From an optimization exercise on the open Yosys and OpenROAD flow, aimed at small area, a short achievable clock period and few clock cycles per item; shortcuts taken in it are not production practice.
At most, simulation tests tie the RTL to the original design; equivalence was not proved.
Some runs may be left out. An edit can pass the tests and still lose a function that they never use.
No functional check of the RTL was part of runs 2 to 6.

==> design/flow/design.v <==
module register_2bits(clk, reset_n, d, q);
	input clk, reset_n;
	input [1:0] d;
	output reg [1:0] q;
	always @(posedge clk or negedge reset_n)
	begin
		if(reset_n == 0)
			q <= 2'b0;
		else
			q <= d;
	end
endmodule
module register_5bits(clk, reset_n, en, d, q);
	input clk, reset_n, en;
	input [4:0] d;
	output reg [4:0] q;
	always @(posedge clk or negedge reset_n)
	begin
		if(reset_n == 0)
			q <= 4'b0;
		else if (en == 1)
			q <= d;
		else
			q <= q;
	end
endmodule
module register_64bits(clk, reset_n, en, d, q);
	input clk, reset_n, en;
	input [63:0] d;
	output reg [63:0] q;
	always @(posedge clk or negedge reset_n)
	begin
		if(reset_n == 0)
			q <= 64'b0;
		else if (en == 1)
			q <= d;
		else
			q <= q;
	end
endmodule
module register_65bits(clk, reset_n, en, d, q);
	input clk, reset_n, en;
	input [64:0] d;
	output reg [64:0] q;
	always @(posedge clk or negedge reset_n)
	begin
		if(reset_n == 0)
			q <= 65'b0;
		else if (en == 1)
			q <= d;
		else
			q <= q;
	end
endmodule
module register_128bits(clk, reset_n, en, d, q);
	input clk, reset_n, en;
	input [127:0] d;
	output reg [127:0] q;
	always @(posedge clk or negedge reset_n)
	begin
		if(reset_n == 0)
			q <= 128'b0;
		else if (en == 1)
			q <= d;
		else
			q <= q;
	end
endmodule
module state_count_output_controler(op_start, count, q, d, nextCount, countEnabler, op_done);
	input op_start;
	input [4:0] count;
	input [1:0] q;
	output [1:0] d;
	output [4:0]nextCount;
	output countEnabler, op_done;
	parameter IDLE = 2'b00;
	parameter CALCULATING = 2'b01;
	parameter DONE = 2'b10;
	wire finish;
	reg [1:0] d;
	assign finish = count[0] & count[1] & count[2] & count[3] & count[4];
	always @(q, op_start, finish)
	casex({q, op_start, finish})
		4'b0000 : d <= IDLE;
		4'b0010 : d <= CALCULATING;
		4'b00x1 : d <= DONE;	 
		4'b01X0 : d <= CALCULATING;
		4'b01X1 : d <= DONE;
		4'b10XX : d <= DONE;
		default : d <= 2'bxx;	 
	endcase
	assign op_done = q[1];
	assign nextCount = count + 1;
	assign countEnabler = ~q[1] & q[0];
endmodule 
module multiplier_multiplicand_controler(op, shiftedMultiplicand,
		multiplierStart, multiplierIn, multiplierEnabler, multiplierOut,
		multiplicandStart, multiplicandIn, multiplicandEnabler, multiplicandOut);
	input [1:0] op;
	output reg [127:0] shiftedMultiplicand;
	input [63:0] multiplierStart;
	input [64:0] multiplierIn;
	output [64:0] multiplierOut;
	output multiplierEnabler;
	input [63:0] multiplicandStart;
	input [63:0] multiplicandIn;
	output [63:0] multiplicandOut;
	output multiplicandEnabler;
	wire [64:0] multiplicandMinus;	 
	parameter IDLE = 2'b00;
	parameter CALCULATING = 2'b01;
	parameter DONE = 2'b10;
	assign multiplicandMinus = -{multiplicandIn[63],multiplicandIn};
	always @(*)
	case (multiplierIn[2:0])
		3'b000 : shiftedMultiplicand <= 128'b0;
		3'b001 : shiftedMultiplicand <= {multiplicandIn[63],multiplicandIn[63],multiplicandIn,62'b0};
		3'b010 : shiftedMultiplicand <= {multiplicandIn[63],multiplicandIn[63],multiplicandIn,62'b0};
		3'b011 : shiftedMultiplicand <= {multiplicandIn[63],multiplicandIn,63'b0};		
		3'b100 : shiftedMultiplicand <= {multiplicandMinus,63'b0};		
		3'b101 : shiftedMultiplicand <= {multiplicandMinus[64],multiplicandMinus,62'b0};		
		3'b110 : shiftedMultiplicand <= {multiplicandMinus[64],multiplicandMinus,62'b0};	
		3'b111 : shiftedMultiplicand <= 128'b0;
	endcase
	assign multiplierOut = op == IDLE ? { multiplierStart, 1'b0 } :
								  op == CALCULATING ? { multiplierIn[64],multiplierIn[64],multiplierIn[64:2] } :	 
								  multiplierIn;
	assign multiplierEnabler = ~op[1];	 
	assign multiplicandOut = op == IDLE ? multiplicandStart : multiplicandIn;
	assign multiplicandEnabler = ~(op[1] | op[0]);	 
endmodule 
module result_controler(op, shiftedNumber, resultIn, resultOut, resultEnabler);
	input [1:0] op;
	input [127:0] shiftedNumber, resultIn;
	output [127:0] resultOut;
	output resultEnabler;
	parameter IDLE = 2'b00;
	parameter CALCULATING = 2'b01;
	parameter DONE = 2'b10;
	assign resultEnabler = ~op[1] & op[0];
	assign resultOut = shiftedNumber + { resultIn[127],resultIn[127],resultIn[127:2] };	 
endmodule 
module booth_multiplier(clk, reset_n, multiplier, multiplicand, op_start, op_clear, result, op_done);
	input clk, reset_n, op_start, op_clear;
	input [63:0] multiplier, multiplicand;
	output op_done;
	output [127:0] result;
	wire compounded_reset_n, en_cntr, en_mltr, en_mltd, en_res;
	wire [1:0] op, nextOp;
	wire [4:0] counter, nextCounter;
	wire [63:0] mltd, nextMltd;
	wire [64:0] mltr, nextMltr;
	wire [127:0] shiftedNumber, nextResult;
	assign compounded_reset_n = ~op_clear & reset_n;
	register_2bits R0_state (.clk(clk), .reset_n(compounded_reset_n), .d(nextOp), .q(op));
	register_5bits R1_count (.clk(clk), .reset_n(compounded_reset_n), .en(en_cntr), .d(nextCounter), .q(counter));
	register_64bits R2_multiplicand (.clk(clk), .reset_n(compounded_reset_n), .en(en_mltd), .d(nextMltd), .q(mltd));
	register_65bits R3_multiplier (.clk(clk), .reset_n(compounded_reset_n), .en(en_mltr), .d(nextMltr), .q(mltr));
	register_128bits R4_result(.clk(clk), .reset_n(compounded_reset_n), .en(en_res), .d(nextResult), .q(result));
	state_count_output_controler U0_state_count_output_controler(.op_start(op_start), .count(counter), .q(op), .d(nextOp), .nextCount(nextCounter), .countEnabler(en_cntr), .op_done(op_done));
	multiplier_multiplicand_controler U1_multiplier_multiplicand_controler (.op(op), .shiftedMultiplicand(shiftedNumber),
		.multiplierStart(multiplier), .multiplierIn(mltr), .multiplierEnabler(en_mltr), .multiplierOut(nextMltr),
		.multiplicandStart(multiplicand), .multiplicandIn(mltd), .multiplicandEnabler(en_mltd), .multiplicandOut(nextMltd));
	result_controler U2_result_controler(.op(op), .shiftedNumber(shiftedNumber), .resultIn(result), .resultOut(nextResult), .resultEnabler(en_res));
endmodule 
==> design/flow/run.sh <==
#!/bin/bash
# synth_recipe.tcl (not shown) runs the flow's synth.tcl, then flattens the netlist and writes it again
# the make line also repeats each setting of config.mk as NAME=value (left out here)
make -C /OpenROAD-flow-scripts/flow DESIGN_CONFIG=/design/flow/config.mk WORK_HOME=/design/flow/orfs CLKGATE_MAP_FILE= SYNTH_SCRIPT=/design/flow/synth_recipe.tcl finish
==> design/flow/config.mk <==
export PLATFORM = sky130hd
export DESIGN_NAME = booth_multiplier
export DESIGN_NICKNAME = booth_multiplier
export VERILOG_FILES = /design/flow/design.v
export SDC_FILE = /design/flow/constraint.sdc
export NUM_CORES = 4
export LEC_CHECK = 0
export CAP_MARGIN = 20
export CORE_MARGIN = 2
export CORE_UTILIZATION = 40
export SLEW_MARGIN = 20
==> design/flow/constraint.sdc <==
create_clock -name core_clock -period 6.0 [get_ports {clk}]
set_input_delay 1.2000 -clock core_clock [delete_from_list [all_inputs] [get_ports {clk}]]
set_output_delay 1.2000 -clock core_clock [all_outputs]
set_load 0.01 [all_outputs]
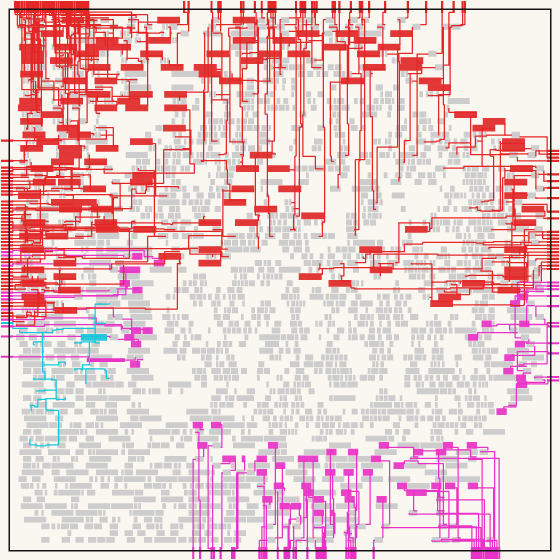
Run 1: nets reached from selected ports
[multiplicand] magenta | bits: 64 | direction: input | end cells: 64 | buffers: 64 | wire: 2610 um
[op_done] cyan | bits: 1 | direction: output | end cells: 1 | buffers: 1 | wire: 251 um
[result] red | bits: 128 | direction: output | end cells: 128 | buffers: 128 | wire: 7780 um
io pins: 261
input/output buffers: 260

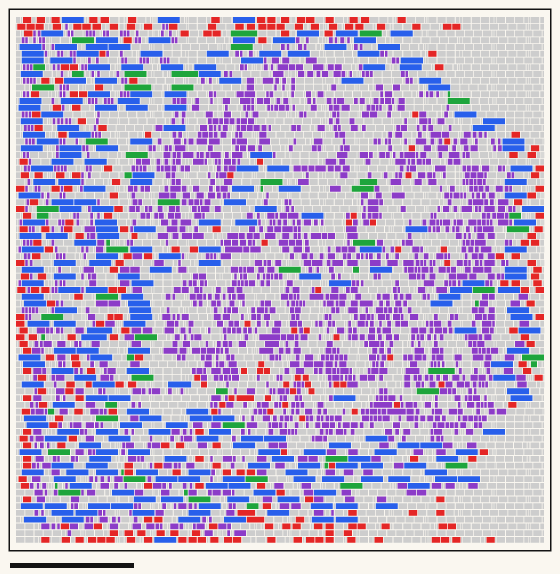
Run 1: cell classes on the final placement
Scale bar: 50 um. Fill, decap, tap and diode cells in gray.
[flops] blue | cells: 264 | share of their area: 31%
[clock drivers and dummy loads] green | cells: 60 | share of their area: 5.4%
[combinational and other logic] purple | cells: 1728 | share of their area: 50%
[other buffers and delay cells] red | cells: 313 | share of their area: 14%
std cell rows: 78
post-layout utilization of the core: 0.492
Core Region: 45200 um^2
Seq/total area: 0.298
Layout Cell Area excl Fill: 22200 um^2

==> out/metrics.sh, run 1 <==
START_UTIL=0.404
CRIT_REQUIRED_PS=6400
GRT.MET1_USAGE=0.304
SYNTH.AREA.MUX_SHARE=0.0778
SEQUENCE_OF_CELLS_ON_THE_CRITICAL_PATH='nor4_4, nand2b_2, or4_1, or3_1, or3_1, xnor2_1, o21ai_0, o211ai_1, a21oi_1, ha_1, a21o_1, a21o_1, a21oi_1, nor2_1, a2111oi_0, o31a_1, o21a_1, o21ai_0, xnor2_1, o21ai_0'
M2_GR_USAGE=0.419
WORSTPATHMAXFANOUT=9
INITIAL_ANTENNA_VIOLATION_COUNT=1
SLEW-LIMIT-HEADROOM=0.271
WORST-SLEW-PIN-TRANSITION_PS=1090
DETAIL_ROUTE.WL_PER_CELL_UM=19.7
GROUTE.LAYER.MET3.USAGE=0.0576
SYNTH_TOP_FAMILY_BY_AREA='compound AO/OA/AOI/OAI gates'
SYNTH-SEQ-CELLS=264
DESIGN.DIE.AREA_UM2=47300
NUMBER_OF_VIAS_IN_THE_ROUTED_LAYOUT=16500
SYNTH-ASYNC-RESET-RATIO=1.00
AREA_GROWTH_SYN_TO_LAYOUT_PCT=21.9
GLOBALROUTETOTALUTIL=0.248
WORST_PATH_LARGEST_CELL_DELAY_PS=680
DIE_WIDTH_UM=218
SYNTH.YOSYS.SEQ_AREA_SHARE=0.362
GPL_CONGESTION=0.923
NUMBER_OF_MAX_SLEW_VIOLATIONS_IN_THE_FINAL_REPORT=0
CTS_TREE='done'
POST-ROUTE-PERIOD-UTIL=0.928
DRT-INITIAL-DRC-COUNT=1339
GLOBAL_ROUTE_WIRE_LENGTH_BEFORE_REPAIR_UM=92900
WORSTSETUPSTARTPOINTTYPE='flip-flop'
POSTLAYOUTSETUPSLACKWORST_PS=434
GRT_START_MAX_NET_PINS=141
WORSTSETUPSTARTPOINT='R2_multiplicand.q[8]'
DRIVE_GT1_FRAC=0.0943
LEFTOVER_OVERFLOW_AT_THE_END_OF_GLOBAL_ROUTING=0
CLOCK_INSERTION_DELAY_WORST_SKEW_PS=560
HOLD_PATH_STARTPOINT='R4_result.q[7]'
LAYOUT_MIN_CYCLE_TIME_PS=5570
VIAS_IN_THE_FIRST_GLOBAL_ROUTE=16300
HOLDBUFCOUNTCTS=0
ROUTE.DETAILED.VIAS_PER_INST=5.58
TIMING.CRITICAL_PATH.MODE_CELL='sky130_fd_sc_hd__o21ai_0'
SYNTH-ADDER-AREA-SHARE=0.0488
ANTENNA_VIOLATING_NETS_POST_ROUTE=0
DIE_HEIGHT_UM=218
PATH_TYPE_OF_THE_WORST_MIN_DELAY_PATH='flip-flop to flip-flop'
STATUS='finished clean'
PATH_TYPE_OF_THE_WORST_SETUP_PATH='flip-flop to flip-flop'
SYN_NETS=2403
SYN_AREA_UM2=18200
SYNTHESIS.AREA_PER_INSTANCE_UM2=8.29
CTS_INSERTED_BUFFERS=34
SYNTH_FF_TYPE='sky130_fd_sc_hd__dfrtp_1'
DRC_ERRORS=0
GR-MAX-USAGE-LAYER='met2'
SYNTHDISTINCTLIBCELLS=81
TIMING.FINAL.HOLD_VIOLATIONS=0
POST-PLACE-WS_PS=201
PLACE_AREA_UM2=21000
CTS.SINK_COUNT=264
POST_SYNTH_XOR_AREA_FRACTION=0.0556
POSTCTSSETUPREPAIRBUFS=0
MAX-CAP-VIOLATIONS=0
SYNTHSIMPLEGATEAREAFRAC=0.187
CTS.REPORTEDPATHS.CLKPINSLEW_PS=60
DP_HPWL_UM=43100
FILL_CELLS=4367
NUMBER_OF_SYNTHESIS_WARNINGS=7
FINAL.SETUP.TNS_PS=0
FINALSETUPVIOLCOUNT=0
TIMING.CLOCK.SKEW_PS=29.2
CTS_ROOT_BUFFER='sky130_fd_sc_hd__clkbuf_16'
FMAX_GHz=0.180
TIMING.CRITICAL_PATH.ARRIVAL_PS=5970
CRITICAL_PATH.SLOWEST_CELL='sky130_fd_sc_hd__or4_1'
DETAIL_ROUTE.FIRST_PASS.ITERATIONS=6
SYNTH-COMPOUND-AREA-SHARE=0.207
SYN_INST=2202
CTS_MAX_PATH_BUFFERS=3
SYNTH_EDF_COUNT=0
CTS.HTREE.LEVELS=2
FINAL_NET_COUNT=2542
WORST_R2R_STARTPOINT='R2_multiplicand.q[8]'
TIMING.CRITICAL_PATH.MAX_DELAY_FAMILY='compound AO/OA/AOI/OAI gates'
BUF_INV_ON_CP=0
END_KIND='flip-flop'
Testbench counts for the RTL of run 1, summed over its fixed seeds: cycles 16,800, items 480.
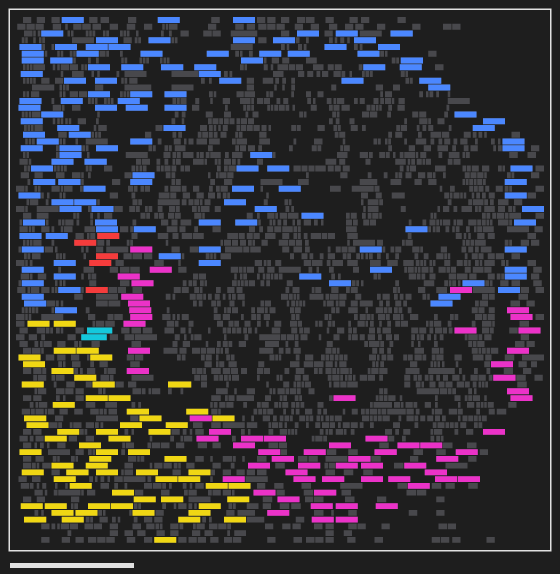
Run 1: register map, names as in the netlist
Scale bar: 50 um. Other cells in gray.
[R1_count.q] red | placed flops: 5 | where: middle left
[R0_state.q] cyan | placed flops: 2
[R2_multiplicand.q] magenta | placed flops: 64
[R4_result.q] blue | placed flops: 128
[R3_multiplier.q] yellow | placed flops: 65 | where: lower left
Storage cell area: 6620 um^2

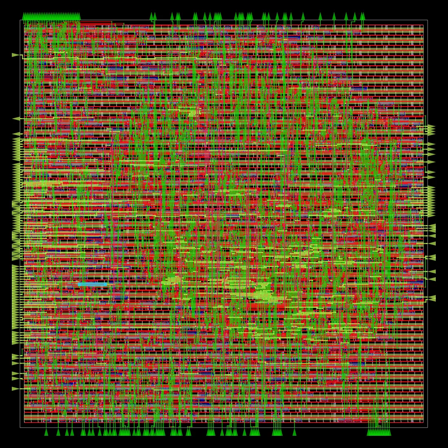
Run 1: signal routing as the flow saved it
routed metal-1 wirelength: 23900 um
metal3 WL: 4290 um
Total Wirelength: 58400 um

run 1: registers in the layout, indices dropped and copies added, names as in the netlist:
register           count
R4_result.q          128
R1_count.q             5
R0_state.q             2
R2_multiplicand.q     64
R3_multiplier.q       65
run 1: Yosys cell counts, drive strengths merged (10+ instances only):
master | number | area (um^2)
nand2 | 440 | 1660
dfrtp | 264 | 6610
o21ai | 264 | 1330
a21oi | 145 | 726
nor2 | 138 | 518
clkbuf | 120 | 450
buf | 90 | 612
mux2i | 72 | 721
ha | 68 | 851
mux2 | 62 | 698
xnor2 | 61 | 542
xor2 | 54 | 473
a21o | 44 | 330
nor3 | 43 | 274
nand3 | 34 | 175
inv | 17 | 63.8
nand4 | 16 | 100
o22ai | 16 | 100
a221oi | 15 | 131
a22oi | 15 | 113
o21a | 15 | 113
o21bai | 14 | 105
a31oi | 13 | 81.3
nor4 | 13 | 118
and3 | 12 | 75.1
nor2b | 12 | 75.1
o211ai | 12 | 90.1
or3 | 12 | 90.1
a211oi | 10 | 75.1
run 1: cell families (layout without fill, tap and decap cells):
group | after synthesis | count (layout)
AO/OA/AOI/OAI | 628 | 628
XOR/XNOR | 115 | 115
adder cells (fa/ha/maj) | 71 | 71
buffers and inverters | 229 | 392
flip-flops | 264 | 264
multiplexers | 134 | 134
other | 0 | 1
AND/OR/NAND/NOR | 761 | 761
run 1: per-stage QoR:
step / hold slack (ps) / instances
after floorplan: 453 / 2202
after global routing: 508 / 2965
after global placement: 462 / 2905
after CTS: 485 / 2965
final: 477 / 2966
after detailed placement: 470 / 2905
run 1: metal layers:
metal,routed length (um),vias to the layer above
li1,-,7982
met1,23900,7876
met2,28100,578
met3,4290,107
met4,2160,2
met5,13,-
run 1: layout make-up:
class | instances | area, um^2 | area share
flip-flops and latches | 264 | 6620 | 0.298
diodes | 1 | 2.50 | 0.000113
repair buffers | 313 | 3040 | 0.137
clock inverters | 15 | 205 | 0.00923
inverters | 19 | 71.3 | 0.00321
multi-input cells | 1709 | 10600 | 0.476
well taps | 600 | 751 | 0.0338
clock buffers | 45 | 962 | 0.0433
run 1: cells in the final DEF, fill, tap and decap left out, drive strengths merged, types with 15 or more instances in the layout:
cell type,Yosys,layout
a21o,44,44
a21oi,145,145
a221oi,15,15
a22oi,15,15
buf,90,53
clkbuf,120,45
clkdlybuf4s50,0,260
dfrtp,264,264
ha,68,68
inv,17,20
mux2,62,62
mux2i,72,72
nand2,440,440
nand3,34,34
nand4,16,16
nor2,138,138
nor3,43,43
o21a,15,15
o21ai,264,264
o22ai,16,16
xnor2,61,61
xor2,54,54
run 1: worst min-delay path: cells and delay by family, from the launching register on:
family | cells | cell delay, ps
flops | 1 | 350
simple gates | 2 | 100
run 1: worst paths after layout:
| path | to | slack (ps) | cells past startpoint |
|---|---|---|---|
| max in group asynchronous | R4_result.q[116] | 4020 | 3 |
| max | R4_result.q[122] | 430 | 20 |
| min in group asynchronous | R3_multiplier.q[17] | 1260 | 3 |
| min | R4_result.q[5] | 480 | 2 |
| max reg2reg | R4_result.q[122] | 430 | 20 |
| min reg2reg | R4_result.q[5] | 480 | 2 |
run 1: repair_timing:
action | in CTS | in global routing
hold endpoints to repair | 0 | 0
endpoints found under the setup margin | 0 | 15
resized for setup | 0 | 10
--- run 2 (changed files replaced; the others as in run 1) ---
==> design/flow/design.v <==
module booth_multiplier(clk, reset_n, multiplier, multiplicand, op_start, op_clear, result, op_done);
	input clk, reset_n, op_start, op_clear;
	input [63:0] multiplier, multiplicand;
	output op_done;
	output [127:0] result;
	reg busy, fin, done;
	reg [2:0] cnt;
	wire idle = ~(busy | fin | done);
	wire last = (cnt == 3'd7);
	always @(posedge clk or negedge reset_n)
		if (!reset_n) begin
			busy <= 1'b0; fin <= 1'b0; done <= 1'b0;
		end else if (op_clear) begin
			busy <= 1'b0; fin <= 1'b0; done <= 1'b0;
		end else begin
			busy <= idle ? op_start : (busy & ~last);
			fin <= busy & last;
			done <= fin | done;
		end
	always @(posedge clk)
		cnt <= busy ? cnt + 1'b1 : 3'd0;
	reg [63:0] B;       
	reg [63:0] lo;      
	reg [63:0] S;       
	reg [62:0] C;       
	reg [7:0] DS, DC;  
	reg cf;             
	reg [3:0] e_one, e_two, e_neg;  
	wire [8:0] eb = idle ? {multiplier[7:0], 1'b0} : lo[15:7];
	wire [3:0] n_one, n_two, n_neg;
	genvar g;
	generate for (g = 0; g < 4; g = g + 1) begin : enc
		assign n_one[g] = eb[2*g+1] ^ eb[2*g];
		assign n_two[g] = (eb[2*g+2] & ~eb[2*g+1] & ~eb[2*g]) | (~eb[2*g+2] & eb[2*g+1] & eb[2*g]);
		assign n_neg[g] = eb[2*g+2];
	end endgenerate
	always @(posedge clk) begin
		e_one <= n_one; e_two <= n_two; e_neg <= n_neg;
	end
	wire [64:0] bx = {B[63], B};
	wire [65:0] bx2 = {B[63], B, 1'b0};
	wire [64:0] pp0 = {1'b1, 64'b0} ^ ({65{e_neg[0]}} ^ (({65{e_one[0]}} & bx) | ({65{e_two[0]}} & bx2[64:0])));
	wire [64:0] pp1 = {1'b1, 64'b0} ^ ({65{e_neg[1]}} ^ (({65{e_one[1]}} & bx) | ({65{e_two[1]}} & bx2[64:0])));
	wire [64:0] pp2 = {1'b1, 64'b0} ^ ({65{e_neg[2]}} ^ (({65{e_one[2]}} & bx) | ({65{e_two[2]}} & bx2[64:0])));
	wire [64:0] pp3 = {1'b1, 64'b0} ^ ({65{e_neg[3]}} ^ (({65{e_one[3]}} & bx) | ({65{e_two[3]}} & bx2[64:0])));
	wire s1;
	wire k2;
	wire s3;
	wire k4;
	wire s5;
	wire k6;
	wire s7;
	wire k8;
	wire s9;
	wire k10;
	wire s11;
	wire k12;
	wire s13;
	wire k14;
	wire s15;
	wire k16;
	wire s17;
	wire k18;
	wire s19;
	wire k20;
	wire s21;
	wire k22;
	wire s23;
	wire k24;
	wire s25;
	wire k26;
	wire s27;
	wire k28;
	wire s29;
	wire k30;
	wire s31;
	wire k32;
	wire s33;
	wire k34;
	wire s35;
	wire k36;
	wire s37;
	wire k38;
	wire s39;
	wire k40;
	wire s41;
	wire k42;
	wire s43;
	wire k44;
	wire s45;
	wire k46;
	wire s47;
	wire k48;
	wire s49;
	wire k50;
	wire s51;
	wire k52;
	wire s53;
	wire k54;
	wire s55;
	wire k56;
	wire s57;
	wire k58;
	wire s59;
	wire k60;
	wire s61;
	wire k62;
	wire s63;
	wire k64;
	wire s65;
	wire k66;
	wire s67;
	wire k68;
	wire s69;
	wire k70;
	wire s71;
	wire k72;
	wire s73;
	wire k74;
	wire s75;
	wire k76;
	wire s77;
	wire k78;
	wire s79;
	wire k80;
	wire s81;
	wire k82;
	wire s83;
	wire k84;
	wire s85;
	wire k86;
	wire s87;
	wire k88;
	wire s89;
	wire k90;
	wire s91;
	wire k92;
	wire s93;
	wire k94;
	wire s95;
	wire k96;
	wire s97;
	wire k98;
	wire s99;
	wire k100;
	wire s101;
	wire k102;
	wire s103;
	wire k104;
	wire s105;
	wire k106;
	wire s107;
	wire k108;
	wire s109;
	wire k110;
	wire s111;
	wire k112;
	wire s113;
	wire k114;
	wire s115;
	wire k116;
	wire s117;
	wire k118;
	wire s119;
	wire k120;
	wire s121;
	wire k122;
	wire s123;
	wire k124;
	wire s125;
	wire k126;
	wire s127;
	wire k128;
	wire s129;
	wire k130;
	wire s131;
	wire k132;
	wire s133;
	wire k134;
	wire s135;
	wire k136;
	wire s137;
	wire k138;
	wire s139;
	wire k140;
	wire s141;
	wire k142;
	wire s143;
	wire k144;
	wire s145;
	wire k146;
	wire s147;
	wire k148;
	wire s149;
	wire k150;
	wire s151;
	wire k152;
	wire s153;
	wire k154;
	wire s155;
	wire k156;
	wire s157;
	wire k158;
	wire s159;
	wire k160;
	wire s161;
	wire k162;
	wire s163;
	wire k164;
	wire s165;
	wire k166;
	wire s167;
	wire k168;
	wire s169;
	wire k170;
	wire s171;
	wire k172;
	wire s173;
	wire k174;
	wire s175;
	wire k176;
	wire s177;
	wire k178;
	wire s179;
	wire k180;
	wire s181;
	wire k182;
	wire s183;
	wire k184;
	wire s185;
	wire k186;
	wire s187;
	wire k188;
	wire s189;
	wire k190;
	wire s191;
	wire k192;
	wire s193;
	wire k194;
	wire s195;
	wire k196;
	wire s197;
	wire k198;
	wire s199;
	wire k200;
	wire s201;
	wire k202;
	wire s203;
	wire k204;
	wire s205;
	wire k206;
	wire s207;
	wire k208;
	wire s209;
	wire k210;
	wire s211;
	wire k212;
	wire s213;
	wire k214;
	wire s215;
	wire k216;
	wire s217;
	wire k218;
	wire s219;
	wire k220;
	wire s221;
	wire k222;
	wire s223;
	wire k224;
	wire s225;
	wire k226;
	wire s227;
	wire k228;
	wire s229;
	wire k230;
	wire s231;
	wire k232;
	wire s233;
	wire k234;
	wire s235;
	wire k236;
	wire s237;
	wire k238;
	wire s239;
	wire k240;
	wire s241;
	wire k242;
	wire s243;
	wire k244;
	wire s245;
	wire k246;
	wire s247;
	wire k248;
	wire s249;
	wire k250;
	wire s251;
	wire k252;
	wire s253;
	wire k254;
	wire s255;
	wire k256;
	wire s257;
	wire k258;
	wire s259;
	wire k260;
	wire s261;
	wire k262;
	wire s263;
	wire k264;
	wire s265;
	wire k266;
	wire s267;
	wire k268;
	wire s269;
	wire k270;
	wire s271;
	wire k272;
	wire s273;
	wire k274;
	wire s275;
	wire k276;
	wire s277;
	wire k278;
	wire s279;
	wire k280;
	wire s281;
	wire k282;
	wire s283;
	wire k284;
	wire s285;
	wire k286;
	wire s287;
	wire k288;
	wire s289;
	wire k290;
	wire s291;
	wire k292;
	wire s293;
	wire k294;
	wire s295;
	wire k296;
	wire s297;
	wire k298;
	wire s299;
	wire k300;
	wire s301;
	wire k302;
	wire s303;
	wire k304;
	wire s305;
	wire k306;
	wire s307;
	wire k308;
	wire s309;
	wire k310;
	wire s311;
	wire k312;
	wire s313;
	wire k314;
	wire s315;
	wire k316;
	wire s317;
	wire k318;
	wire s319;
	wire k320;
	wire s321;
	wire k322;
	wire s323;
	wire k324;
	wire s325;
	wire k326;
	wire s327;
	wire k328;
	wire s329;
	wire k330;
	wire s331;
	wire k332;
	wire s333;
	wire k334;
	wire s335;
	wire k336;
	wire s337;
	wire k338;
	wire s339;
	wire k340;
	wire s341;
	wire k342;
	wire s343;
	wire k344;
	wire s345;
	wire k346;
	wire s347;
	wire k348;
	wire s349;
	wire k350;
	wire s351;
	wire k352;
	wire s353;
	wire k354;
	wire s355;
	wire k356;
	wire s357;
	wire k358;
	wire s359;
	wire k360;
	wire s361;
	wire k362;
	wire s363;
	wire k364;
	wire s365;
	wire k366;
	wire s367;
	wire k368;
	wire s369;
	wire k370;
	wire s371;
	wire k372;
	wire s373;
	wire k374;
	wire s375;
	wire k376;
	wire s377;
	wire k378;
	wire s379;
	wire k380;
	wire s381;
	wire k382;
	wire s383;
	wire k384;
	wire s385;
	wire k386;
	wire s387;
	wire k388;
	wire s389;
	wire k390;
	wire s391;
	wire k392;
	wire s393;
	wire k394;
	wire s395;
	wire k396;
	wire s397;
	wire k398;
	wire s399;
	wire k400;
	wire s401;
	wire k402;
	wire s403;
	wire k404;
	wire s405;
	wire k406;
	wire s407;
	wire k408;
	wire s409;
	wire k410;
	wire s411;
	wire k412;
	wire s413;
	wire k414;
	wire s415;
	wire k416;
	wire s417;
	wire k418;
	wire s419;
	wire k420;
	wire s421;
	wire k422;
	wire s423;
	wire k424;
	wire s425;
	wire k426;
	wire s427;
	wire k428;
	wire s429;
	wire k430;
	wire s431;
	wire k432;
	wire s433;
	wire k434;
	wire s435;
	wire k436;
	wire s437;
	wire k438;
	wire s439;
	wire k440;
	wire s441;
	wire k442;
	wire s443;
	wire k444;
	wire s445;
	wire k446;
	wire s447;
	wire k448;
	wire s449;
	wire k450;
	wire s451;
	wire k452;
	wire s453;
	wire k454;
	wire s455;
	wire k456;
	wire s457;
	wire k458;
	wire s459;
	wire k460;
	wire s461;
	wire k462;
	wire s463;
	wire k464;
	wire s465;
	wire k466;
	wire s467;
	wire k468;
	wire s469;
	wire k470;
	wire s471;
	wire k472;
	wire s473;
	wire k474;
	wire s475;
	wire k476;
	wire s477;
	wire k478;
	wire s479;
	wire k480;
	wire s481;
	wire k482;
	wire s483;
	wire k484;
	wire s485;
	wire k486;
	wire s487;
	wire k488;
	wire s489;
	wire k490;
	wire s491;
	wire k492;
	wire s493;
	wire k494;
	wire s495;
	wire k496;
	wire s497;
	wire k498;
	wire s499;
	wire k500;
	wire s501;
	wire k502;
	wire s503;
	wire k504;
	wire s505;
	wire k506;
	wire s507;
	wire k508;
	wire s509;
	wire k510;
	wire s511;
	wire k512;
	assign s1 = S[0] ^ C[0] ^ e_neg[0];
	assign k2 = (S[0] & C[0]) | (S[0] & e_neg[0]) | (C[0] & e_neg[0]);
	assign s3 = S[1] ^ C[1] ^ k2;
	assign k4 = (S[1] & C[1]) | (S[1] & k2) | (C[1] & k2);
	assign s5 = S[2] ^ C[2] ^ e_neg[1];
	assign k6 = (S[2] & C[2]) | (S[2] & e_neg[1]) | (C[2] & e_neg[1]);
	assign s7 = s5 ^ pp0[2] ^ pp1[0];
	assign k8 = (s5 & pp0[2]) | (s5 & pp1[0]) | (pp0[2] & pp1[0]);
	assign s9 = S[3] ^ C[3] ^ k6;
	assign k10 = (S[3] & C[3]) | (S[3] & k6) | (C[3] & k6);
	assign s11 = pp0[3] ^ pp1[1] ^ s9;
	assign k12 = (pp0[3] & pp1[1]) | (pp0[3] & s9) | (pp1[1] & s9);
	assign s13 = S[4] ^ C[4] ^ e_neg[2];
	assign k14 = (S[4] & C[4]) | (S[4] & e_neg[2]) | (C[4] & e_neg[2]);
	assign s15 = s13 ^ pp0[4] ^ pp1[2];
	assign k16 = (s13 & pp0[4]) | (s13 & pp1[2]) | (pp0[4] & pp1[2]);
	assign s17 = pp2[0] ^ k10 ^ s15;
	assign k18 = (pp2[0] & k10) | (pp2[0] & s15) | (k10 & s15);
	assign s19 = S[5] ^ C[5] ^ k14;
	assign k20 = (S[5] & C[5]) | (S[5] & k14) | (C[5] & k14);
	assign s21 = pp0[5] ^ pp1[3] ^ pp2[1];
	assign k22 = (pp0[5] & pp1[3]) | (pp0[5] & pp2[1]) | (pp1[3] & pp2[1]);
	assign s23 = s19 ^ k16 ^ s21;
	assign k24 = (s19 & k16) | (s19 & s21) | (k16 & s21);
	assign s25 = S[6] ^ C[6] ^ e_neg[3];
	assign k26 = (S[6] & C[6]) | (S[6] & e_neg[3]) | (C[6] & e_neg[3]);
	assign s27 = s25 ^ pp0[6] ^ pp1[4];
	assign k28 = (s25 & pp0[6]) | (s25 & pp1[4]) | (pp0[6] & pp1[4]);
	assign s29 = pp2[2] ^ pp3[0] ^ k20;
	assign k30 = (pp2[2] & pp3[0]) | (pp2[2] & k20) | (pp3[0] & k20);
	assign s31 = k22 ^ s27 ^ s29;
	assign k32 = (k22 & s27) | (k22 & s29) | (s27 & s29);
	assign s33 = S[7] ^ C[7] ^ k26;
	assign k34 = (S[7] & C[7]) | (S[7] & k26) | (C[7] & k26);
	assign s35 = pp0[7] ^ pp1[5] ^ pp2[3];
	assign k36 = (pp0[7] & pp1[5]) | (pp0[7] & pp2[3]) | (pp1[5] & pp2[3]);
	assign s37 = pp3[1] ^ s33 ^ k28;
	assign k38 = (pp3[1] & s33) | (pp3[1] & k28) | (s33 & k28);
	assign s39 = s35 ^ k30 ^ s37;
	assign k40 = (s35 & k30) | (s35 & s37) | (k30 & s37);
	assign s41 = S[8] ^ C[8] ^ pp0[8];
	assign k42 = (S[8] & C[8]) | (S[8] & pp0[8]) | (C[8] & pp0[8]);
	assign s43 = pp1[6] ^ pp2[4] ^ pp3[2];
	assign k44 = (pp1[6] & pp2[4]) | (pp1[6] & pp3[2]) | (pp2[4] & pp3[2]);
	assign s45 = k34 ^ k36 ^ s41;
	assign k46 = (k34 & k36) | (k34 & s41) | (k36 & s41);
	assign s47 = s43 ^ k38 ^ s45;
	assign k48 = (s43 & k38) | (s43 & s45) | (k38 & s45);
	assign s49 = S[9] ^ C[9] ^ pp0[9];
	assign k50 = (S[9] & C[9]) | (S[9] & pp0[9]) | (C[9] & pp0[9]);
	assign s51 = pp1[7] ^ pp2[5] ^ pp3[3];
	assign k52 = (pp1[7] & pp2[5]) | (pp1[7] & pp3[3]) | (pp2[5] & pp3[3]);
	assign s53 = k42 ^ k44 ^ s49;
	assign k54 = (k42 & k44) | (k42 & s49) | (k44 & s49);
	assign s55 = s51 ^ k46 ^ s53;
	assign k56 = (s51 & k46) | (s51 & s53) | (k46 & s53);
	assign s57 = S[10] ^ C[10] ^ pp0[10];
	assign k58 = (S[10] & C[10]) | (S[10] & pp0[10]) | (C[10] & pp0[10]);
	assign s59 = pp1[8] ^ pp2[6] ^ pp3[4];
	assign k60 = (pp1[8] & pp2[6]) | (pp1[8] & pp3[4]) | (pp2[6] & pp3[4]);
	assign s61 = k50 ^ k52 ^ s57;
	assign k62 = (k50 & k52) | (k50 & s57) | (k52 & s57);
	assign s63 = s59 ^ k54 ^ s61;
	assign k64 = (s59 & k54) | (s59 & s61) | (k54 & s61);
	assign s65 = S[11] ^ C[11] ^ pp0[11];
	assign k66 = (S[11] & C[11]) | (S[11] & pp0[11]) | (C[11] & pp0[11]);
	assign s67 = pp1[9] ^ pp2[7] ^ pp3[5];
	assign k68 = (pp1[9] & pp2[7]) | (pp1[9] & pp3[5]) | (pp2[7] & pp3[5]);
	assign s69 = k58 ^ k60 ^ s65;
	assign k70 = (k58 & k60) | (k58 & s65) | (k60 & s65);
	assign s71 = s67 ^ k62 ^ s69;
	assign k72 = (s67 & k62) | (s67 & s69) | (k62 & s69);
	assign s73 = S[12] ^ C[12] ^ pp0[12];
	assign k74 = (S[12] & C[12]) | (S[12] & pp0[12]) | (C[12] & pp0[12]);
	assign s75 = pp1[10] ^ pp2[8] ^ pp3[6];
	assign k76 = (pp1[10] & pp2[8]) | (pp1[10] & pp3[6]) | (pp2[8] & pp3[6]);
	assign s77 = k66 ^ k68 ^ s73;
	assign k78 = (k66 & k68) | (k66 & s73) | (k68 & s73);
	assign s79 = s75 ^ k70 ^ s77;
	assign k80 = (s75 & k70) | (s75 & s77) | (k70 & s77);
	assign s81 = S[13] ^ C[13] ^ pp0[13];
	assign k82 = (S[13] & C[13]) | (S[13] & pp0[13]) | (C[13] & pp0[13]);
	assign s83 = pp1[11] ^ pp2[9] ^ pp3[7];
	assign k84 = (pp1[11] & pp2[9]) | (pp1[11] & pp3[7]) | (pp2[9] & pp3[7]);
	assign s85 = k74 ^ k76 ^ s81;
	assign k86 = (k74 & k76) | (k74 & s81) | (k76 & s81);
	assign s87 = s83 ^ k78 ^ s85;
	assign k88 = (s83 & k78) | (s83 & s85) | (k78 & s85);
	assign s89 = S[14] ^ C[14] ^ pp0[14];
	assign k90 = (S[14] & C[14]) | (S[14] & pp0[14]) | (C[14] & pp0[14]);
	assign s91 = pp1[12] ^ pp2[10] ^ pp3[8];
	assign k92 = (pp1[12] & pp2[10]) | (pp1[12] & pp3[8]) | (pp2[10] & pp3[8]);
	assign s93 = k82 ^ k84 ^ s89;
	assign k94 = (k82 & k84) | (k82 & s89) | (k84 & s89);
	assign s95 = s91 ^ k86 ^ s93;
	assign k96 = (s91 & k86) | (s91 & s93) | (k86 & s93);
	assign s97 = S[15] ^ C[15] ^ pp0[15];
	assign k98 = (S[15] & C[15]) | (S[15] & pp0[15]) | (C[15] & pp0[15]);
	assign s99 = pp1[13] ^ pp2[11] ^ pp3[9];
	assign k100 = (pp1[13] & pp2[11]) | (pp1[13] & pp3[9]) | (pp2[11] & pp3[9]);
	assign s101 = k90 ^ k92 ^ s97;
	assign k102 = (k90 & k92) | (k90 & s97) | (k92 & s97);
	assign s103 = s99 ^ k94 ^ s101;
	assign k104 = (s99 & k94) | (s99 & s101) | (k94 & s101);
	assign s105 = S[16] ^ C[16] ^ pp0[16];
	assign k106 = (S[16] & C[16]) | (S[16] & pp0[16]) | (C[16] & pp0[16]);
	assign s107 = pp1[14] ^ pp2[12] ^ pp3[10];
	assign k108 = (pp1[14] & pp2[12]) | (pp1[14] & pp3[10]) | (pp2[12] & pp3[10]);
	assign s109 = k98 ^ k100 ^ s105;
	assign k110 = (k98 & k100) | (k98 & s105) | (k100 & s105);
	assign s111 = s107 ^ k102 ^ s109;
	assign k112 = (s107 & k102) | (s107 & s109) | (k102 & s109);
	assign s113 = S[17] ^ C[17] ^ pp0[17];
	assign k114 = (S[17] & C[17]) | (S[17] & pp0[17]) | (C[17] & pp0[17]);
	assign s115 = pp1[15] ^ pp2[13] ^ pp3[11];
	assign k116 = (pp1[15] & pp2[13]) | (pp1[15] & pp3[11]) | (pp2[13] & pp3[11]);
	assign s117 = k106 ^ k108 ^ s113;
	assign k118 = (k106 & k108) | (k106 & s113) | (k108 & s113);
	assign s119 = s115 ^ k110 ^ s117;
	assign k120 = (s115 & k110) | (s115 & s117) | (k110 & s117);
	assign s121 = S[18] ^ C[18] ^ pp0[18];
	assign k122 = (S[18] & C[18]) | (S[18] & pp0[18]) | (C[18] & pp0[18]);
	assign s123 = pp1[16] ^ pp2[14] ^ pp3[12];
	assign k124 = (pp1[16] & pp2[14]) | (pp1[16] & pp3[12]) | (pp2[14] & pp3[12]);
	assign s125 = k114 ^ k116 ^ s121;
	assign k126 = (k114 & k116) | (k114 & s121) | (k116 & s121);
	assign s127 = s123 ^ k118 ^ s125;
	assign k128 = (s123 & k118) | (s123 & s125) | (k118 & s125);
	assign s129 = S[19] ^ C[19] ^ pp0[19];
	assign k130 = (S[19] & C[19]) | (S[19] & pp0[19]) | (C[19] & pp0[19]);
	assign s131 = pp1[17] ^ pp2[15] ^ pp3[13];
	assign k132 = (pp1[17] & pp2[15]) | (pp1[17] & pp3[13]) | (pp2[15] & pp3[13]);
	assign s133 = k122 ^ k124 ^ s129;
	assign k134 = (k122 & k124) | (k122 & s129) | (k124 & s129);
	assign s135 = s131 ^ k126 ^ s133;
	assign k136 = (s131 & k126) | (s131 & s133) | (k126 & s133);
	assign s137 = S[20] ^ C[20] ^ pp0[20];
	assign k138 = (S[20] & C[20]) | (S[20] & pp0[20]) | (C[20] & pp0[20]);
	assign s139 = pp1[18] ^ pp2[16] ^ pp3[14];
	assign k140 = (pp1[18] & pp2[16]) | (pp1[18] & pp3[14]) | (pp2[16] & pp3[14]);
	assign s141 = k130 ^ k132 ^ s137;
	assign k142 = (k130 & k132) | (k130 & s137) | (k132 & s137);
	assign s143 = s139 ^ k134 ^ s141;
	assign k144 = (s139 & k134) | (s139 & s141) | (k134 & s141);
	assign s145 = S[21] ^ C[21] ^ pp0[21];
	assign k146 = (S[21] & C[21]) | (S[21] & pp0[21]) | (C[21] & pp0[21]);
	assign s147 = pp1[19] ^ pp2[17] ^ pp3[15];
	assign k148 = (pp1[19] & pp2[17]) | (pp1[19] & pp3[15]) | (pp2[17] & pp3[15]);
	assign s149 = k138 ^ k140 ^ s145;
	assign k150 = (k138 & k140) | (k138 & s145) | (k140 & s145);
	assign s151 = s147 ^ k142 ^ s149;
	assign k152 = (s147 & k142) | (s147 & s149) | (k142 & s149);
	assign s153 = S[22] ^ C[22] ^ pp0[22];
	assign k154 = (S[22] & C[22]) | (S[22] & pp0[22]) | (C[22] & pp0[22]);
	assign s155 = pp1[20] ^ pp2[18] ^ pp3[16];
	assign k156 = (pp1[20] & pp2[18]) | (pp1[20] & pp3[16]) | (pp2[18] & pp3[16]);
	assign s157 = k146 ^ k148 ^ s153;
	assign k158 = (k146 & k148) | (k146 & s153) | (k148 & s153);
	assign s159 = s155 ^ k150 ^ s157;
	assign k160 = (s155 & k150) | (s155 & s157) | (k150 & s157);
	assign s161 = S[23] ^ C[23] ^ pp0[23];
	assign k162 = (S[23] & C[23]) | (S[23] & pp0[23]) | (C[23] & pp0[23]);
	assign s163 = pp1[21] ^ pp2[19] ^ pp3[17];
	assign k164 = (pp1[21] & pp2[19]) | (pp1[21] & pp3[17]) | (pp2[19] & pp3[17]);
	assign s165 = k154 ^ k156 ^ s161;
	assign k166 = (k154 & k156) | (k154 & s161) | (k156 & s161);
	assign s167 = s163 ^ k158 ^ s165;
	assign k168 = (s163 & k158) | (s163 & s165) | (k158 & s165);
	assign s169 = S[24] ^ C[24] ^ pp0[24];
	assign k170 = (S[24] & C[24]) | (S[24] & pp0[24]) | (C[24] & pp0[24]);
	assign s171 = pp1[22] ^ pp2[20] ^ pp3[18];
	assign k172 = (pp1[22] & pp2[20]) | (pp1[22] & pp3[18]) | (pp2[20] & pp3[18]);
	assign s173 = k162 ^ k164 ^ s169;
	assign k174 = (k162 & k164) | (k162 & s169) | (k164 & s169);
	assign s175 = s171 ^ k166 ^ s173;
	assign k176 = (s171 & k166) | (s171 & s173) | (k166 & s173);
	assign s177 = S[25] ^ C[25] ^ pp0[25];
	assign k178 = (S[25] & C[25]) | (S[25] & pp0[25]) | (C[25] & pp0[25]);
	assign s179 = pp1[23] ^ pp2[21] ^ pp3[19];
	assign k180 = (pp1[23] & pp2[21]) | (pp1[23] & pp3[19]) | (pp2[21] & pp3[19]);
	assign s181 = k170 ^ k172 ^ s177;
	assign k182 = (k170 & k172) | (k170 & s177) | (k172 & s177);
	assign s183 = s179 ^ k174 ^ s181;
	assign k184 = (s179 & k174) | (s179 & s181) | (k174 & s181);
	assign s185 = S[26] ^ C[26] ^ pp0[26];
	assign k186 = (S[26] & C[26]) | (S[26] & pp0[26]) | (C[26] & pp0[26]);
	assign s187 = pp1[24] ^ pp2[22] ^ pp3[20];
	assign k188 = (pp1[24] & pp2[22]) | (pp1[24] & pp3[20]) | (pp2[22] & pp3[20]);
	assign s189 = k178 ^ k180 ^ s185;
	assign k190 = (k178 & k180) | (k178 & s185) | (k180 & s185);
	assign s191 = s187 ^ k182 ^ s189;
	assign k192 = (s187 & k182) | (s187 & s189) | (k182 & s189);
	assign s193 = S[27] ^ C[27] ^ pp0[27];
	assign k194 = (S[27] & C[27]) | (S[27] & pp0[27]) | (C[27] & pp0[27]);
	assign s195 = pp1[25] ^ pp2[23] ^ pp3[21];
	assign k196 = (pp1[25] & pp2[23]) | (pp1[25] & pp3[21]) | (pp2[23] & pp3[21]);
	assign s197 = k186 ^ k188 ^ s193;
	assign k198 = (k186 & k188) | (k186 & s193) | (k188 & s193);
	assign s199 = s195 ^ k190 ^ s197;
	assign k200 = (s195 & k190) | (s195 & s197) | (k190 & s197);
	assign s201 = S[28] ^ C[28] ^ pp0[28];
	assign k202 = (S[28] & C[28]) | (S[28] & pp0[28]) | (C[28] & pp0[28]);
	assign s203 = pp1[26] ^ pp2[24] ^ pp3[22];
	assign k204 = (pp1[26] & pp2[24]) | (pp1[26] & pp3[22]) | (pp2[24] & pp3[22]);
	assign s205 = k194 ^ k196 ^ s201;
	assign k206 = (k194 & k196) | (k194 & s201) | (k196 & s201);
	assign s207 = s203 ^ k198 ^ s205;
	assign k208 = (s203 & k198) | (s203 & s205) | (k198 & s205);
	assign s209 = S[29] ^ C[29] ^ pp0[29];
	assign k210 = (S[29] & C[29]) | (S[29] & pp0[29]) | (C[29] & pp0[29]);
	assign s211 = pp1[27] ^ pp2[25] ^ pp3[23];
	assign k212 = (pp1[27] & pp2[25]) | (pp1[27] & pp3[23]) | (pp2[25] & pp3[23]);
	assign s213 = k202 ^ k204 ^ s209;
	assign k214 = (k202 & k204) | (k202 & s209) | (k204 & s209);
	assign s215 = s211 ^ k206 ^ s213;
	assign k216 = (s211 & k206) | (s211 & s213) | (k206 & s213);
	assign s217 = S[30] ^ C[30] ^ pp0[30];
	assign k218 = (S[30] & C[30]) | (S[30] & pp0[30]) | (C[30] & pp0[30]);
	assign s219 = pp1[28] ^ pp2[26] ^ pp3[24];
	assign k220 = (pp1[28] & pp2[26]) | (pp1[28] & pp3[24]) | (pp2[26] & pp3[24]);
	assign s221 = k210 ^ k212 ^ s217;
	assign k222 = (k210 & k212) | (k210 & s217) | (k212 & s217);
	assign s223 = s219 ^ k214 ^ s221;
	assign k224 = (s219 & k214) | (s219 & s221) | (k214 & s221);
	assign s225 = S[31] ^ C[31] ^ pp0[31];
	assign k226 = (S[31] & C[31]) | (S[31] & pp0[31]) | (C[31] & pp0[31]);
	assign s227 = pp1[29] ^ pp2[27] ^ pp3[25];
	assign k228 = (pp1[29] & pp2[27]) | (pp1[29] & pp3[25]) | (pp2[27] & pp3[25]);
	assign s229 = k218 ^ k220 ^ s225;
	assign k230 = (k218 & k220) | (k218 & s225) | (k220 & s225);
	assign s231 = s227 ^ k222 ^ s229;
	assign k232 = (s227 & k222) | (s227 & s229) | (k222 & s229);
	assign s233 = S[32] ^ C[32] ^ pp0[32];
	assign k234 = (S[32] & C[32]) | (S[32] & pp0[32]) | (C[32] & pp0[32]);
	assign s235 = pp1[30] ^ pp2[28] ^ pp3[26];
	assign k236 = (pp1[30] & pp2[28]) | (pp1[30] & pp3[26]) | (pp2[28] & pp3[26]);
	assign s237 = k226 ^ k228 ^ s233;
	assign k238 = (k226 & k228) | (k226 & s233) | (k228 & s233);
	assign s239 = s235 ^ k230 ^ s237;
	assign k240 = (s235 & k230) | (s235 & s237) | (k230 & s237);
	assign s241 = S[33] ^ C[33] ^ pp0[33];
	assign k242 = (S[33] & C[33]) | (S[33] & pp0[33]) | (C[33] & pp0[33]);
	assign s243 = pp1[31] ^ pp2[29] ^ pp3[27];
	assign k244 = (pp1[31] & pp2[29]) | (pp1[31] & pp3[27]) | (pp2[29] & pp3[27]);
	assign s245 = k234 ^ k236 ^ s241;
	assign k246 = (k234 & k236) | (k234 & s241) | (k236 & s241);
	assign s247 = s243 ^ k238 ^ s245;
	assign k248 = (s243 & k238) | (s243 & s245) | (k238 & s245);
	assign s249 = S[34] ^ C[34] ^ pp0[34];
	assign k250 = (S[34] & C[34]) | (S[34] & pp0[34]) | (C[34] & pp0[34]);
	assign s251 = pp1[32] ^ pp2[30] ^ pp3[28];
	assign k252 = (pp1[32] & pp2[30]) | (pp1[32] & pp3[28]) | (pp2[30] & pp3[28]);
	assign s253 = k242 ^ k244 ^ s249;
	assign k254 = (k242 & k244) | (k242 & s249) | (k244 & s249);
	assign s255 = s251 ^ k246 ^ s253;
	assign k256 = (s251 & k246) | (s251 & s253) | (k246 & s253);
	assign s257 = S[35] ^ C[35] ^ pp0[35];
	assign k258 = (S[35] & C[35]) | (S[35] & pp0[35]) | (C[35] & pp0[35]);
	assign s259 = pp1[33] ^ pp2[31] ^ pp3[29];
	assign k260 = (pp1[33] & pp2[31]) | (pp1[33] & pp3[29]) | (pp2[31] & pp3[29]);
	assign s261 = k250 ^ k252 ^ s257;
	assign k262 = (k250 & k252) | (k250 & s257) | (k252 & s257);
	assign s263 = s259 ^ k254 ^ s261;
	assign k264 = (s259 & k254) | (s259 & s261) | (k254 & s261);
	assign s265 = S[36] ^ C[36] ^ pp0[36];
	assign k266 = (S[36] & C[36]) | (S[36] & pp0[36]) | (C[36] & pp0[36]);
	assign s267 = pp1[34] ^ pp2[32] ^ pp3[30];
	assign k268 = (pp1[34] & pp2[32]) | (pp1[34] & pp3[30]) | (pp2[32] & pp3[30]);
	assign s269 = k258 ^ k260 ^ s265;
	assign k270 = (k258 & k260) | (k258 & s265) | (k260 & s265);
	assign s271 = s267 ^ k262 ^ s269;
	assign k272 = (s267 & k262) | (s267 & s269) | (k262 & s269);
	assign s273 = S[37] ^ C[37] ^ pp0[37];
	assign k274 = (S[37] & C[37]) | (S[37] & pp0[37]) | (C[37] & pp0[37]);
	assign s275 = pp1[35] ^ pp2[33] ^ pp3[31];
	assign k276 = (pp1[35] & pp2[33]) | (pp1[35] & pp3[31]) | (pp2[33] & pp3[31]);
	assign s277 = k266 ^ k268 ^ s273;
	assign k278 = (k266 & k268) | (k266 & s273) | (k268 & s273);
	assign s279 = s275 ^ k270 ^ s277;
	assign k280 = (s275 & k270) | (s275 & s277) | (k270 & s277);
	assign s281 = S[38] ^ C[38] ^ pp0[38];
	assign k282 = (S[38] & C[38]) | (S[38] & pp0[38]) | (C[38] & pp0[38]);
	assign s283 = pp1[36] ^ pp2[34] ^ pp3[32];
	assign k284 = (pp1[36] & pp2[34]) | (pp1[36] & pp3[32]) | (pp2[34] & pp3[32]);
	assign s285 = k274 ^ k276 ^ s281;
	assign k286 = (k274 & k276) | (k274 & s281) | (k276 & s281);
	assign s287 = s283 ^ k278 ^ s285;
	assign k288 = (s283 & k278) | (s283 & s285) | (k278 & s285);
	assign s289 = S[39] ^ C[39] ^ pp0[39];
	assign k290 = (S[39] & C[39]) | (S[39] & pp0[39]) | (C[39] & pp0[39]);
	assign s291 = pp1[37] ^ pp2[35] ^ pp3[33];
	assign k292 = (pp1[37] & pp2[35]) | (pp1[37] & pp3[33]) | (pp2[35] & pp3[33]);
	assign s293 = k282 ^ k284 ^ s289;
	assign k294 = (k282 & k284) | (k282 & s289) | (k284 & s289);
	assign s295 = s291 ^ k286 ^ s293;
	assign k296 = (s291 & k286) | (s291 & s293) | (k286 & s293);
	assign s297 = S[40] ^ C[40] ^ pp0[40];
	assign k298 = (S[40] & C[40]) | (S[40] & pp0[40]) | (C[40] & pp0[40]);
	assign s299 = pp1[38] ^ pp2[36] ^ pp3[34];
	assign k300 = (pp1[38] & pp2[36]) | (pp1[38] & pp3[34]) | (pp2[36] & pp3[34]);
	assign s301 = k290 ^ k292 ^ s297;
	assign k302 = (k290 & k292) | (k290 & s297) | (k292 & s297);
	assign s303 = s299 ^ k294 ^ s301;
	assign k304 = (s299 & k294) | (s299 & s301) | (k294 & s301);
	assign s305 = S[41] ^ C[41] ^ pp0[41];
	assign k306 = (S[41] & C[41]) | (S[41] & pp0[41]) | (C[41] & pp0[41]);
	assign s307 = pp1[39] ^ pp2[37] ^ pp3[35];
	assign k308 = (pp1[39] & pp2[37]) | (pp1[39] & pp3[35]) | (pp2[37] & pp3[35]);
	assign s309 = k298 ^ k300 ^ s305;
	assign k310 = (k298 & k300) | (k298 & s305) | (k300 & s305);
	assign s311 = s307 ^ k302 ^ s309;
	assign k312 = (s307 & k302) | (s307 & s309) | (k302 & s309);
	assign s313 = S[42] ^ C[42] ^ pp0[42];
	assign k314 = (S[42] & C[42]) | (S[42] & pp0[42]) | (C[42] & pp0[42]);
	assign s315 = pp1[40] ^ pp2[38] ^ pp3[36];
	assign k316 = (pp1[40] & pp2[38]) | (pp1[40] & pp3[36]) | (pp2[38] & pp3[36]);
	assign s317 = k306 ^ k308 ^ s313;
	assign k318 = (k306 & k308) | (k306 & s313) | (k308 & s313);
	assign s319 = s315 ^ k310 ^ s317;
	assign k320 = (s315 & k310) | (s315 & s317) | (k310 & s317);
	assign s321 = S[43] ^ C[43] ^ pp0[43];
	assign k322 = (S[43] & C[43]) | (S[43] & pp0[43]) | (C[43] & pp0[43]);
	assign s323 = pp1[41] ^ pp2[39] ^ pp3[37];
	assign k324 = (pp1[41] & pp2[39]) | (pp1[41] & pp3[37]) | (pp2[39] & pp3[37]);
	assign s325 = k314 ^ k316 ^ s321;
	assign k326 = (k314 & k316) | (k314 & s321) | (k316 & s321);
	assign s327 = s323 ^ k318 ^ s325;
	assign k328 = (s323 & k318) | (s323 & s325) | (k318 & s325);
	assign s329 = S[44] ^ C[44] ^ pp0[44];
	assign k330 = (S[44] & C[44]) | (S[44] & pp0[44]) | (C[44] & pp0[44]);
	assign s331 = pp1[42] ^ pp2[40] ^ pp3[38];
	assign k332 = (pp1[42] & pp2[40]) | (pp1[42] & pp3[38]) | (pp2[40] & pp3[38]);
	assign s333 = k322 ^ k324 ^ s329;
	assign k334 = (k322 & k324) | (k322 & s329) | (k324 & s329);
	assign s335 = s331 ^ k326 ^ s333;
	assign k336 = (s331 & k326) | (s331 & s333) | (k326 & s333);
	assign s337 = S[45] ^ C[45] ^ pp0[45];
	assign k338 = (S[45] & C[45]) | (S[45] & pp0[45]) | (C[45] & pp0[45]);
	assign s339 = pp1[43] ^ pp2[41] ^ pp3[39];
	assign k340 = (pp1[43] & pp2[41]) | (pp1[43] & pp3[39]) | (pp2[41] & pp3[39]);
	assign s341 = k330 ^ k332 ^ s337;
	assign k342 = (k330 & k332) | (k330 & s337) | (k332 & s337);
	assign s343 = s339 ^ k334 ^ s341;
	assign k344 = (s339 & k334) | (s339 & s341) | (k334 & s341);
	assign s345 = S[46] ^ C[46] ^ pp0[46];
	assign k346 = (S[46] & C[46]) | (S[46] & pp0[46]) | (C[46] & pp0[46]);
	assign s347 = pp1[44] ^ pp2[42] ^ pp3[40];
	assign k348 = (pp1[44] & pp2[42]) | (pp1[44] & pp3[40]) | (pp2[42] & pp3[40]);
	assign s349 = k338 ^ k340 ^ s345;
	assign k350 = (k338 & k340) | (k338 & s345) | (k340 & s345);
	assign s351 = s347 ^ k342 ^ s349;
	assign k352 = (s347 & k342) | (s347 & s349) | (k342 & s349);
	assign s353 = S[47] ^ C[47] ^ pp0[47];
	assign k354 = (S[47] & C[47]) | (S[47] & pp0[47]) | (C[47] & pp0[47]);
	assign s355 = pp1[45] ^ pp2[43] ^ pp3[41];
	assign k356 = (pp1[45] & pp2[43]) | (pp1[45] & pp3[41]) | (pp2[43] & pp3[41]);
	assign s357 = k346 ^ k348 ^ s353;
	assign k358 = (k346 & k348) | (k346 & s353) | (k348 & s353);
	assign s359 = s355 ^ k350 ^ s357;
	assign k360 = (s355 & k350) | (s355 & s357) | (k350 & s357);
	assign s361 = S[48] ^ C[48] ^ pp0[48];
	assign k362 = (S[48] & C[48]) | (S[48] & pp0[48]) | (C[48] & pp0[48]);
	assign s363 = pp1[46] ^ pp2[44] ^ pp3[42];
	assign k364 = (pp1[46] & pp2[44]) | (pp1[46] & pp3[42]) | (pp2[44] & pp3[42]);
	assign s365 = k354 ^ k356 ^ s361;
	assign k366 = (k354 & k356) | (k354 & s361) | (k356 & s361);
	assign s367 = s363 ^ k358 ^ s365;
	assign k368 = (s363 & k358) | (s363 & s365) | (k358 & s365);
	assign s369 = S[49] ^ C[49] ^ pp0[49];
	assign k370 = (S[49] & C[49]) | (S[49] & pp0[49]) | (C[49] & pp0[49]);
	assign s371 = pp1[47] ^ pp2[45] ^ pp3[43];
	assign k372 = (pp1[47] & pp2[45]) | (pp1[47] & pp3[43]) | (pp2[45] & pp3[43]);
	assign s373 = k362 ^ k364 ^ s369;
	assign k374 = (k362 & k364) | (k362 & s369) | (k364 & s369);
	assign s375 = s371 ^ k366 ^ s373;
	assign k376 = (s371 & k366) | (s371 & s373) | (k366 & s373);
	assign s377 = S[50] ^ C[50] ^ pp0[50];
	assign k378 = (S[50] & C[50]) | (S[50] & pp0[50]) | (C[50] & pp0[50]);
	assign s379 = pp1[48] ^ pp2[46] ^ pp3[44];
	assign k380 = (pp1[48] & pp2[46]) | (pp1[48] & pp3[44]) | (pp2[46] & pp3[44]);
	assign s381 = k370 ^ k372 ^ s377;
	assign k382 = (k370 & k372) | (k370 & s377) | (k372 & s377);
	assign s383 = s379 ^ k374 ^ s381;
	assign k384 = (s379 & k374) | (s379 & s381) | (k374 & s381);
	assign s385 = S[51] ^ C[51] ^ pp0[51];
	assign k386 = (S[51] & C[51]) | (S[51] & pp0[51]) | (C[51] & pp0[51]);
	assign s387 = pp1[49] ^ pp2[47] ^ pp3[45];
	assign k388 = (pp1[49] & pp2[47]) | (pp1[49] & pp3[45]) | (pp2[47] & pp3[45]);
	assign s389 = k378 ^ k380 ^ s385;
	assign k390 = (k378 & k380) | (k378 & s385) | (k380 & s385);
	assign s391 = s387 ^ k382 ^ s389;
	assign k392 = (s387 & k382) | (s387 & s389) | (k382 & s389);
	assign s393 = S[52] ^ C[52] ^ pp0[52];
	assign k394 = (S[52] & C[52]) | (S[52] & pp0[52]) | (C[52] & pp0[52]);
	assign s395 = pp1[50] ^ pp2[48] ^ pp3[46];
	assign k396 = (pp1[50] & pp2[48]) | (pp1[50] & pp3[46]) | (pp2[48] & pp3[46]);
	assign s397 = k386 ^ k388 ^ s393;
	assign k398 = (k386 & k388) | (k386 & s393) | (k388 & s393);
	assign s399 = s395 ^ k390 ^ s397;
	assign k400 = (s395 & k390) | (s395 & s397) | (k390 & s397);
	assign s401 = S[53] ^ C[53] ^ pp0[53];
	assign k402 = (S[53] & C[53]) | (S[53] & pp0[53]) | (C[53] & pp0[53]);
	assign s403 = pp1[51] ^ pp2[49] ^ pp3[47];
	assign k404 = (pp1[51] & pp2[49]) | (pp1[51] & pp3[47]) | (pp2[49] & pp3[47]);
	assign s405 = k394 ^ k396 ^ s401;
	assign k406 = (k394 & k396) | (k394 & s401) | (k396 & s401);
	assign s407 = s403 ^ k398 ^ s405;
	assign k408 = (s403 & k398) | (s403 & s405) | (k398 & s405);
	assign s409 = S[54] ^ C[54] ^ pp0[54];
	assign k410 = (S[54] & C[54]) | (S[54] & pp0[54]) | (C[54] & pp0[54]);
	assign s411 = pp1[52] ^ pp2[50] ^ pp3[48];
	assign k412 = (pp1[52] & pp2[50]) | (pp1[52] & pp3[48]) | (pp2[50] & pp3[48]);
	assign s413 = k402 ^ k404 ^ s409;
	assign k414 = (k402 & k404) | (k402 & s409) | (k404 & s409);
	assign s415 = s411 ^ k406 ^ s413;
	assign k416 = (s411 & k406) | (s411 & s413) | (k406 & s413);
	assign s417 = S[55] ^ C[55] ^ pp0[55];
	assign k418 = (S[55] & C[55]) | (S[55] & pp0[55]) | (C[55] & pp0[55]);
	assign s419 = pp1[53] ^ pp2[51] ^ pp3[49];
	assign k420 = (pp1[53] & pp2[51]) | (pp1[53] & pp3[49]) | (pp2[51] & pp3[49]);
	assign s421 = k410 ^ k412 ^ s417;
	assign k422 = (k410 & k412) | (k410 & s417) | (k412 & s417);
	assign s423 = s419 ^ k414 ^ s421;
	assign k424 = (s419 & k414) | (s419 & s421) | (k414 & s421);
	assign s425 = S[56] ^ C[56] ^ pp0[56];
	assign k426 = (S[56] & C[56]) | (S[56] & pp0[56]) | (C[56] & pp0[56]);
	assign s427 = pp1[54] ^ pp2[52] ^ pp3[50];
	assign k428 = (pp1[54] & pp2[52]) | (pp1[54] & pp3[50]) | (pp2[52] & pp3[50]);
	assign s429 = k418 ^ k420 ^ s425;
	assign k430 = (k418 & k420) | (k418 & s425) | (k420 & s425);
	assign s431 = s427 ^ k422 ^ s429;
	assign k432 = (s427 & k422) | (s427 & s429) | (k422 & s429);
	assign s433 = S[57] ^ C[57] ^ pp0[57];
	assign k434 = (S[57] & C[57]) | (S[57] & pp0[57]) | (C[57] & pp0[57]);
	assign s435 = pp1[55] ^ pp2[53] ^ pp3[51];
	assign k436 = (pp1[55] & pp2[53]) | (pp1[55] & pp3[51]) | (pp2[53] & pp3[51]);
	assign s437 = k426 ^ k428 ^ s433;
	assign k438 = (k426 & k428) | (k426 & s433) | (k428 & s433);
	assign s439 = s435 ^ k430 ^ s437;
	assign k440 = (s435 & k430) | (s435 & s437) | (k430 & s437);
	assign s441 = S[58] ^ C[58] ^ pp0[58];
	assign k442 = (S[58] & C[58]) | (S[58] & pp0[58]) | (C[58] & pp0[58]);
	assign s443 = pp1[56] ^ pp2[54] ^ pp3[52];
	assign k444 = (pp1[56] & pp2[54]) | (pp1[56] & pp3[52]) | (pp2[54] & pp3[52]);
	assign s445 = k434 ^ k436 ^ s441;
	assign k446 = (k434 & k436) | (k434 & s441) | (k436 & s441);
	assign s447 = s443 ^ k438 ^ s445;
	assign k448 = (s443 & k438) | (s443 & s445) | (k438 & s445);
	assign s449 = S[59] ^ C[59] ^ pp0[59];
	assign k450 = (S[59] & C[59]) | (S[59] & pp0[59]) | (C[59] & pp0[59]);
	assign s451 = pp1[57] ^ pp2[55] ^ pp3[53];
	assign k452 = (pp1[57] & pp2[55]) | (pp1[57] & pp3[53]) | (pp2[55] & pp3[53]);
	assign s453 = k442 ^ k444 ^ s449;
	assign k454 = (k442 & k444) | (k442 & s449) | (k444 & s449);
	assign s455 = s451 ^ k446 ^ s453;
	assign k456 = (s451 & k446) | (s451 & s453) | (k446 & s453);
	assign s457 = S[60] ^ C[60] ^ pp0[60];
	assign k458 = (S[60] & C[60]) | (S[60] & pp0[60]) | (C[60] & pp0[60]);
	assign s459 = pp1[58] ^ pp2[56] ^ pp3[54];
	assign k460 = (pp1[58] & pp2[56]) | (pp1[58] & pp3[54]) | (pp2[56] & pp3[54]);
	assign s461 = k450 ^ k452 ^ s457;
	assign k462 = (k450 & k452) | (k450 & s457) | (k452 & s457);
	assign s463 = s459 ^ k454 ^ s461;
	assign k464 = (s459 & k454) | (s459 & s461) | (k454 & s461);
	assign s465 = S[61] ^ C[61] ^ pp0[61];
	assign k466 = (S[61] & C[61]) | (S[61] & pp0[61]) | (C[61] & pp0[61]);
	assign s467 = pp1[59] ^ pp2[57] ^ pp3[55];
	assign k468 = (pp1[59] & pp2[57]) | (pp1[59] & pp3[55]) | (pp2[57] & pp3[55]);
	assign s469 = k458 ^ k460 ^ s465;
	assign k470 = (k458 & k460) | (k458 & s465) | (k460 & s465);
	assign s471 = s467 ^ k462 ^ s469;
	assign k472 = (s467 & k462) | (s467 & s469) | (k462 & s469);
	assign s473 = S[62] ^ C[62] ^ pp0[62];
	assign k474 = (S[62] & C[62]) | (S[62] & pp0[62]) | (C[62] & pp0[62]);
	assign s475 = pp1[60] ^ pp2[58] ^ pp3[56];
	assign k476 = (pp1[60] & pp2[58]) | (pp1[60] & pp3[56]) | (pp2[58] & pp3[56]);
	assign s477 = k466 ^ k468 ^ s473;
	assign k478 = (k466 & k468) | (k466 & s473) | (k468 & s473);
	assign s479 = s475 ^ k470 ^ s477;
	assign k480 = (s475 & k470) | (s475 & s477) | (k470 & s477);
	assign s481 = ~(S[63] ^ pp0[63]);
	assign k482 = S[63] | pp0[63];
	assign s483 = pp1[61] ^ pp2[59] ^ pp3[57];
	assign k484 = (pp1[61] & pp2[59]) | (pp1[61] & pp3[57]) | (pp2[59] & pp3[57]);
	assign s485 = k474 ^ k476 ^ s481;
	assign k486 = (k474 & k476) | (k474 & s481) | (k476 & s481);
	assign s487 = s483 ^ k478 ^ s485;
	assign k488 = (s483 & k478) | (s483 & s485) | (k478 & s485);
	assign s489 = pp0[64] ^ pp1[62] ^ pp2[60];
	assign k490 = (pp0[64] & pp1[62]) | (pp0[64] & pp2[60]) | (pp1[62] & pp2[60]);
	assign s491 = pp3[58] ^ k482 ^ k484;
	assign k492 = (pp3[58] & k482) | (pp3[58] & k484) | (k482 & k484);
	assign s493 = s489 ^ k486 ^ s491;
	assign k494 = (s489 & k486) | (s489 & s491) | (k486 & s491);
	assign s495 = ~(pp1[63] ^ pp2[61]);
	assign k496 = pp1[63] | pp2[61];
	assign s497 = pp3[59] ^ k490 ^ s495;
	assign k498 = (pp3[59] & k490) | (pp3[59] & s495) | (k490 & s495);
	assign s499 = k492 ^ s497 ^ k494;
	assign k500 = (k492 & s497) | (k492 & k494) | (s497 & k494);
	assign s501 = pp1[64] ^ pp2[62] ^ pp3[60];
	assign k502 = (pp1[64] & pp2[62]) | (pp1[64] & pp3[60]) | (pp2[62] & pp3[60]);
	assign s503 = k496 ^ s501 ^ k498;
	assign k504 = (k496 & s501) | (k496 & k498) | (s501 & k498);
	assign s505 = ~(pp2[63] ^ pp3[61]);
	assign k506 = pp2[63] | pp3[61];
	assign s507 = k502 ^ s505 ^ k504;
	assign k508 = (k502 & s505) | (k502 & k504) | (s505 & k504);
	assign s509 = pp2[64] ^ pp3[62] ^ k506;
	assign k510 = (pp2[64] & pp3[62]) | (pp2[64] & k506) | (pp3[62] & k506);
	assign s511 = ~(pp3[63] ^ k510);
	assign k512 = pp3[63] | k510;
	wire [71:0] sp = {1'b0, pp3[64], s511, s509, s507, s503, s499, k488, k480, k472, k464, k456, k448, k440, k432, k424, k416, k408, k400, k392, k384, k376, k368, k360, k352, k344, k336, k328, k320, k312, k304, k296, k288, k280, k272, k264, k256, k248, k240, k232, k224, k216, k208, k200, k192, k184, k176, k168, k160, k152, k144, k136, k128, k120, k112, k104, k96, k88, k80, k72, k64, k56, k48, k40, k32, k24, k18, k12, k8, k4, pp0[1], s1};
	wire [71:0] cp = {1'b0, k512, 1'b0, k508, 1'b0, k500, 1'b0, s493, s487, s479, s471, s463, s455, s447, s439, s431, s423, s415, s407, s399, s391, s383, s375, s367, s359, s351, s343, s335, s327, s319, s311, s303, s295, s287, s279, s271, s263, s255, s247, s239, s231, s223, s215, s207, s199, s191, s183, s175, s167, s159, s151, s143, s135, s127, s119, s111, s103, s95, s87, s79, s71, s63, s55, s47, s39, s31, s23, s17, s11, s7, s3, pp0[0]};
	wire [63:0] s_next = {sp[71] | cp[71], sp[70:8]};
	wire [62:0] c_next = cp[70:8];
	wire [8:0] low = DS + DC + cf;
	wire [63:0] hi = S + {1'b0, C} + low[8];
	wire first = busy & (cnt == 3'd0);
	always @(posedge clk) begin
		DS <= sp[7:0];
		DC <= cp[7:0];
		cf <= low[8] & ~first;
		B <= idle ? multiplicand : B;
		lo <= (busy | fin) ? {low[7:0], lo[63:8]} : (done ? lo : multiplier);
		S <= busy ? s_next : (fin ? {~hi[63], hi[62:0]} : (done ? S : {1'b1, 63'b0}));
		C <= busy ? c_next : 63'b0;
	end
	assign result = {S, lo};
	assign op_done = done;
endmodule
==> run 2 against run 1 <==
  * Largest cell class unchanged
  * Worst hold slack worse by 34 ps
  * Highest routed layer unchanged
  * Routed wire length up 23%
  * Flip-flop and latch count up 23
  * Via count up 4.7%
==> out/metrics.sh, run 2 <==
POST_SYNTH_XOR_AREA_FRACTION=0.122  # +0.0662
ANTENNA_VIOLATING_NETS_POST_ROUTE=0  # unchanged
WORSTSETUPSTARTPOINTTYPE='flip-flop'
DRC_ERRORS=0  # unchanged
PATH_TYPE_OF_THE_WORST_MIN_DELAY_PATH='flip-flop to flip-flop'
INITIAL_ANTENNA_VIOLATION_COUNT=5  # +4
CTS.HTREE.LEVELS=2  # unchanged
DETAIL_ROUTE.FIRST_PASS.ITERATIONS=5  # -1
WORSTPATHMAXFANOUT=4  # -5
LAYOUT.CELL_AREA.NON_FILLER_UM2=27900  # +25%
STATUS='finished clean'
DRT-INITIAL-DRC-COUNT=1307  # -2.4%
START_UTIL=0.402  # -0.00179
SYNTHDISTINCTLIBCELLS=74  # -8.6%
CTS_INSERTED_BUFFERS=38  # +12%
GLOBAL_ROUTE_WIRE_LENGTH_BEFORE_REPAIR_UM=111000  # +19%
DIE_HEIGHT_UM=247  # +13%
MAX-CAP-VIOLATIONS=0  # unchanged
WORSTHOLDENDPOINT='cnt[0]'
SYNTH.AREA.MUX_SHARE=0.0303  # -0.0475
SYNTH-SEQ-CELLS=287  # +8.7%
GPL_CONGESTION=0.920  # -0.40%
FINALSETUPVIOLCOUNT=0  # unchanged
LAYOUT_MIN_CYCLE_TIME_PS=5290  # -272 ps
DIE_WIDTH_UM=247  # +13%
CORE.ROWCOUNT=89  # +14%
NUMBER_OF_MAX_SLEW_VIOLATIONS_IN_THE_FINAL_REPORT=0  # unchanged
POST-ROUTE-PERIOD-UTIL=0.882  # -0.0453
SYNTH-ASYNC-RESET-RATIO=0.0105  # -0.990
CTS_TREE='done'
CLOCK_INSERTION_DELAY_WORST_SKEW_PS=590  # +30 ps
GROUTE.LAYER.MET3.USAGE=0.0437  # -0.0139
POSTCTSSETUPREPAIRBUFS=0  # unchanged
LARGEST_REGISTERS='B x64, S x64, lo x64'
CRIT_REQUIRED_PS=6280  # -120 ps
HOLDBUFCOUNTCTS=0  # unchanged
MOSTFREQUENTLAYOUTCELL='sky130_fd_sc_hd__xnor2_1'
GRT_START_MAX_NET_PINS=86  # -39%
MIN_PATH_CELLS=1  # -1
DRIVE_GT1_FRAC=0.0732  # -0.0211
SYN_INST=2112  # -4.1%
NUMBER_OF_SYNTHESIS_WARNINGS=1  # -6
CTS_ROOT_BUFFER='sky130_fd_sc_hd__clkbuf_16'
SLEW-LIMIT-HEADROOM=0.339  # +0.0683
SEQUENCE_OF_CELLS_ON_THE_CRITICAL_PATH='inv_1, fa_1, inv_1, fa_1, nand2_1, nand2_1, a21oi_1, o21bai_1, a21oi_1, o21bai_1, a21oi_1, fa_1, inv_1, fa_1, a211o_1, a211o_1, a41oi_2, a211oi_1, o31a_1, o21ai_2, o21ai_2, a311oi_2, xor2_1, o21ai_1'
PLACE_AREA_UM2=26500  # +26%
GR-MAX-USAGE-LAYER='met2'
GRT.MET1_USAGE=0.321  # +0.0164
SYNTHTOPCELLSBYAREA='sky130_fd_sc_hd__edfxtp_1 (24%), sky130_fd_sc_hd__fa_1 (21%), sky130_fd_sc_hd__xnor2_1 (11%)'
SYNTHESIS.AREA_PER_INSTANCE_UM2=11.2  # +35%
WORST_R2R_STARTPOINT='DS[0]'
HOLD_PATH_STARTPOINT='cnt[0]'
SYNTH-COMPOUND-AREA-SHARE=0.160  # -0.0466
TIMING.CRITICAL_PATH.ARRIVAL_PS=5570  # -400 ps
AREA_GROWTH_SYN_TO_LAYOUT_PCT=18.2
FINAL_NET_COUNT=2700  # +6.2%
PATH_TYPE_OF_THE_WORST_SETUP_PATH='flip-flop to flip-flop'
REG2REG_SETUP_SLACK_PS=710  # +270 ps
SYNTH_EDF_COUNT=191  # +191
ROUTE.DETAILED.VIAS_PER_INST=5.69  # +2.0%
FINAL.SETUP.TNS_PS=0  # unchanged
SYNTHSIMPLEGATEAREAFRAC=0.0624  # -0.124
SYNTH-ADDER-AREA-SHARE=0.255  # +0.206
TIMING.CLOCK.SKEW_PS=38.8  # +9.61 ps
SYN_NETS=2573  # +7.1%
SYN_AREA_UM2=23600  # +29%
CTS_MAX_PATH_BUFFERS=3  # unchanged
SYNTHDOMINANTCELLAREASHARE=0.243  # -0.119
SYNTH.YOSYS.SEQ_AREA_SHARE=0.325  # -0.0369
WORST-SLEW-PIN-TRANSITION_PS=991  # -102 ps
MOST-COMMON-LAYOUT-CELLS='sky130_fd_sc_hd__xnor2_1 (284), sky130_fd_sc_hd__clkdlybuf4s50_1 (260), sky130_fd_sc_hd__fa_1 (253)'
VIAS_IN_THE_FIRST_GLOBAL_ROUTE=18300  # +12%
CTS.REPORTEDPATHS.CLKPINSLEW_PS=60  # about the same
-- run 2: cell families after synthesis --
| group | Yosys count |
|---|---|
| flip-flops | 287 |
| XOR/XNOR | 328 |
| AO/OA/AOI/OAI | 544 |
| AND/OR/NAND/NOR | 303 |
| buffers and inverters | 257 |
| adder cells (fa/ha/maj) | 329 |
| multiplexers | 64 |
-- run 2: layout make-up --
cell class,count,area [um^2]
clock inverter,13,209
sequential,287,7700
clock buffer,57,1110
tap,773,967
fill,5340,30800
multi-input combinational,1568,14900
timing repair buffer,279,2750
inverter,65,244
antenna,3,7.51
-- run 2: routing by layer --
metal  wire length, um  up-vias
li1                  -     7710
met4              2180        2
met3              4600      128
met5                13        -
met2             33900      688
met1             30900     8799
-- run 2: how the worst max path moves through the flow --
| stage | startpoint | endpoint | slack [ps] | cells past startpoint |
|---|---|---|---|---|
| 3_3_place_gp | DS[0] | S[50] | 790 | 24 |
| 6_report | DS[0] | S[50] | 710 | 24 |
| 3_5_place_dp | DS[0] | S[50] | 770 | 24 |
| 4_1_cts | DS[0] | S[50] | 710 | 24 |
| 5_1_grt | DC[0] | S[50] | 310 | 24 |
| 2_1_floorplan | DS[0] | S[50] | 1310 | 24 |
-- run 2: worst max-delay path, delay by kind of cell (launching register included) --
kind / cells / cell delay [ps]
AO/OA/AOI/OAI: 14 / 2960
buffers and inverters: 3 / 190
flip-flops: 1 / 290
adder cells (fa/ha/maj): 4 / 1230
XOR/XNOR: 1 / 160
AND/OR/NAND/NOR: 2 / 130
-- run 2: per-stage QoR --
stage	utilization	hold WS (ps)	std cells	setup slack, ps
floorplan	-	402	2112	1310
global placement	0.452	411	2972	792
detailed placement	0.452	427	2972	773
CTS	0.475	441	3042	707
global route	0.475	485	3045	310
finish	0.475	443	3045	706
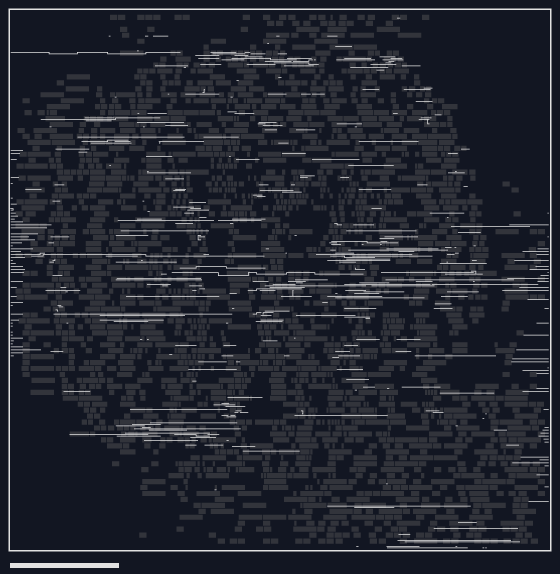
Run 2: the metal 3 layer
Scale bar: 50 um. Cells faint in the background.
wire length on this layer: 4600 um
share of all routed wire: 6.4%
longest straight run: 81.4 um
Total Wirelength: 71600 um
number of vias in the routed layout: 17300

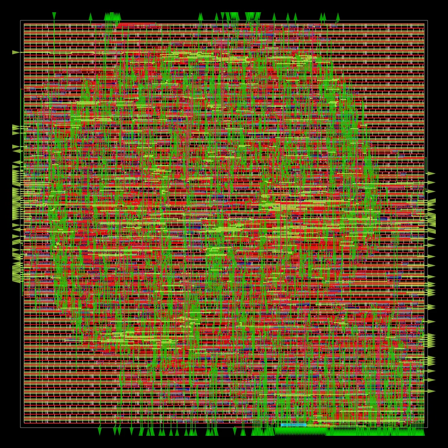
Run 2: signal routing as the flow saved it
metal3 WL: 4600 um
Total GRT Usage: 0.237
routed wire length per instance: 23.5 um
wire length on met2: 33900 um

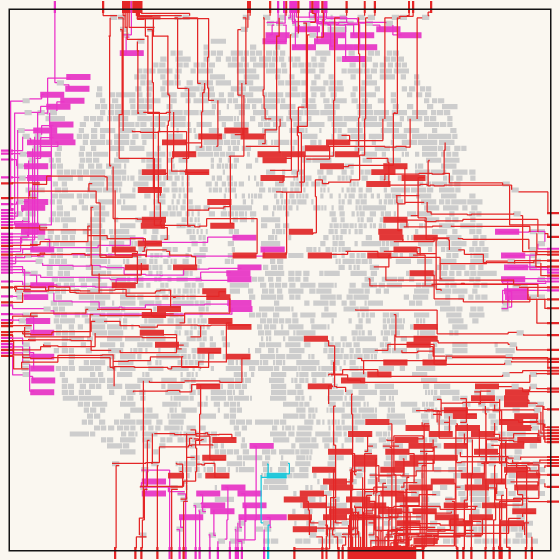
Run 2: nets reached from selected ports
[multiplicand] magenta | bits: 64 | direction: input | end cells: 64 | buffers: 64 | wire: 2450 um
[op_done] cyan | bits: 1 | direction: output | end cells: 1 | buffers: 1 | wire: 59.3 um
[result] red | bits: 128 | direction: output | end cells: 128 | buffers: 128 | wire: 9840 um

--- run 3 (diff from run 2) ---
--- a/design/flow/design.v
+++ b/design/flow/design.v
@@ -1072,6 +1072,8 @@
 	wire [63:0] s_next = {sp[71] | cp[71], sp[70:8]};
 	wire [62:0] c_next = cp[70:8];
-	wire [8:0] low = DS + DC + cf;
-	wire [63:0] hi = S + {1'b0, C} + low[8];
+	wire [9:0] low0 = {1'b0, DS, cf} + {1'b0, DC, cf};
+	wire [8:0] low = low0[9:1];
+	wire [72:0] sum = {S, DS, cf} + {1'b0, C, DC, cf};
+	wire [63:0] hi = sum[72:9];
 	wire first = busy & (cnt == 3'd0);
 	always @(posedge clk) begin
==> run 3 against run 2 <==
  * Routed wire length grew 11%
  * First-iteration DRC count grew 35%
  * Critical path depth shrank 14
==> out/metrics.sh, run 3 <==
STATUS='finished clean'
SYNTHTOPCELLSBYAREA='sky130_fd_sc_hd__edfxtp_1 (23%), sky130_fd_sc_hd__fa_1 (20%), sky130_fd_sc_hd__a22oi_1 (7.7%)'
GPL_CONGESTION=0.935  # +1.7%
DIE_WIDTH_UM=252  # +2.0%
SYNTH_EDF_COUNT=191  # unchanged
POST_ROUTE_WORST_HOLD_SLACK_PS=440  # -3.39 ps
CLOCK_INSERTION_DELAY_WORST_SKEW_PS=560  # -30 ps
DESIGN.DIE.AREA_UM2=63400
HOLDBUFCOUNTCTS=0  # unchanged
IOPINCOUNT=261
DRIVE_GT1_FRAC=0.0694  # -0.00377
GRT_START_MAX_NET_PINS=72  # -16%
END_KIND='flip-flop'
DRT-INITIAL-DRC-COUNT=1769  # +35%
DRT-TOTAL-WL_UM=79300  # +11%
NUMBER_OF_VIAS_IN_THE_ROUTED_LAYOUT=18900  # +9.2%
FINAL_NET_COUNT=2923  # +8.3%
TIMING.CRITICAL_PATH.ARRIVAL_PS=4430  # -1140 ps
GLOBALROUTETOTALUTIL=0.248  # +0.0114
PLACE_AREA_UM2=27500  # +3.6%
FINAL.SETUP.TNS_PS=0  # unchanged
ROUTED-WL-MET2_UM=37400  # +10%
SYNTHDOMINANTCELLAREASHARE=0.233  # -0.00980
POSTLAYOUTSETUPSLACKWORST_PS=1830  # +1130 ps
POST-PLACE-WS_PS=1840  # +1060 ps
CTS.HTREE.LEVELS=2  # unchanged
NUMBER_OF_SYNTHESIS_WARNINGS=1  # unchanged
SLEW-LIMIT-HEADROOM=0.304  # -0.0351
FINALSETUPVIOLCOUNT=0  # unchanged
SYN_NETS=2809  # +9.2%
SYNTH_FF_TYPE='sky130_fd_sc_hd__edfxtp_1'
ANTENNA_VIOLATING_NETS_POST_ROUTE=0  # unchanged
LAYOUT.CELL_AREA.NON_FILLER_UM2=28800  # +3.3%
LARGEST_REGISTERS='B x64, S x64, lo x64'
SYNTH_COMMON_CELLS='sky130_fd_sc_hd__a22oi_1 (252), sky130_fd_sc_hd__fa_1 (250), sky130_fd_sc_hd__edfxtp_1 (191), sky130_fd_sc_hd__xnor2_1 (178), sky130_fd_sc_hd__inv_1 (170)'
SEQUENCE_OF_CELLS_ON_THE_CRITICAL_PATH='clkinv_2, buf_4, xnor2_1, fa_1, fa_1, inv_1, fa_1, fa_1, nand2_1, o21ai_0'
CORE-AREA_UM2=60600
CRIT_REQUIRED_PS=6270  # about the same
PATH_TYPE_OF_THE_WORST_MIN_DELAY_PATH='flip-flop to flip-flop'
WORSTPATHMAXFANOUT=35  # +31
CTS_REPAIR_RESIZE_COUNT=0
SYNTH-ASYNC-RESET-RATIO=0.0105  # unchanged
SYNTHESIS.AREA_PER_INSTANCE_UM2=10.5  # -6.3%
TIMING.CLOCK.SKEW_PS=28.4  # -10.5 ps
VIAS_IN_THE_FIRST_GLOBAL_ROUTE=19300  # +5.9%
PATH_TYPE_OF_THE_WORST_SETUP_PATH='flip-flop to flip-flop'
TIMING.FINAL.HOLD_VIOLATIONS=0
CTS_MAX_PATH_BUFFERS=3  # unchanged
SYN_AREA_UM2=24600  # +4.2%
NUMBER_OF_MAX_SLEW_VIOLATIONS_IN_THE_FINAL_REPORT=0  # unchanged
SYNTHDISTINCTLIBCELLS=77  # +4.1%
MAX-CAP-VIOLATIONS=0  # unchanged
POSTCTSSETUPREPAIRBUFS=0  # unchanged
WORSTSETUPSTARTPOINTTYPE='flip-flop'
ROUTE.DETAILED.VIAS_PER_INST=5.77  # +1.5%
POST-ROUTE-PERIOD-UTIL=0.695  # -0.188
CTS_INSERTED_BUFFERS=38  # unchanged
MOSTFREQUENTLAYOUTCELL='sky130_fd_sc_hd__clkdlybuf4s50_1'
CTS_TREE='done'
CTS.SINK_COUNT=287
SYNTH.YOSYS.SEQ_AREA_SHARE=0.312  # -0.0131
SYNTH-SEQ-CELLS=287  # unchanged
WORST-SLEW-PIN-TRANSITION_PS=1040  # +52.7 ps
WL_MET1_UM=33200  # +7.6%
YOSYSTOPAREACELL='sky130_fd_sc_hd__edfxtp_1'
DRC_ERRORS=0  # unchanged
START_UTIL=0.406  # +0.00376
SYN_INST=2349  # +11%
GLOBAL_ROUTE_WIRE_LENGTH_BEFORE_REPAIR_UM=120000  # +8.7%
NUMPORTBUFFERS=260
DP_HPWL_UM=58900
CTS.REPORTEDPATHS.CLKPINSLEW_PS=60  # about the same
CORE.ROWCOUNT=90  # +1.1%
MOST-COMMON-LAYOUT-CELLS='sky130_fd_sc_hd__clkdlybuf4s50_1 (260), sky130_fd_sc_hd__a22oi_1 (252), sky130_fd_sc_hd__fa_1 (250)'
CTS_ROOT_BUFFER='sky130_fd_sc_hd__clkbuf_16'
FMAX_GHz=0.240
TIMING.CRITICAL_PATH.MODE_CELL='sky130_fd_sc_hd__fa_1'
DIE_HEIGHT_UM=252  # +2.0%
LAYOUT_MIN_CYCLE_TIME_PS=4170  # -1130 ps
GRT_SETUP_UNREPAIRED='no'
WORST_PATH_LARGEST_CELL_DELAY_PS=770
AREA_GROWTH_SYN_TO_LAYOUT_PCT=17.1
DETAIL_ROUTE.FIRST_PASS.ITERATIONS=6  # +1
LEFTOVER_OVERFLOW_AT_THE_END_OF_GLOBAL_ROUTING=0
CRITICAL_PATH.SLOWEST_CELL='sky130_fd_sc_hd__clkinv_2'
INITIAL_ANTENNA_VIOLATION_COUNT=3  # -2
SYNTH_MOST_COMMON_CELL='sky130_fd_sc_hd__a22oi_1'
## run 3: kinds of logic (layout without fill, tap and decap cells)
| kind of cell | after synthesis | after routing | share of synthesized area |
|---|---|---|---|
| compound gates | 581 | 581 | 0.161 |
| simple gates | 380 | 380 | 0.0758 |
| buf+inv | 379 | 523 | 0.0615 |
| xor+xnor | 330 | 330 | 0.118 |
| fa+ha+maj | 328 | 328 | 0.243 |
| flops | 287 | 287 | 0.312 |
| mux | 64 | 64 | 0.0290 |
| other cells | 0 | 2 | 0 |
## run 3: stage by stage
step,instances,util
2_1_floorplan,2349,-
3_3_place_gp,3205,0.454
3_5_place_dp,3205,0.454
4_1_cts,3275,0.475
5_1_grt,3277,0.475
6_report,3277,0.475
## run 3: worst paths after layout
kind,from,to,slack [ps],cells after the start
min in group asynchronous,reset_n,fin,840,1
worst min-delay path,cnt[0],cnt[0],440,1
max in group asynchronous,reset_n,busy,4990,1
worst max-delay path,e_neg[1],S[59],1830,10
worst min register to register,cnt[0],cnt[0],440,1
worst max register to register,e_neg[1],S[59],1830,10
## run 3: cell type report
| class | instances | area [um^2] |
|---|---|---|
| multi-input combinational | 1683 | 15400 |
| tap | 782 | 978 |
| inverter | 173 | 651 |
| fill | 5615 | 31800 |
| sequential | 287 | 7700 |
| timing repair buffer | 280 | 2750 |
| clock inverter | 19 | 215 |
| antenna | 2 | 5.00 |
| clock buffer | 51 | 1060 |
## run 3: worst max-delay path: cells and delay by family (launching register included)
kind	cells	cell delay (ps)
flip-flops	1	510
XOR/XNOR	1	230
adder cells (fa/ha/maj)	4	1460
buffers and inverters	3	1490
AO/OA/AOI/OAI	1	80
AND/OR/NAND/NOR	1	70
## run 3: metal layers
metal / up-vias / GRT usage
li1: 8355 / -
met1: 9542 / 0.334
met2: 868 / 0.403
met3: 158 / 0.0490
met4: 0 / 0.0818
met5: - / 0
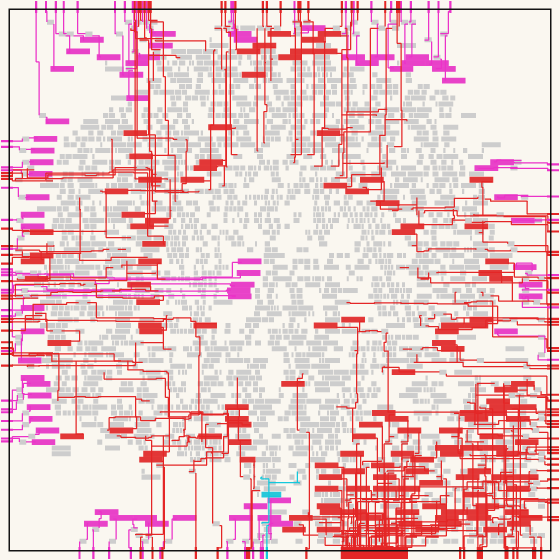
Run 3: nets reached from selected ports
[result] red | bits: 128 | direction: output | end cells: 128 | buffers: 128 | wire: 9320 um
[multiplicand] magenta | bits: 64 | direction: input | end cells: 64 | buffers: 64 | wire: 1790 um
[op_done] cyan | bits: 1 | direction: output | end cells: 1 | buffers: 1 | wire: 66.3 um

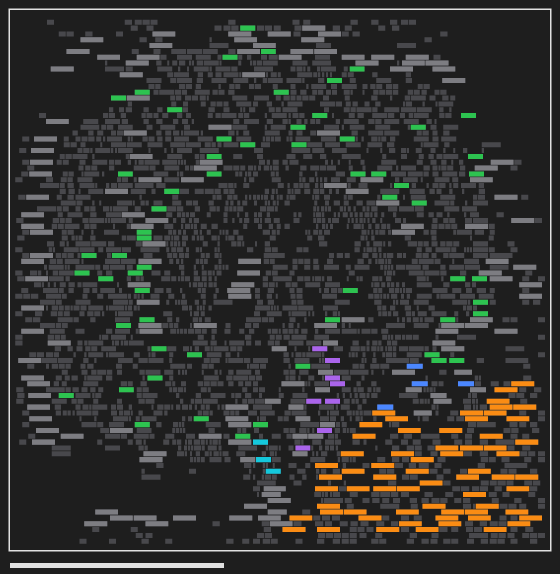
Run 3: register map, names as in the netlist
Scale bar: 100 um. Other sequential cells in the stronger gray, the rest of the logic in the fainter gray.
[e_one] blue | placed flops: 4
[lo] orange | placed flops: 64 | where: lower right
[C] green | placed flops: 60
[DC] purple | placed flops: 8
[cnt] cyan | placed flops: 3
not colored: 148
Seq/total area: 0.267
Storage cell area: 7700 um^2
post-layout utilization of the core: 0.475

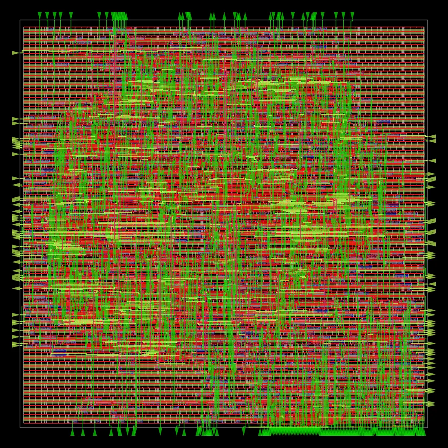
Run 3: signal routing as the flow saved it
uppermost layer routed: met4
routed wire length per instance: 24.2 um
metal3 WL: 6250 um

--- run 4 (diff from run 3) ---
--- a/design/flow/config.mk
+++ b/design/flow/config.mk
@@ -6,6 +6,8 @@
 export NUM_CORES = 4
 export LEC_CHECK = 0
+export ABC_CLOCK_PERIOD_IN_PS = 2700
 export CAP_MARGIN = 20
 export CORE_MARGIN = 2
 export CORE_UTILIZATION = 40
+export SETUP_SLACK_MARGIN = 3.3
 export SLEW_MARGIN = 20
==> run 4 against run 3 <==
  * Die area unchanged
  * Setup slack better by 810 ps
  * Register-to-register slack better by 810 ps
  * Critical endpoint is now S[49]
==> out/metrics.sh, run 4 <==
PATH_TYPE_OF_THE_WORST_MIN_DELAY_PATH='flip-flop to flip-flop'
CTS.SINK_COUNT=287  # unchanged
SYN_INST=2349  # unchanged
MULTI_INPUT_COMB_AREA_UM2=17800  # +15%
SYNTH-ASYNC-RESET-RATIO=0.0105  # unchanged
INSTANCES_NO_FILL=3525  # +7.6%
PLACE_AREA_UM2=27800  # +1.2%
CTS_INSERTED_BUFFERS=38  # unchanged
IOPINCOUNT=261  # unchanged
REG2REG_SETUP_SLACK_PS=2640  # +810 ps
NUMBER_OF_SYNTHESIS_WARNINGS=1  # unchanged
SYN_AREA_UM2=24600  # unchanged
SYNTHDOMINANTCELLAREASHARE=0.233  # unchanged
HOLDBUFCOUNTCTS=0  # unchanged
DRT-INITIAL-DRC-COUNT=2096  # +18%
DP_HPWL_UM=57100  # -3.0%
DESIGN.DIE.AREA_UM2=63400  # unchanged
LEFTOVER_OVERFLOW_AT_THE_END_OF_GLOBAL_ROUTING=0  # unchanged
SEQUENCE_OF_CELLS_ON_THE_CRITICAL_PATH='ha_4, o21ai_0, o211ai_1, nand2_1, a211o_1, and2_4, o31a_1, o41ai_4, a211oi_2, a31oi_1, o21ai_1'
VIAS_IN_THE_FIRST_GLOBAL_ROUTE=21600  # +12%
MAX-CAP-VIOLATIONS=0  # unchanged
NUMPORTBUFFERS=260  # unchanged
SYN_NETS=2809  # unchanged
DETAIL_ROUTE.WL_PER_CELL_UM=25.7  # +6.2%
ANTENNA_VIOLATING_NETS_POST_ROUTE=0  # unchanged
GLOBAL_ROUTE_WIRE_LENGTH_BEFORE_REPAIR_UM=135000  # +12%
MOSTFREQUENTLAYOUTCELL='sky130_fd_sc_hd__edfxtp_1'
GPL_CONGESTION=1.01  # +8.3%
POST-ROUTE-PERIOD-UTIL=0.560  # -0.134
DIE_HEIGHT_UM=252  # unchanged
SYNTH-SEQ-CELLS=287  # unchanged
FILL_CELLS=5042  # -10%
FMAX_GHz=0.298  # +24%
FINAL.SETUP.TNS_PS=0  # unchanged
WORSTPATHMAXFANOUT=4  # -89%
CRITICAL_PATH.SLOWEST_CELL='sky130_fd_sc_hd__edfxtp_1'
MOST-COMMON-LAYOUT-CELLS='sky130_fd_sc_hd__edfxtp_1 (191), sky130_fd_sc_hd__a22oi_1 (171), sky130_fd_sc_hd__inv_1 (162)'
TIMING.CLOCK.SKEW_PS=16.2  # -12.2 ps
CTS_MAX_PATH_BUFFERS=3  # unchanged
SYNTH.YOSYS.SEQ_AREA_SHARE=0.312  # unchanged
CP.DEPTH=11  # +1
SYNTH_MOST_COMMON_CELL='sky130_fd_sc_hd__a22oi_1'
BUF_INV_ON_CP=0  # -3
DETAIL_ROUTE.FIRST_PASS.ITERATIONS=6  # unchanged
FINAL_NET_COUNT=3173  # +8.6%
DRIVE_GT1_FRAC=0.320  # +0.251
TIMING.FINAL.HOLD_VIOLATIONS=0  # unchanged
CTS_ROOT_BUFFER='sky130_fd_sc_hd__clkbuf_16'
SLEW-LIMIT-HEADROOM=0.393  # +0.0888
YOSYSTOPAREACELL='sky130_fd_sc_hd__edfxtp_1'
STATUS='finished clean'
LAYOUT_MIN_CYCLE_TIME_PS=3360  # -806 ps
GRT_SETUP_UNREPAIRED='yes'
SYNTH_EDF_COUNT=191  # unchanged
AREA_GROWTH_SYN_TO_LAYOUT_PCT=38.3
CORE.ROWCOUNT=90  # unchanged
SYNTHTOPCELLSBYAREA='sky130_fd_sc_hd__edfxtp_1 (23%), sky130_fd_sc_hd__fa_1 (20%), sky130_fd_sc_hd__a22oi_1 (7.7%)'
START_UTIL=0.406  # unchanged
SYNTH_FF_TYPE='sky130_fd_sc_hd__edfxtp_1'
WORSTSETUPSTARTPOINTTYPE='flip-flop'
TIMING.CRITICAL_PATH.MAX_DELAY_FAMILY='compound AO/OA/AOI/OAI gates'
DRC_ERRORS=0  # unchanged
ANTENNA_DIODE_COUNT=0  # -2
LAYOUT.CELL_AREA.NON_FILLER_UM2=34000  # +18%
CORE-AREA_UM2=60600  # unchanged
PLACE_INST=3202  # -0.094%
WORST_PATH_LARGEST_CELL_DELAY_PS=440  # -330 ps
GRT_START_MAX_NET_PINS=81  # +13%
DIE_WIDTH_UM=252  # unchanged
SYNTH_COMMON_CELLS='sky130_fd_sc_hd__a22oi_1 (252), sky130_fd_sc_hd__fa_1 (250), sky130_fd_sc_hd__edfxtp_1 (191), sky130_fd_sc_hd__xnor2_1 (178), sky130_fd_sc_hd__inv_1 (170)'
PATH_TYPE_OF_THE_WORST_SETUP_PATH='flip-flop to flip-flop'
NUMBER_OF_MAX_SLEW_VIOLATIONS_IN_THE_FINAL_REPORT=0  # unchanged
CTS_TREE='done'
CTS.REPORTEDPATHS.CLKPINSLEW_PS=70  # about the same
ROUTE.DETAILED.VIAS_PER_INST=5.85  # +1.3%
SYNTHESIS.AREA_PER_INSTANCE_UM2=10.5  # unchanged
WORST-SLEW-PIN-TRANSITION_PS=904  # -140 ps
CRIT_REQUIRED_PS=6310  # +40 ps
LARGEST_REGISTERS='B x64, S x64, lo x64'
RR_WORST_DEPTH=11  # +1
SYNTHDISTINCTLIBCELLS=77  # unchanged
TIMING.CRITICAL_PATH.ARRIVAL_PS=3670  # -760 ps
CTS.HTREE.LEVELS=2  # unchanged
GLOBALROUTETOTALUTIL=0.280  # +0.0317
END_KIND='flip-flop'
MIN_PATH_CELLS=1  # unchanged
FINALSETUPVIOLCOUNT=0  # unchanged
CLOCK_INSERTION_DELAY_WORST_SKEW_PS=570  # about the same
INITIAL_ANTENNA_VIOLATION_COUNT=5  # +2
run 4: changes by cell type in the layout (fill, tap and decap cells not counted), sizes merged, moves of 3 or more:
| cell | previous run | this run |
|---|---|---|
| dlymetal6s2s | 0 | 5 |
| clkbuf | 51 | 56 |
| buf | 20 | 271 |
| inv | 172 | 175 |
| clkdlybuf4s50 | 260 | 143 |
| dlygate4sd2 | 0 | 105 |
run 4: metal layers:
layer	part of all wire	vias up	GRT usage
met1	0.40	10400	0.367
met3	0.078	236	0.0467
met5	0.00012	-	0
met2	0.48	1061	0.464
li1	-	8896	-
met4	0.044	2	0.110
run 4: layout make-up:
type | instances | area share
inverters | 173 | 0.0195
well taps | 782 | 0.0288
multi-input cells | 1684 | 0.524
clock buffers | 54 | 0.0334
flip-flops and latches | 287 | 0.227
repair buffers | 528 | 0.162
repair inverters | 1 | 0.000478
clock inverters | 16 | 0.00486
run 4: path summary, 6_finish.rpt:
| path | start | endpoint |
|---|---|---|
| hold reg to reg | cnt[0] | cnt[0] |
| setup reg to reg | S[1] | S[49] |
| max in group asynchronous | reset_n | busy |
| min in group asynchronous | reset_n | busy |
| hold / removal | cnt[0] | cnt[0] |
| setup / recovery | S[1] | S[49] |
run 4: worst reg2reg max path, cell delays in order (launching register included):
cell and delay (ps):
sky130_fd_sc_hd__edfxtp_1 440, sky130_fd_sc_hd__ha_4 330, sky130_fd_sc_hd__o21ai_0 100, sky130_fd_sc_hd__o211ai_1 380, sky130_fd_sc_hd__nand2_1 140, sky130_fd_sc_hd__a211o_1 380
sky130_fd_sc_hd__and2_4 190, sky130_fd_sc_hd__o31a_1 360, sky130_fd_sc_hd__o41ai_4 300, sky130_fd_sc_hd__a211oi_2 180, sky130_fd_sc_hd__a31oi_1 210, sky130_fd_sc_hd__o21ai_1 90
run 4: kinds of logic after synthesis:
group                    Yosys count  synth area share
AO/OA/AOI/OAI                    581             0.161
XOR/XNOR                         330             0.118
adder cells (fa/ha/maj)          328             0.243
buffers and inverters            379            0.0615
flip-flops                       287             0.312
multiplexers                      64            0.0290
AND/OR/NAND/NOR                  380            0.0758
run 4: what timing repair did:
item	CTS	global route
pin swaps	253	182
gates cloned	13	1
buffers inserted	206	33
gates resized for setup	607	152
endpoints found under the setup margin	376	196
run 4: metrics by stage:
step	util	setup WS (ps)	hold slack, ps
floorplan	-	3060	402
global placement	0.459	1900	414
detailed placement	0.459	1820	428
CTS	0.547	2800	442
global route	0.561	2630	466
finish	0.561	2640	436
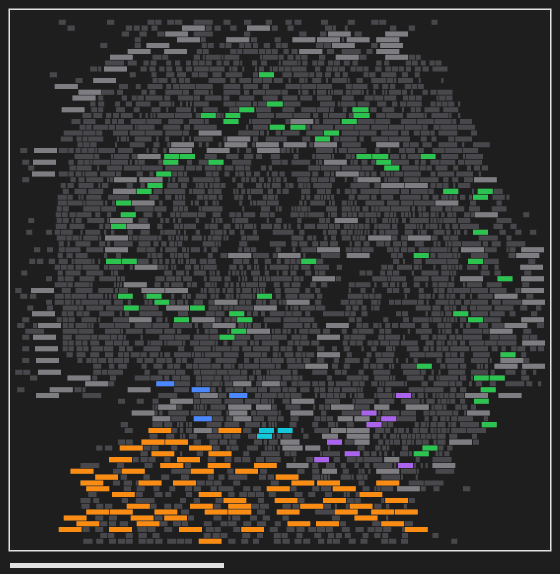
Run 4: register map, names as in the netlist
Scale bar: 100 um. Other sequential cells in the stronger gray, the rest of the logic in the fainter gray.
[lo] orange | placed flops: 64
[DC] purple | placed flops: 8
[cnt] cyan | placed flops: 3
[e_one] blue | placed flops: 4
[C] green | placed flops: 60
post-layout utilization of the core: 0.561
Storage cell area: 7730 um^2

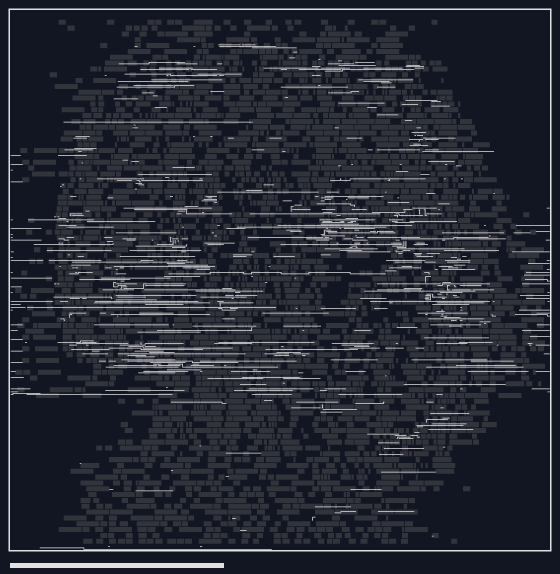
Run 4: the metal 3 layer
Scale bar: 100 um. Cells faint in the background.
main direction: horizontal
longest straight run: 116 um
share of all routed wire: 7.8%
nets with wire on the layer: 370
number of vias in the routed layout: 20600
met3 Use GR: 0.0467

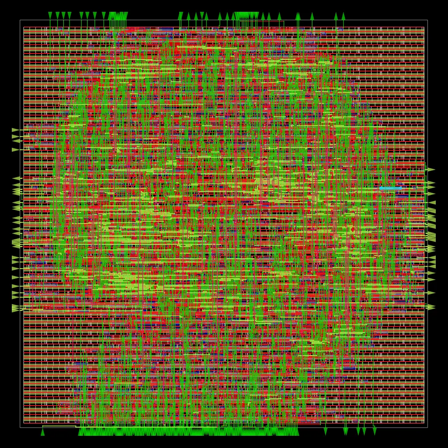
Run 4: signal routing as the flow saved it
uppermost layer routed: met5
Total Wirelength: 90600 um

--- run 5: outline of the changes from run 4 ---
design/flow/design.v: 1090 -> 1616 lines; modules unchanged: 0
  booth_multiplier: edited, 1090 -> 1616 lines
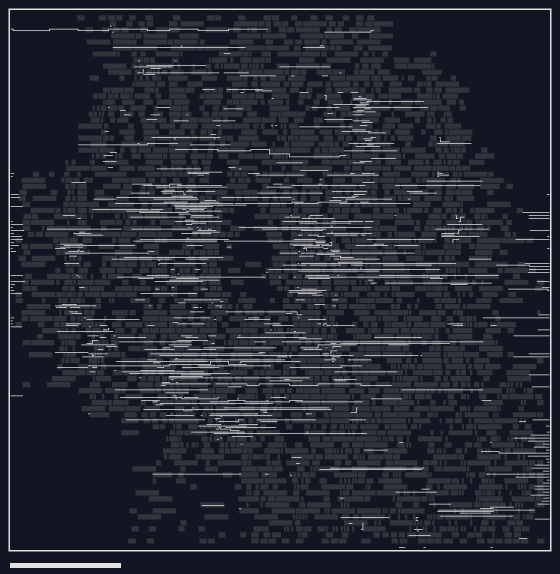
Run 5: the metal 3 layer
Scale bar: 50 um. Cells faint in the background.
longest straight run: 91.1 um
wire length on this layer: 7020 um
number of vias in the routed layout: 19100
Total Wirelength: 85200 um
met3 Use GR: 0.0565

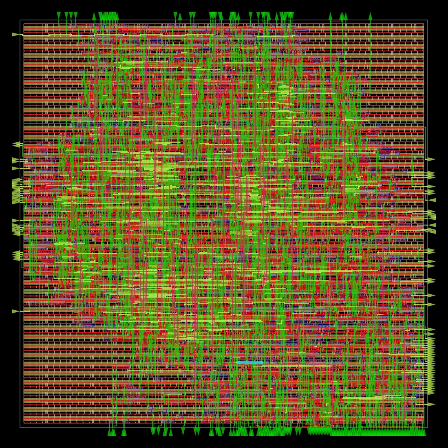
Run 5: signal routing as the flow saved it
routed wire length per instance: 25.5 um
metal3 WL: 7020 um
Total GRT Usage: 0.282
routed metal-1 wirelength: 33400 um
wire length on met2: 40800 um

==> run 5 against run 4 <==
  * Still clean
  * Setup slack improved by 21 ps
  * Critical endpoint is now S[12]
  * Via count decreased by 7.3%
  * Clock skew increased by 36 ps
  * Critical path type unchanged
  * Global-route usage increased by 0.22 points
==> out/metrics.sh, run 5 <==
END_KIND='flip-flop'
SYN_AREA_UM2=23100  # -6.0%
AREA_GROWTH_SYN_TO_LAYOUT_PCT=40.4
SYNTHDOMINANTCELLAREASHARE=0.248  # +0.0149
LAYOUT.CELL_AREA.NON_FILLER_UM2=32400  # -4.6%
RR_ENDPOINT='S[12]'
DETAIL_ROUTE.FIRST_PASS.ITERATIONS=5  # -1
DIE_HEIGHT_UM=244  # -3.0%
GLOBAL_ROUTE_WIRE_LENGTH_BEFORE_REPAIR_UM=127000  # -5.8%
CTS_ROOT_BUFFER='sky130_fd_sc_hd__clkbuf_16'
TIMING.FINAL.HOLD_VIOLATIONS=0  # unchanged
STATUS='finished clean'
SYNTH.YOSYS.SEQ_AREA_SHARE=0.334  # +0.0217
SEQCELLAREA_UM2=7770  # +0.49%
LAYOUT_MIN_CYCLE_TIME_PS=3340  # -21.0 ps
SLEW-LIMIT-HEADROOM=0.362  # -0.0311
DRT-INITIAL-DRC-COUNT=1858  # -11%
FINALSETUPVIOLCOUNT=0  # unchanged
CTS.REPORTEDPATHS.CLKPINSLEW_PS=60  # about the same
CTS.HTREE.LEVELS=2  # unchanged
MULTI_INPUT_COMB_AREA_UM2=16200  # -9.1%
WORSTSETUPSTARTPOINT='cf'
ROUTE.DETAILED.VIAS_PER_INST=5.72  # -2.3%
SYNTH_EDF_COUNT=191  # unchanged
MAX-CAP-VIOLATIONS=0  # unchanged
PATH_TYPE_OF_THE_WORST_MIN_DELAY_PATH='flip-flop to flip-flop'
POST-PLACE-WS_PS=1990  # +173 ps
GRT_SETUP_UNREPAIRED='yes'
VIAS_IN_THE_FIRST_GLOBAL_ROUTE=20000  # -7.2%
GRT_START_MAX_NET_PINS=80  # -1.2%
SYN_NETS=2606  # -7.2%
LARGEST_REGISTERS='B x64, S x64, lo x64'
MOSTFREQUENTLAYOUTCELL='sky130_fd_sc_hd__nand2_1'
GPL_CONGESTION=0.896  # -12%
ANTENNA_DIODE_COUNT=0  # unchanged
CORE-AREA_UM2=57400  # -5.3%
FINAL_NET_COUNT=3016  # -4.9%
ANTENNA_VIOLATING_NETS_POST_ROUTE=0  # unchanged
INITIAL_ANTENNA_VIOLATION_COUNT=1  # -4
DRIVE_GT1_FRAC=0.296  # -0.0238
PATH_TYPE_OF_THE_WORST_SETUP_PATH='flip-flop to flip-flop'
FILL_CELLS=4683  # -7.1%
SYNTH_MOST_COMMON_CELL='sky130_fd_sc_hd__nand2_1'
SYNTH_FF_TYPE='sky130_fd_sc_hd__edfxtp_1'
WORST_PATH_LARGEST_CELL_DELAY_PS=410  # -30 ps
SYNTHDISTINCTLIBCELLS=68  # -12%
DESIGN.DIE.AREA_UM2=59700  # -5.9%
WORSTSETUPSTARTPOINTTYPE='flip-flop'
WORST-SLEW-PIN-TRANSITION_PS=956  # +52.5 ps
LEFTOVER_OVERFLOW_AT_THE_END_OF_GLOBAL_ROUTING=0  # unchanged
WORST_SETUP_EP='S[12]'
CRIT_REQUIRED_PS=6300  # about the same
IOPINCOUNT=261  # unchanged
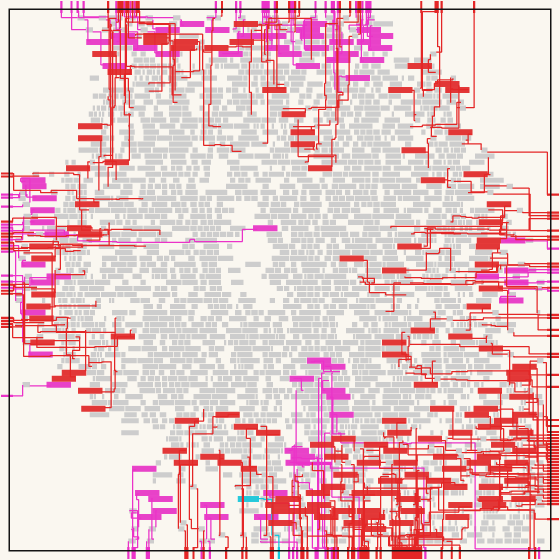
Run 5: nets reached from selected ports
[multiplicand] magenta | bits: 64 | direction: input | end cells: 64 | buffers: 64 | wire: 2230 um
[op_done] cyan | bits: 1 | direction: output | end cells: 1 | buffers: 1 | wire: 31.6 um
[result] red | bits: 128 | direction: output | end cells: 128 | buffers: 165 | wire: 7770 um

run 5: final cells by class:
type / instances / area share
Multi-Input combinational cell: 1572 / 0.499
Sequential cell: 289 / 0.239
Timing Repair Buffer: 553 / 0.180
Clock buffer: 47 / 0.0310
Tap cell: 765 / 0.0295
Inverter: 95 / 0.0112
Clock inverter: 23 / 0.00922
run 5: per-layer routing:
metal / global-route usage / wire length (um) / vias up
met5: 0 / 13 / -
met4: 0.117 / 3970 / 2
met3: 0.0565 / 7020 / 251
met2: 0.466 / 40800 / 978
met1: 0.363 / 33400 / 9642
li1: - / - / 8254
run 5: how the worst min path moves through the flow:
stage | to | slack, ps | cells past startpoint
floorplan | cnt[0] | 400 | 1
global placement | cnt[0] | 410 | 1
detailed placement | cnt[0] | 430 | 1
CTS | cnt[0] | 450 | 1
global route | cnt[0] | 460 | 1
finish | cnt[0] | 440 | 1
run 5: worst max-delay path: cells and delay by family (launching register included):
family	cells	cell delay, ps
and+or+nand+nor	4	760
buffers and inverters	6	670
DFF	1	320
xor gates and xnor gates	1	130
adders and majority gates	1	400
AOI/OAI and AO/OA	4	780
run 5: repair_timing:
action / in CTS / in global routing
setup buffers: 216 / 42
hold buffers: 0 / 0
pin swaps: 256 / 154
cloned: 17 / 2
setup endpoints to repair: 454 / 200
resized for setup: 428 / 170
run 5: cell families after synthesis:
family	synth area share
simple gates	0.0925
xor+xnor	0.111
flops	0.334
buf+inv	0.0484
mux	0.00401
compound gates	0.146
fa+ha+maj	0.265
run 5: per-stage QoR:
stage	util	cells
3_5_place_dp	0.463	2997
5_1_grt	0.566	3344
3_3_place_gp	0.463	2997
2_1_floorplan	-	2139
6_report	0.566	3344
4_1_cts	0.547	3300
Run 5, cell classes on the final placement:
Scale bar: 50 um. Fill, decap, tap and diode cells in gray.
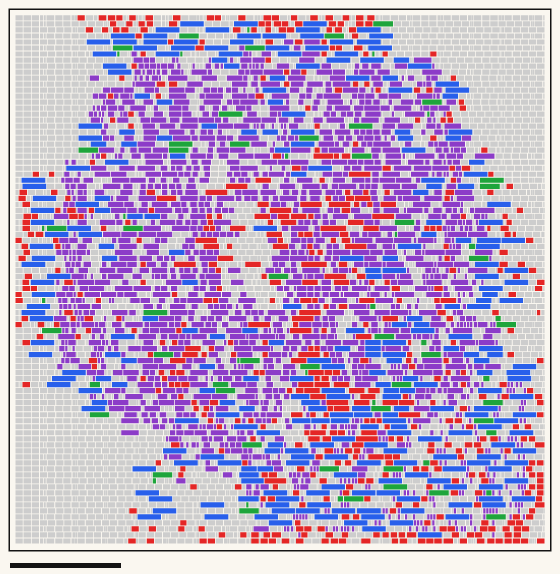

--- run 6 (diff from run 5) ---
--- a/design/flow/design.v
+++ b/design/flow/design.v
@@ -35,6 +35,8 @@
 	end endgenerate
 	reg [3:0] e_one, e_two, e_neg;
+	reg [3:0] f_one, f_two, f_neg;  
 	always @(posedge clk) begin
 		e_one <= n_one; e_two <= n_two; e_neg <= n_neg;
+		f_one <= ~n_one; f_two <= ~n_two; f_neg <= ~n_neg;
 	end
 	wire [3:0] negb = e_neg;
@@ -42,11 +44,15 @@
 	wire [65:0] bx2 = {B[63], B, 1'b0};
 	wire [64:0] pp0;
-	assign pp0 = {1'b1, 64'b0} ^ ({65{e_neg[0]}} ^ (({65{e_one[0]}} & bx) | ({65{e_two[0]}} & bx2[64:0])));
+	assign pp0[32:0] = {33{e_neg[0]}} ^ (({33{e_one[0]}} & bx[32:0]) | ({33{e_two[0]}} & bx2[32:0]));
+	assign pp0[64:33] = {1'b1, 31'b0} ^ ({32{f_neg[0]}} ^ (({32{f_one[0]}} | ~bx[64:33]) & ({32{f_two[0]}} | ~bx2[64:33])));
 	wire [64:0] pp1;
-	assign pp1 = {1'b1, 64'b0} ^ ({65{e_neg[1]}} ^ (({65{e_one[1]}} & bx) | ({65{e_two[1]}} & bx2[64:0])));
+	assign pp1[32:0] = {33{e_neg[1]}} ^ (({33{e_one[1]}} & bx[32:0]) | ({33{e_two[1]}} & bx2[32:0]));
+	assign pp1[64:33] = {1'b1, 31'b0} ^ ({32{f_neg[1]}} ^ (({32{f_one[1]}} | ~bx[64:33]) & ({32{f_two[1]}} | ~bx2[64:33])));
 	wire [64:0] pp2;
-	assign pp2 = {1'b1, 64'b0} ^ ({65{e_neg[2]}} ^ (({65{e_one[2]}} & bx) | ({65{e_two[2]}} & bx2[64:0])));
+	assign pp2[32:0] = {33{e_neg[2]}} ^ (({33{e_one[2]}} & bx[32:0]) | ({33{e_two[2]}} & bx2[32:0]));
+	assign pp2[64:33] = {1'b1, 31'b0} ^ ({32{f_neg[2]}} ^ (({32{f_one[2]}} | ~bx[64:33]) & ({32{f_two[2]}} | ~bx2[64:33])));
 	wire [64:0] pp3;
-	assign pp3 = {1'b1, 64'b0} ^ ({65{e_neg[3]}} ^ (({65{e_one[3]}} & bx) | ({65{e_two[3]}} & bx2[64:0])));
+	assign pp3[32:0] = {33{e_neg[3]}} ^ (({33{e_one[3]}} & bx[32:0]) | ({33{e_two[3]}} & bx2[32:0]));
+	assign pp3[64:33] = {1'b1, 31'b0} ^ ({32{f_neg[3]}} ^ (({32{f_one[3]}} | ~bx[64:33]) & ({32{f_two[3]}} | ~bx2[64:33])));
 	wire fs1 = S[0] ^ C[0] ^ negb[0];
 	wire fc1 = (S[0] & C[0]) | (S[0] & negb[0]) | (C[0] & negb[0]);
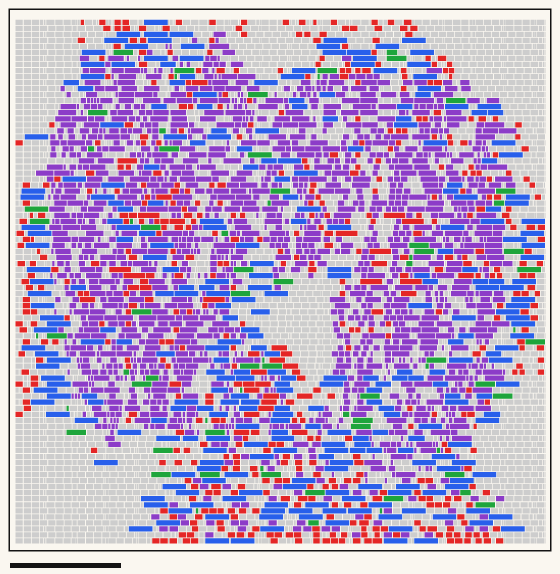
Run 6: cell classes on the final placement
Scale bar: 50 um. Fill, decap, tap and diode cells in gray.
[flops] blue | cells: 301 | share of their area: 26%
[clock drivers and dummy loads] green | cells: 70 | share of their area: 4.1%
[other buffers and delay cells] red | cells: 542 | share of their area: 17%
[combinational and other logic] purple | cells: 1541 | share of their area: 53%
Seq/total area: 0.248
std cell rows: 87
Layout Cell Area excl Fill: 32400 um^2
Core Region: 56600 um^2

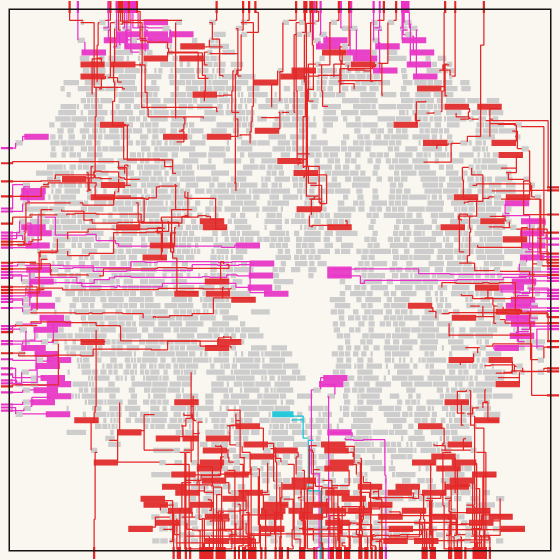
Run 6: nets reached from selected ports
[result] red | bits: 128 | direction: output | end cells: 128 | buffers: 182 | wire: 8810 um
[op_done] cyan | bits: 1 | direction: output | end cells: 1 | buffers: 1 | wire: 79.1 um
[multiplicand] magenta | bits: 64 | direction: input | end cells: 64 | buffers: 64 | wire: 2170 um

==> run 6 against run 5 <==
  * Core utilization rose by 0.63 points
  * Largest cell class unchanged
  * Setup slack improved by 36 ps
  * First-iteration DRC count fell by 7.6%
  * Sequential share of layout area rose by 0.85 points
==> out/metrics.sh, run 6 <==
DETAIL_ROUTE.WL_PER_CELL_UM=24.4  # -4.4%
RR_ENDPOINT='S[45]'
WORST-SLEW-PIN-TRANSITION_PS=760  # -196 ps
GLOBAL_ROUTE_WIRE_LENGTH_BEFORE_REPAIR_UM=116000  # -9.0%
GRT_SETUP_UNREPAIRED='yes'
LEFTOVER_OVERFLOW_AT_THE_END_OF_GLOBAL_ROUTING=0  # unchanged
DP_HPWL_UM=49700
SYNTHDOMINANTCELLAREASHARE=0.250  # +0.00164
SYNTH_FF_TYPE='sky130_fd_sc_hd__edfxtp_1'
GPL_CONGESTION=0.896  # about the same
SYNTH-SEQ-CELLS=301
CTS.REPORTEDPATHS.CLKPINSLEW_PS=60  # about the same
SYNTHTOPCELLSBYAREA='sky130_fd_sc_hd__edfxtp_1 (25%), sky130_fd_sc_hd__fa_1 (22%), sky130_fd_sc_hd__xnor2_1 (10%)'
START_UTIL=0.405
SYN_AREA_UM2=22900  # -0.66%
NUMPORTBUFFERS=260
SYNTH_MOST_COMMON_CELL='sky130_fd_sc_hd__xnor2_1'
LAYOUT_MIN_CYCLE_TIME_PS=3300  # -36.2 ps
PATH_TYPE_OF_THE_WORST_MIN_DELAY_PATH='flip-flop to flip-flop'
NUMBER_OF_MAX_SLEW_VIOLATIONS_IN_THE_FINAL_REPORT=0
FILL_CELLS=4637  # -0.98%
END_KIND='flip-flop'
LARGEST_REGISTERS='B x64, S x64, lo x64'
HOLD_PATH_STARTPOINT='cnt[0]'
POST-ROUTE-PERIOD-UTIL=0.551
SYNTH-ASYNC-RESET-RATIO=0.00997
GLOBALROUTETOTALUTIL=0.256  # -0.0260
FINAL.SETUP.TNS_PS=0
NUMBER_OF_SYNTHESIS_WARNINGS=1
TIMING.CLOCK.SKEW_PS=35.8
GRT_START_MAX_NET_PINS=73  # -8.8%
CTS.HTREE.LEVELS=2  # unchanged
TIMING.CRITICAL_PATH.ARRIVAL_PS=3630
WORST_R2R_STARTPOINT='DS[0]'
WORSTSETUPSTARTPOINTTYPE='flip-flop'
DRT-INITIAL-DRC-COUNT=1717  # -7.6%
DRIVE_GT1_FRAC=0.346  # +0.0497
HOLDBUFCOUNTCTS=0  # unchanged
FINAL_NET_COUNT=2891  # -4.1%
SYNTH.YOSYS.SEQ_AREA_SHARE=0.347  # +0.0127
IOPINCOUNT=261  # unchanged
SLEW-LIMIT-HEADROOM=0.493  # +0.131
STATUS='finished clean'
DESIGN.DIE.AREA_UM2=59300  # -0.64%
DIE_HEIGHT_UM=244  # -0.32%
CRIT_REQUIRED_PS=6320  # +20 ps
REG2REG_SETUP_SLACK_PS=2700
PLACE_AREA_UM2=26500
CTS_ROOT_BUFFER='sky130_fd_sc_hd__clkbuf_16'
MOST-COMMON-LAYOUT-CELLS='sky130_fd_sc_hd__xnor2_1 (212), sky130_fd_sc_hd__edfxtp_1 (191), sky130_fd_sc_hd__buf_4 (190)'
MAX-CAP-VIOLATIONS=0  # unchanged
FINALSETUPVIOLCOUNT=0  # unchanged
ROUTE.DETAILED.VIAS_PER_INST=5.62  # -1.7%
WORSTPATHMAXFANOUT=4
SYNTHESIS.AREA_PER_INSTANCE_UM2=11.5
VIAS_IN_THE_FIRST_GLOBAL_ROUTE=18800  # -6.2%
DIE_WIDTH_UM=244
CTS_INSERTED_BUFFERS=38
SYNTH_COMMON_CELLS='sky130_fd_sc_hd__xnor2_1 (274), sky130_fd_sc_hd__fa_1 (256), sky130_fd_sc_hd__edfxtp_1 (191), sky130_fd_sc_hd__a22oi_1 (128), sky130_fd_sc_hd__o22ai_1 (124)'
TIMING.FINAL.HOLD_VIOLATIONS=0  # unchanged
SYNTHDISTINCTLIBCELLS=69  # +1.5%
FMAX_GHz=0.303
CLOCK_INSERTION_DELAY_WORST_SKEW_PS=590
SYNTH_EDF_COUNT=191  # unchanged
DETAIL_ROUTE.FIRST_PASS.ITERATIONS=6  # +1
AREA_GROWTH_SYN_TO_LAYOUT_PCT=41.0
PATH_TYPE_OF_THE_WORST_SETUP_PATH='flip-flop to flip-flop'
ANTENNA_VIOLATING_NETS_POST_ROUTE=0  # unchanged
WORSTHOLDENDPOINT='cnt[0]'
MIN_PATH_CELLS=1  # unchanged
SYN_INST=1988
MOSTFREQUENTLAYOUTCELL='sky130_fd_sc_hd__xnor2_1'
YOSYSTOPAREACELL='sky130_fd_sc_hd__edfxtp_1'
DRC_ERRORS=0
INITIAL_ANTENNA_VIOLATION_COUNT=3  # +2
CTS_MAX_PATH_BUFFERS=3
RR_WORST_DEPTH=15
SYN_NETS=2455  # -5.8%
CTS_TREE='done'
CTS.SINK_COUNT=301
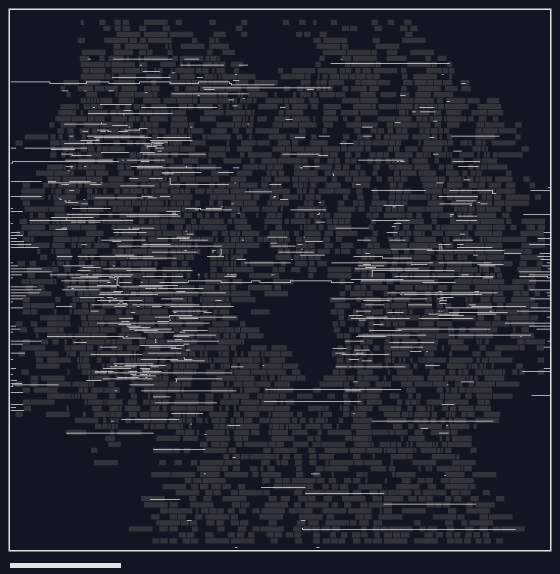
Run 6: the metal 3 layer
Scale bar: 50 um. Cells faint in the background.
longest straight run: 95.9 um
main direction: horizontal
number of vias in the routed layout: 18000
Total Wirelength: 78200 um
met3 Use GR: 0.0444

run 6: critical path, cell delays in order, from the launching register on:
cell and delay [ps]:
sky130_fd_sc_hd__dfxtp_2 320, sky130_fd_sc_hd__inv_2 40, sky130_fd_sc_hd__fa_2 390, sky130_fd_sc_hd__nand2b_4 170, sky130_fd_sc_hd__a21oi_4 190, sky130_fd_sc_hd__o211ai_4 140, sky130_fd_sc_hd__a2111oi_4 530, sky130_fd_sc_hd__nor4_4 60
sky130_fd_sc_hd__buf_6 160, sky130_fd_sc_hd__o31a_4 320, sky130_fd_sc_hd__buf_12 140, sky130_fd_sc_hd__buf_6 110, sky130_fd_sc_hd__o21ai_4 150, sky130_fd_sc_hd__a21oi_2 80, sky130_fd_sc_hd__xor2_1 190, sky130_fd_sc_hd__o21ai_1 70
run 6: area by class of cell:
cell class	instances	area, um^2	share of cell area
inverters	113	464	0.0143
repair buffers	542	5320	0.164
clock inverters	17	191	0.00591
multi-input cells	1428	16300	0.505
diodes	1	2.50	0.0000773
flip-flops and latches	301	8020	0.248
clock buffers	53	1090	0.0337
well taps	756	946	0.0292
run 6: metal layers:
layer  wire (um)  up-vias  GRT usage  share of wire
met5           0        -          0              0
met4        3260        0     0.0994          0.042
met3        5520      194     0.0444          0.071
met2       38500      864      0.432           0.49
met1       31000     9138      0.329           0.40
li1            -     7852          -              -
run 6: what timing repair did:
| item | 4_1_cts | 5_1_grt |
|---|---|---|
| pin swaps | 257 | 213 |
| resized for setup | 452 | 224 |
| buffers inserted | 162 | 83 |
| hold endpoints to repair | 0 | 0 |
| gates cloned | 10 | 1 |
| endpoints found under the setup margin | 435 | 192 |
run 6: cells by family (layout without fill, tap and decap cells):
kind of cell / count (synthesis) / count (layout) / share of synthesized area
flip-flops: 301 / 301 / 0.347
XOR/XNOR: 318 / 318 / 0.121
adder cells (fa/ha/maj): 335 / 335 / 0.266
other: 0 / 1 / 0
multiplexers: 66 / 66 / 0.0319
buffers and inverters: 260 / 725 / 0.0441
AO/OA/AOI/OAI: 450 / 450 / 0.134
AND/OR/NAND/NOR: 258 / 259 / 0.0556
run 6: worst max-delay path by stage:
stage | startpoint | end | slack [ps] | cells past startpoint
5_1_grt | S[20] | S[53] | 2590 | 15
4_1_cts | S[48] | S[62] | 2730 | 11
3_5_place_dp | S[34] | S[62] | 2410 | 11
6_report | DS[0] | S[45] | 2700 | 15
3_3_place_gp | S[34] | S[62] | 2440 | 11
2_1_floorplan | S[50] | S[62] | 2870 | 11
run 6: through the flow:
stage	setup slack, ps	util	hold WS [ps]	std cells
after CTS	2730	0.541	451	3126
after global placement	2440	0.469	436	2884
after floorplan	2870	-	420	1988
after global routing	2590	0.572	475	3211
final	2700	0.572	445	3211
after detailed placement	2410	0.469	438	2884

separate check: timing with driven ports:
How much do the figures lean on ideal ports? The routed layouts below were timed once more, with nothing changed but the port constraints.
Step 1 sets driving cells, clkbuf_16 on the clock port and buf_2 on the other inputs (assumed; they add their load-dependent delay and slew).
Step 2 also shifts input and output timing later by t, the mid clock arrival at the registers, as if the neighbouring blocks saw the same clock.
Slacks: ideal / step 1 / step 2; pairs: ideal / step 1.
| run | t, ns | setup WS [ns] | worst register clock-pin slew, ns |
|---|---|---|---|
| run 1 | 0.607 | 0.434 / 0.434 / 0.434 | 0.06 / 0.06 |
| run 2 | 0.627 | 0.706 / 0.706 / 0.706 | 0.06 / 0.06 |
| run 3 | 0.611 | 1.832 / 1.832 / 1.832 | 0.06 / 0.06 |
| run 4 | 0.622 | 2.639 / 2.639 / 2.639 | 0.07 / 0.07 |
| run 5 | 0.633 | 2.660 / 2.660 / 2.660 | 0.07 / 0.07 |
| run 6 | 0.633 | 2.696 / 2.696 / 2.696 | 0.07 / 0.07 |
After both steps setup and hold are still met in every run listed.
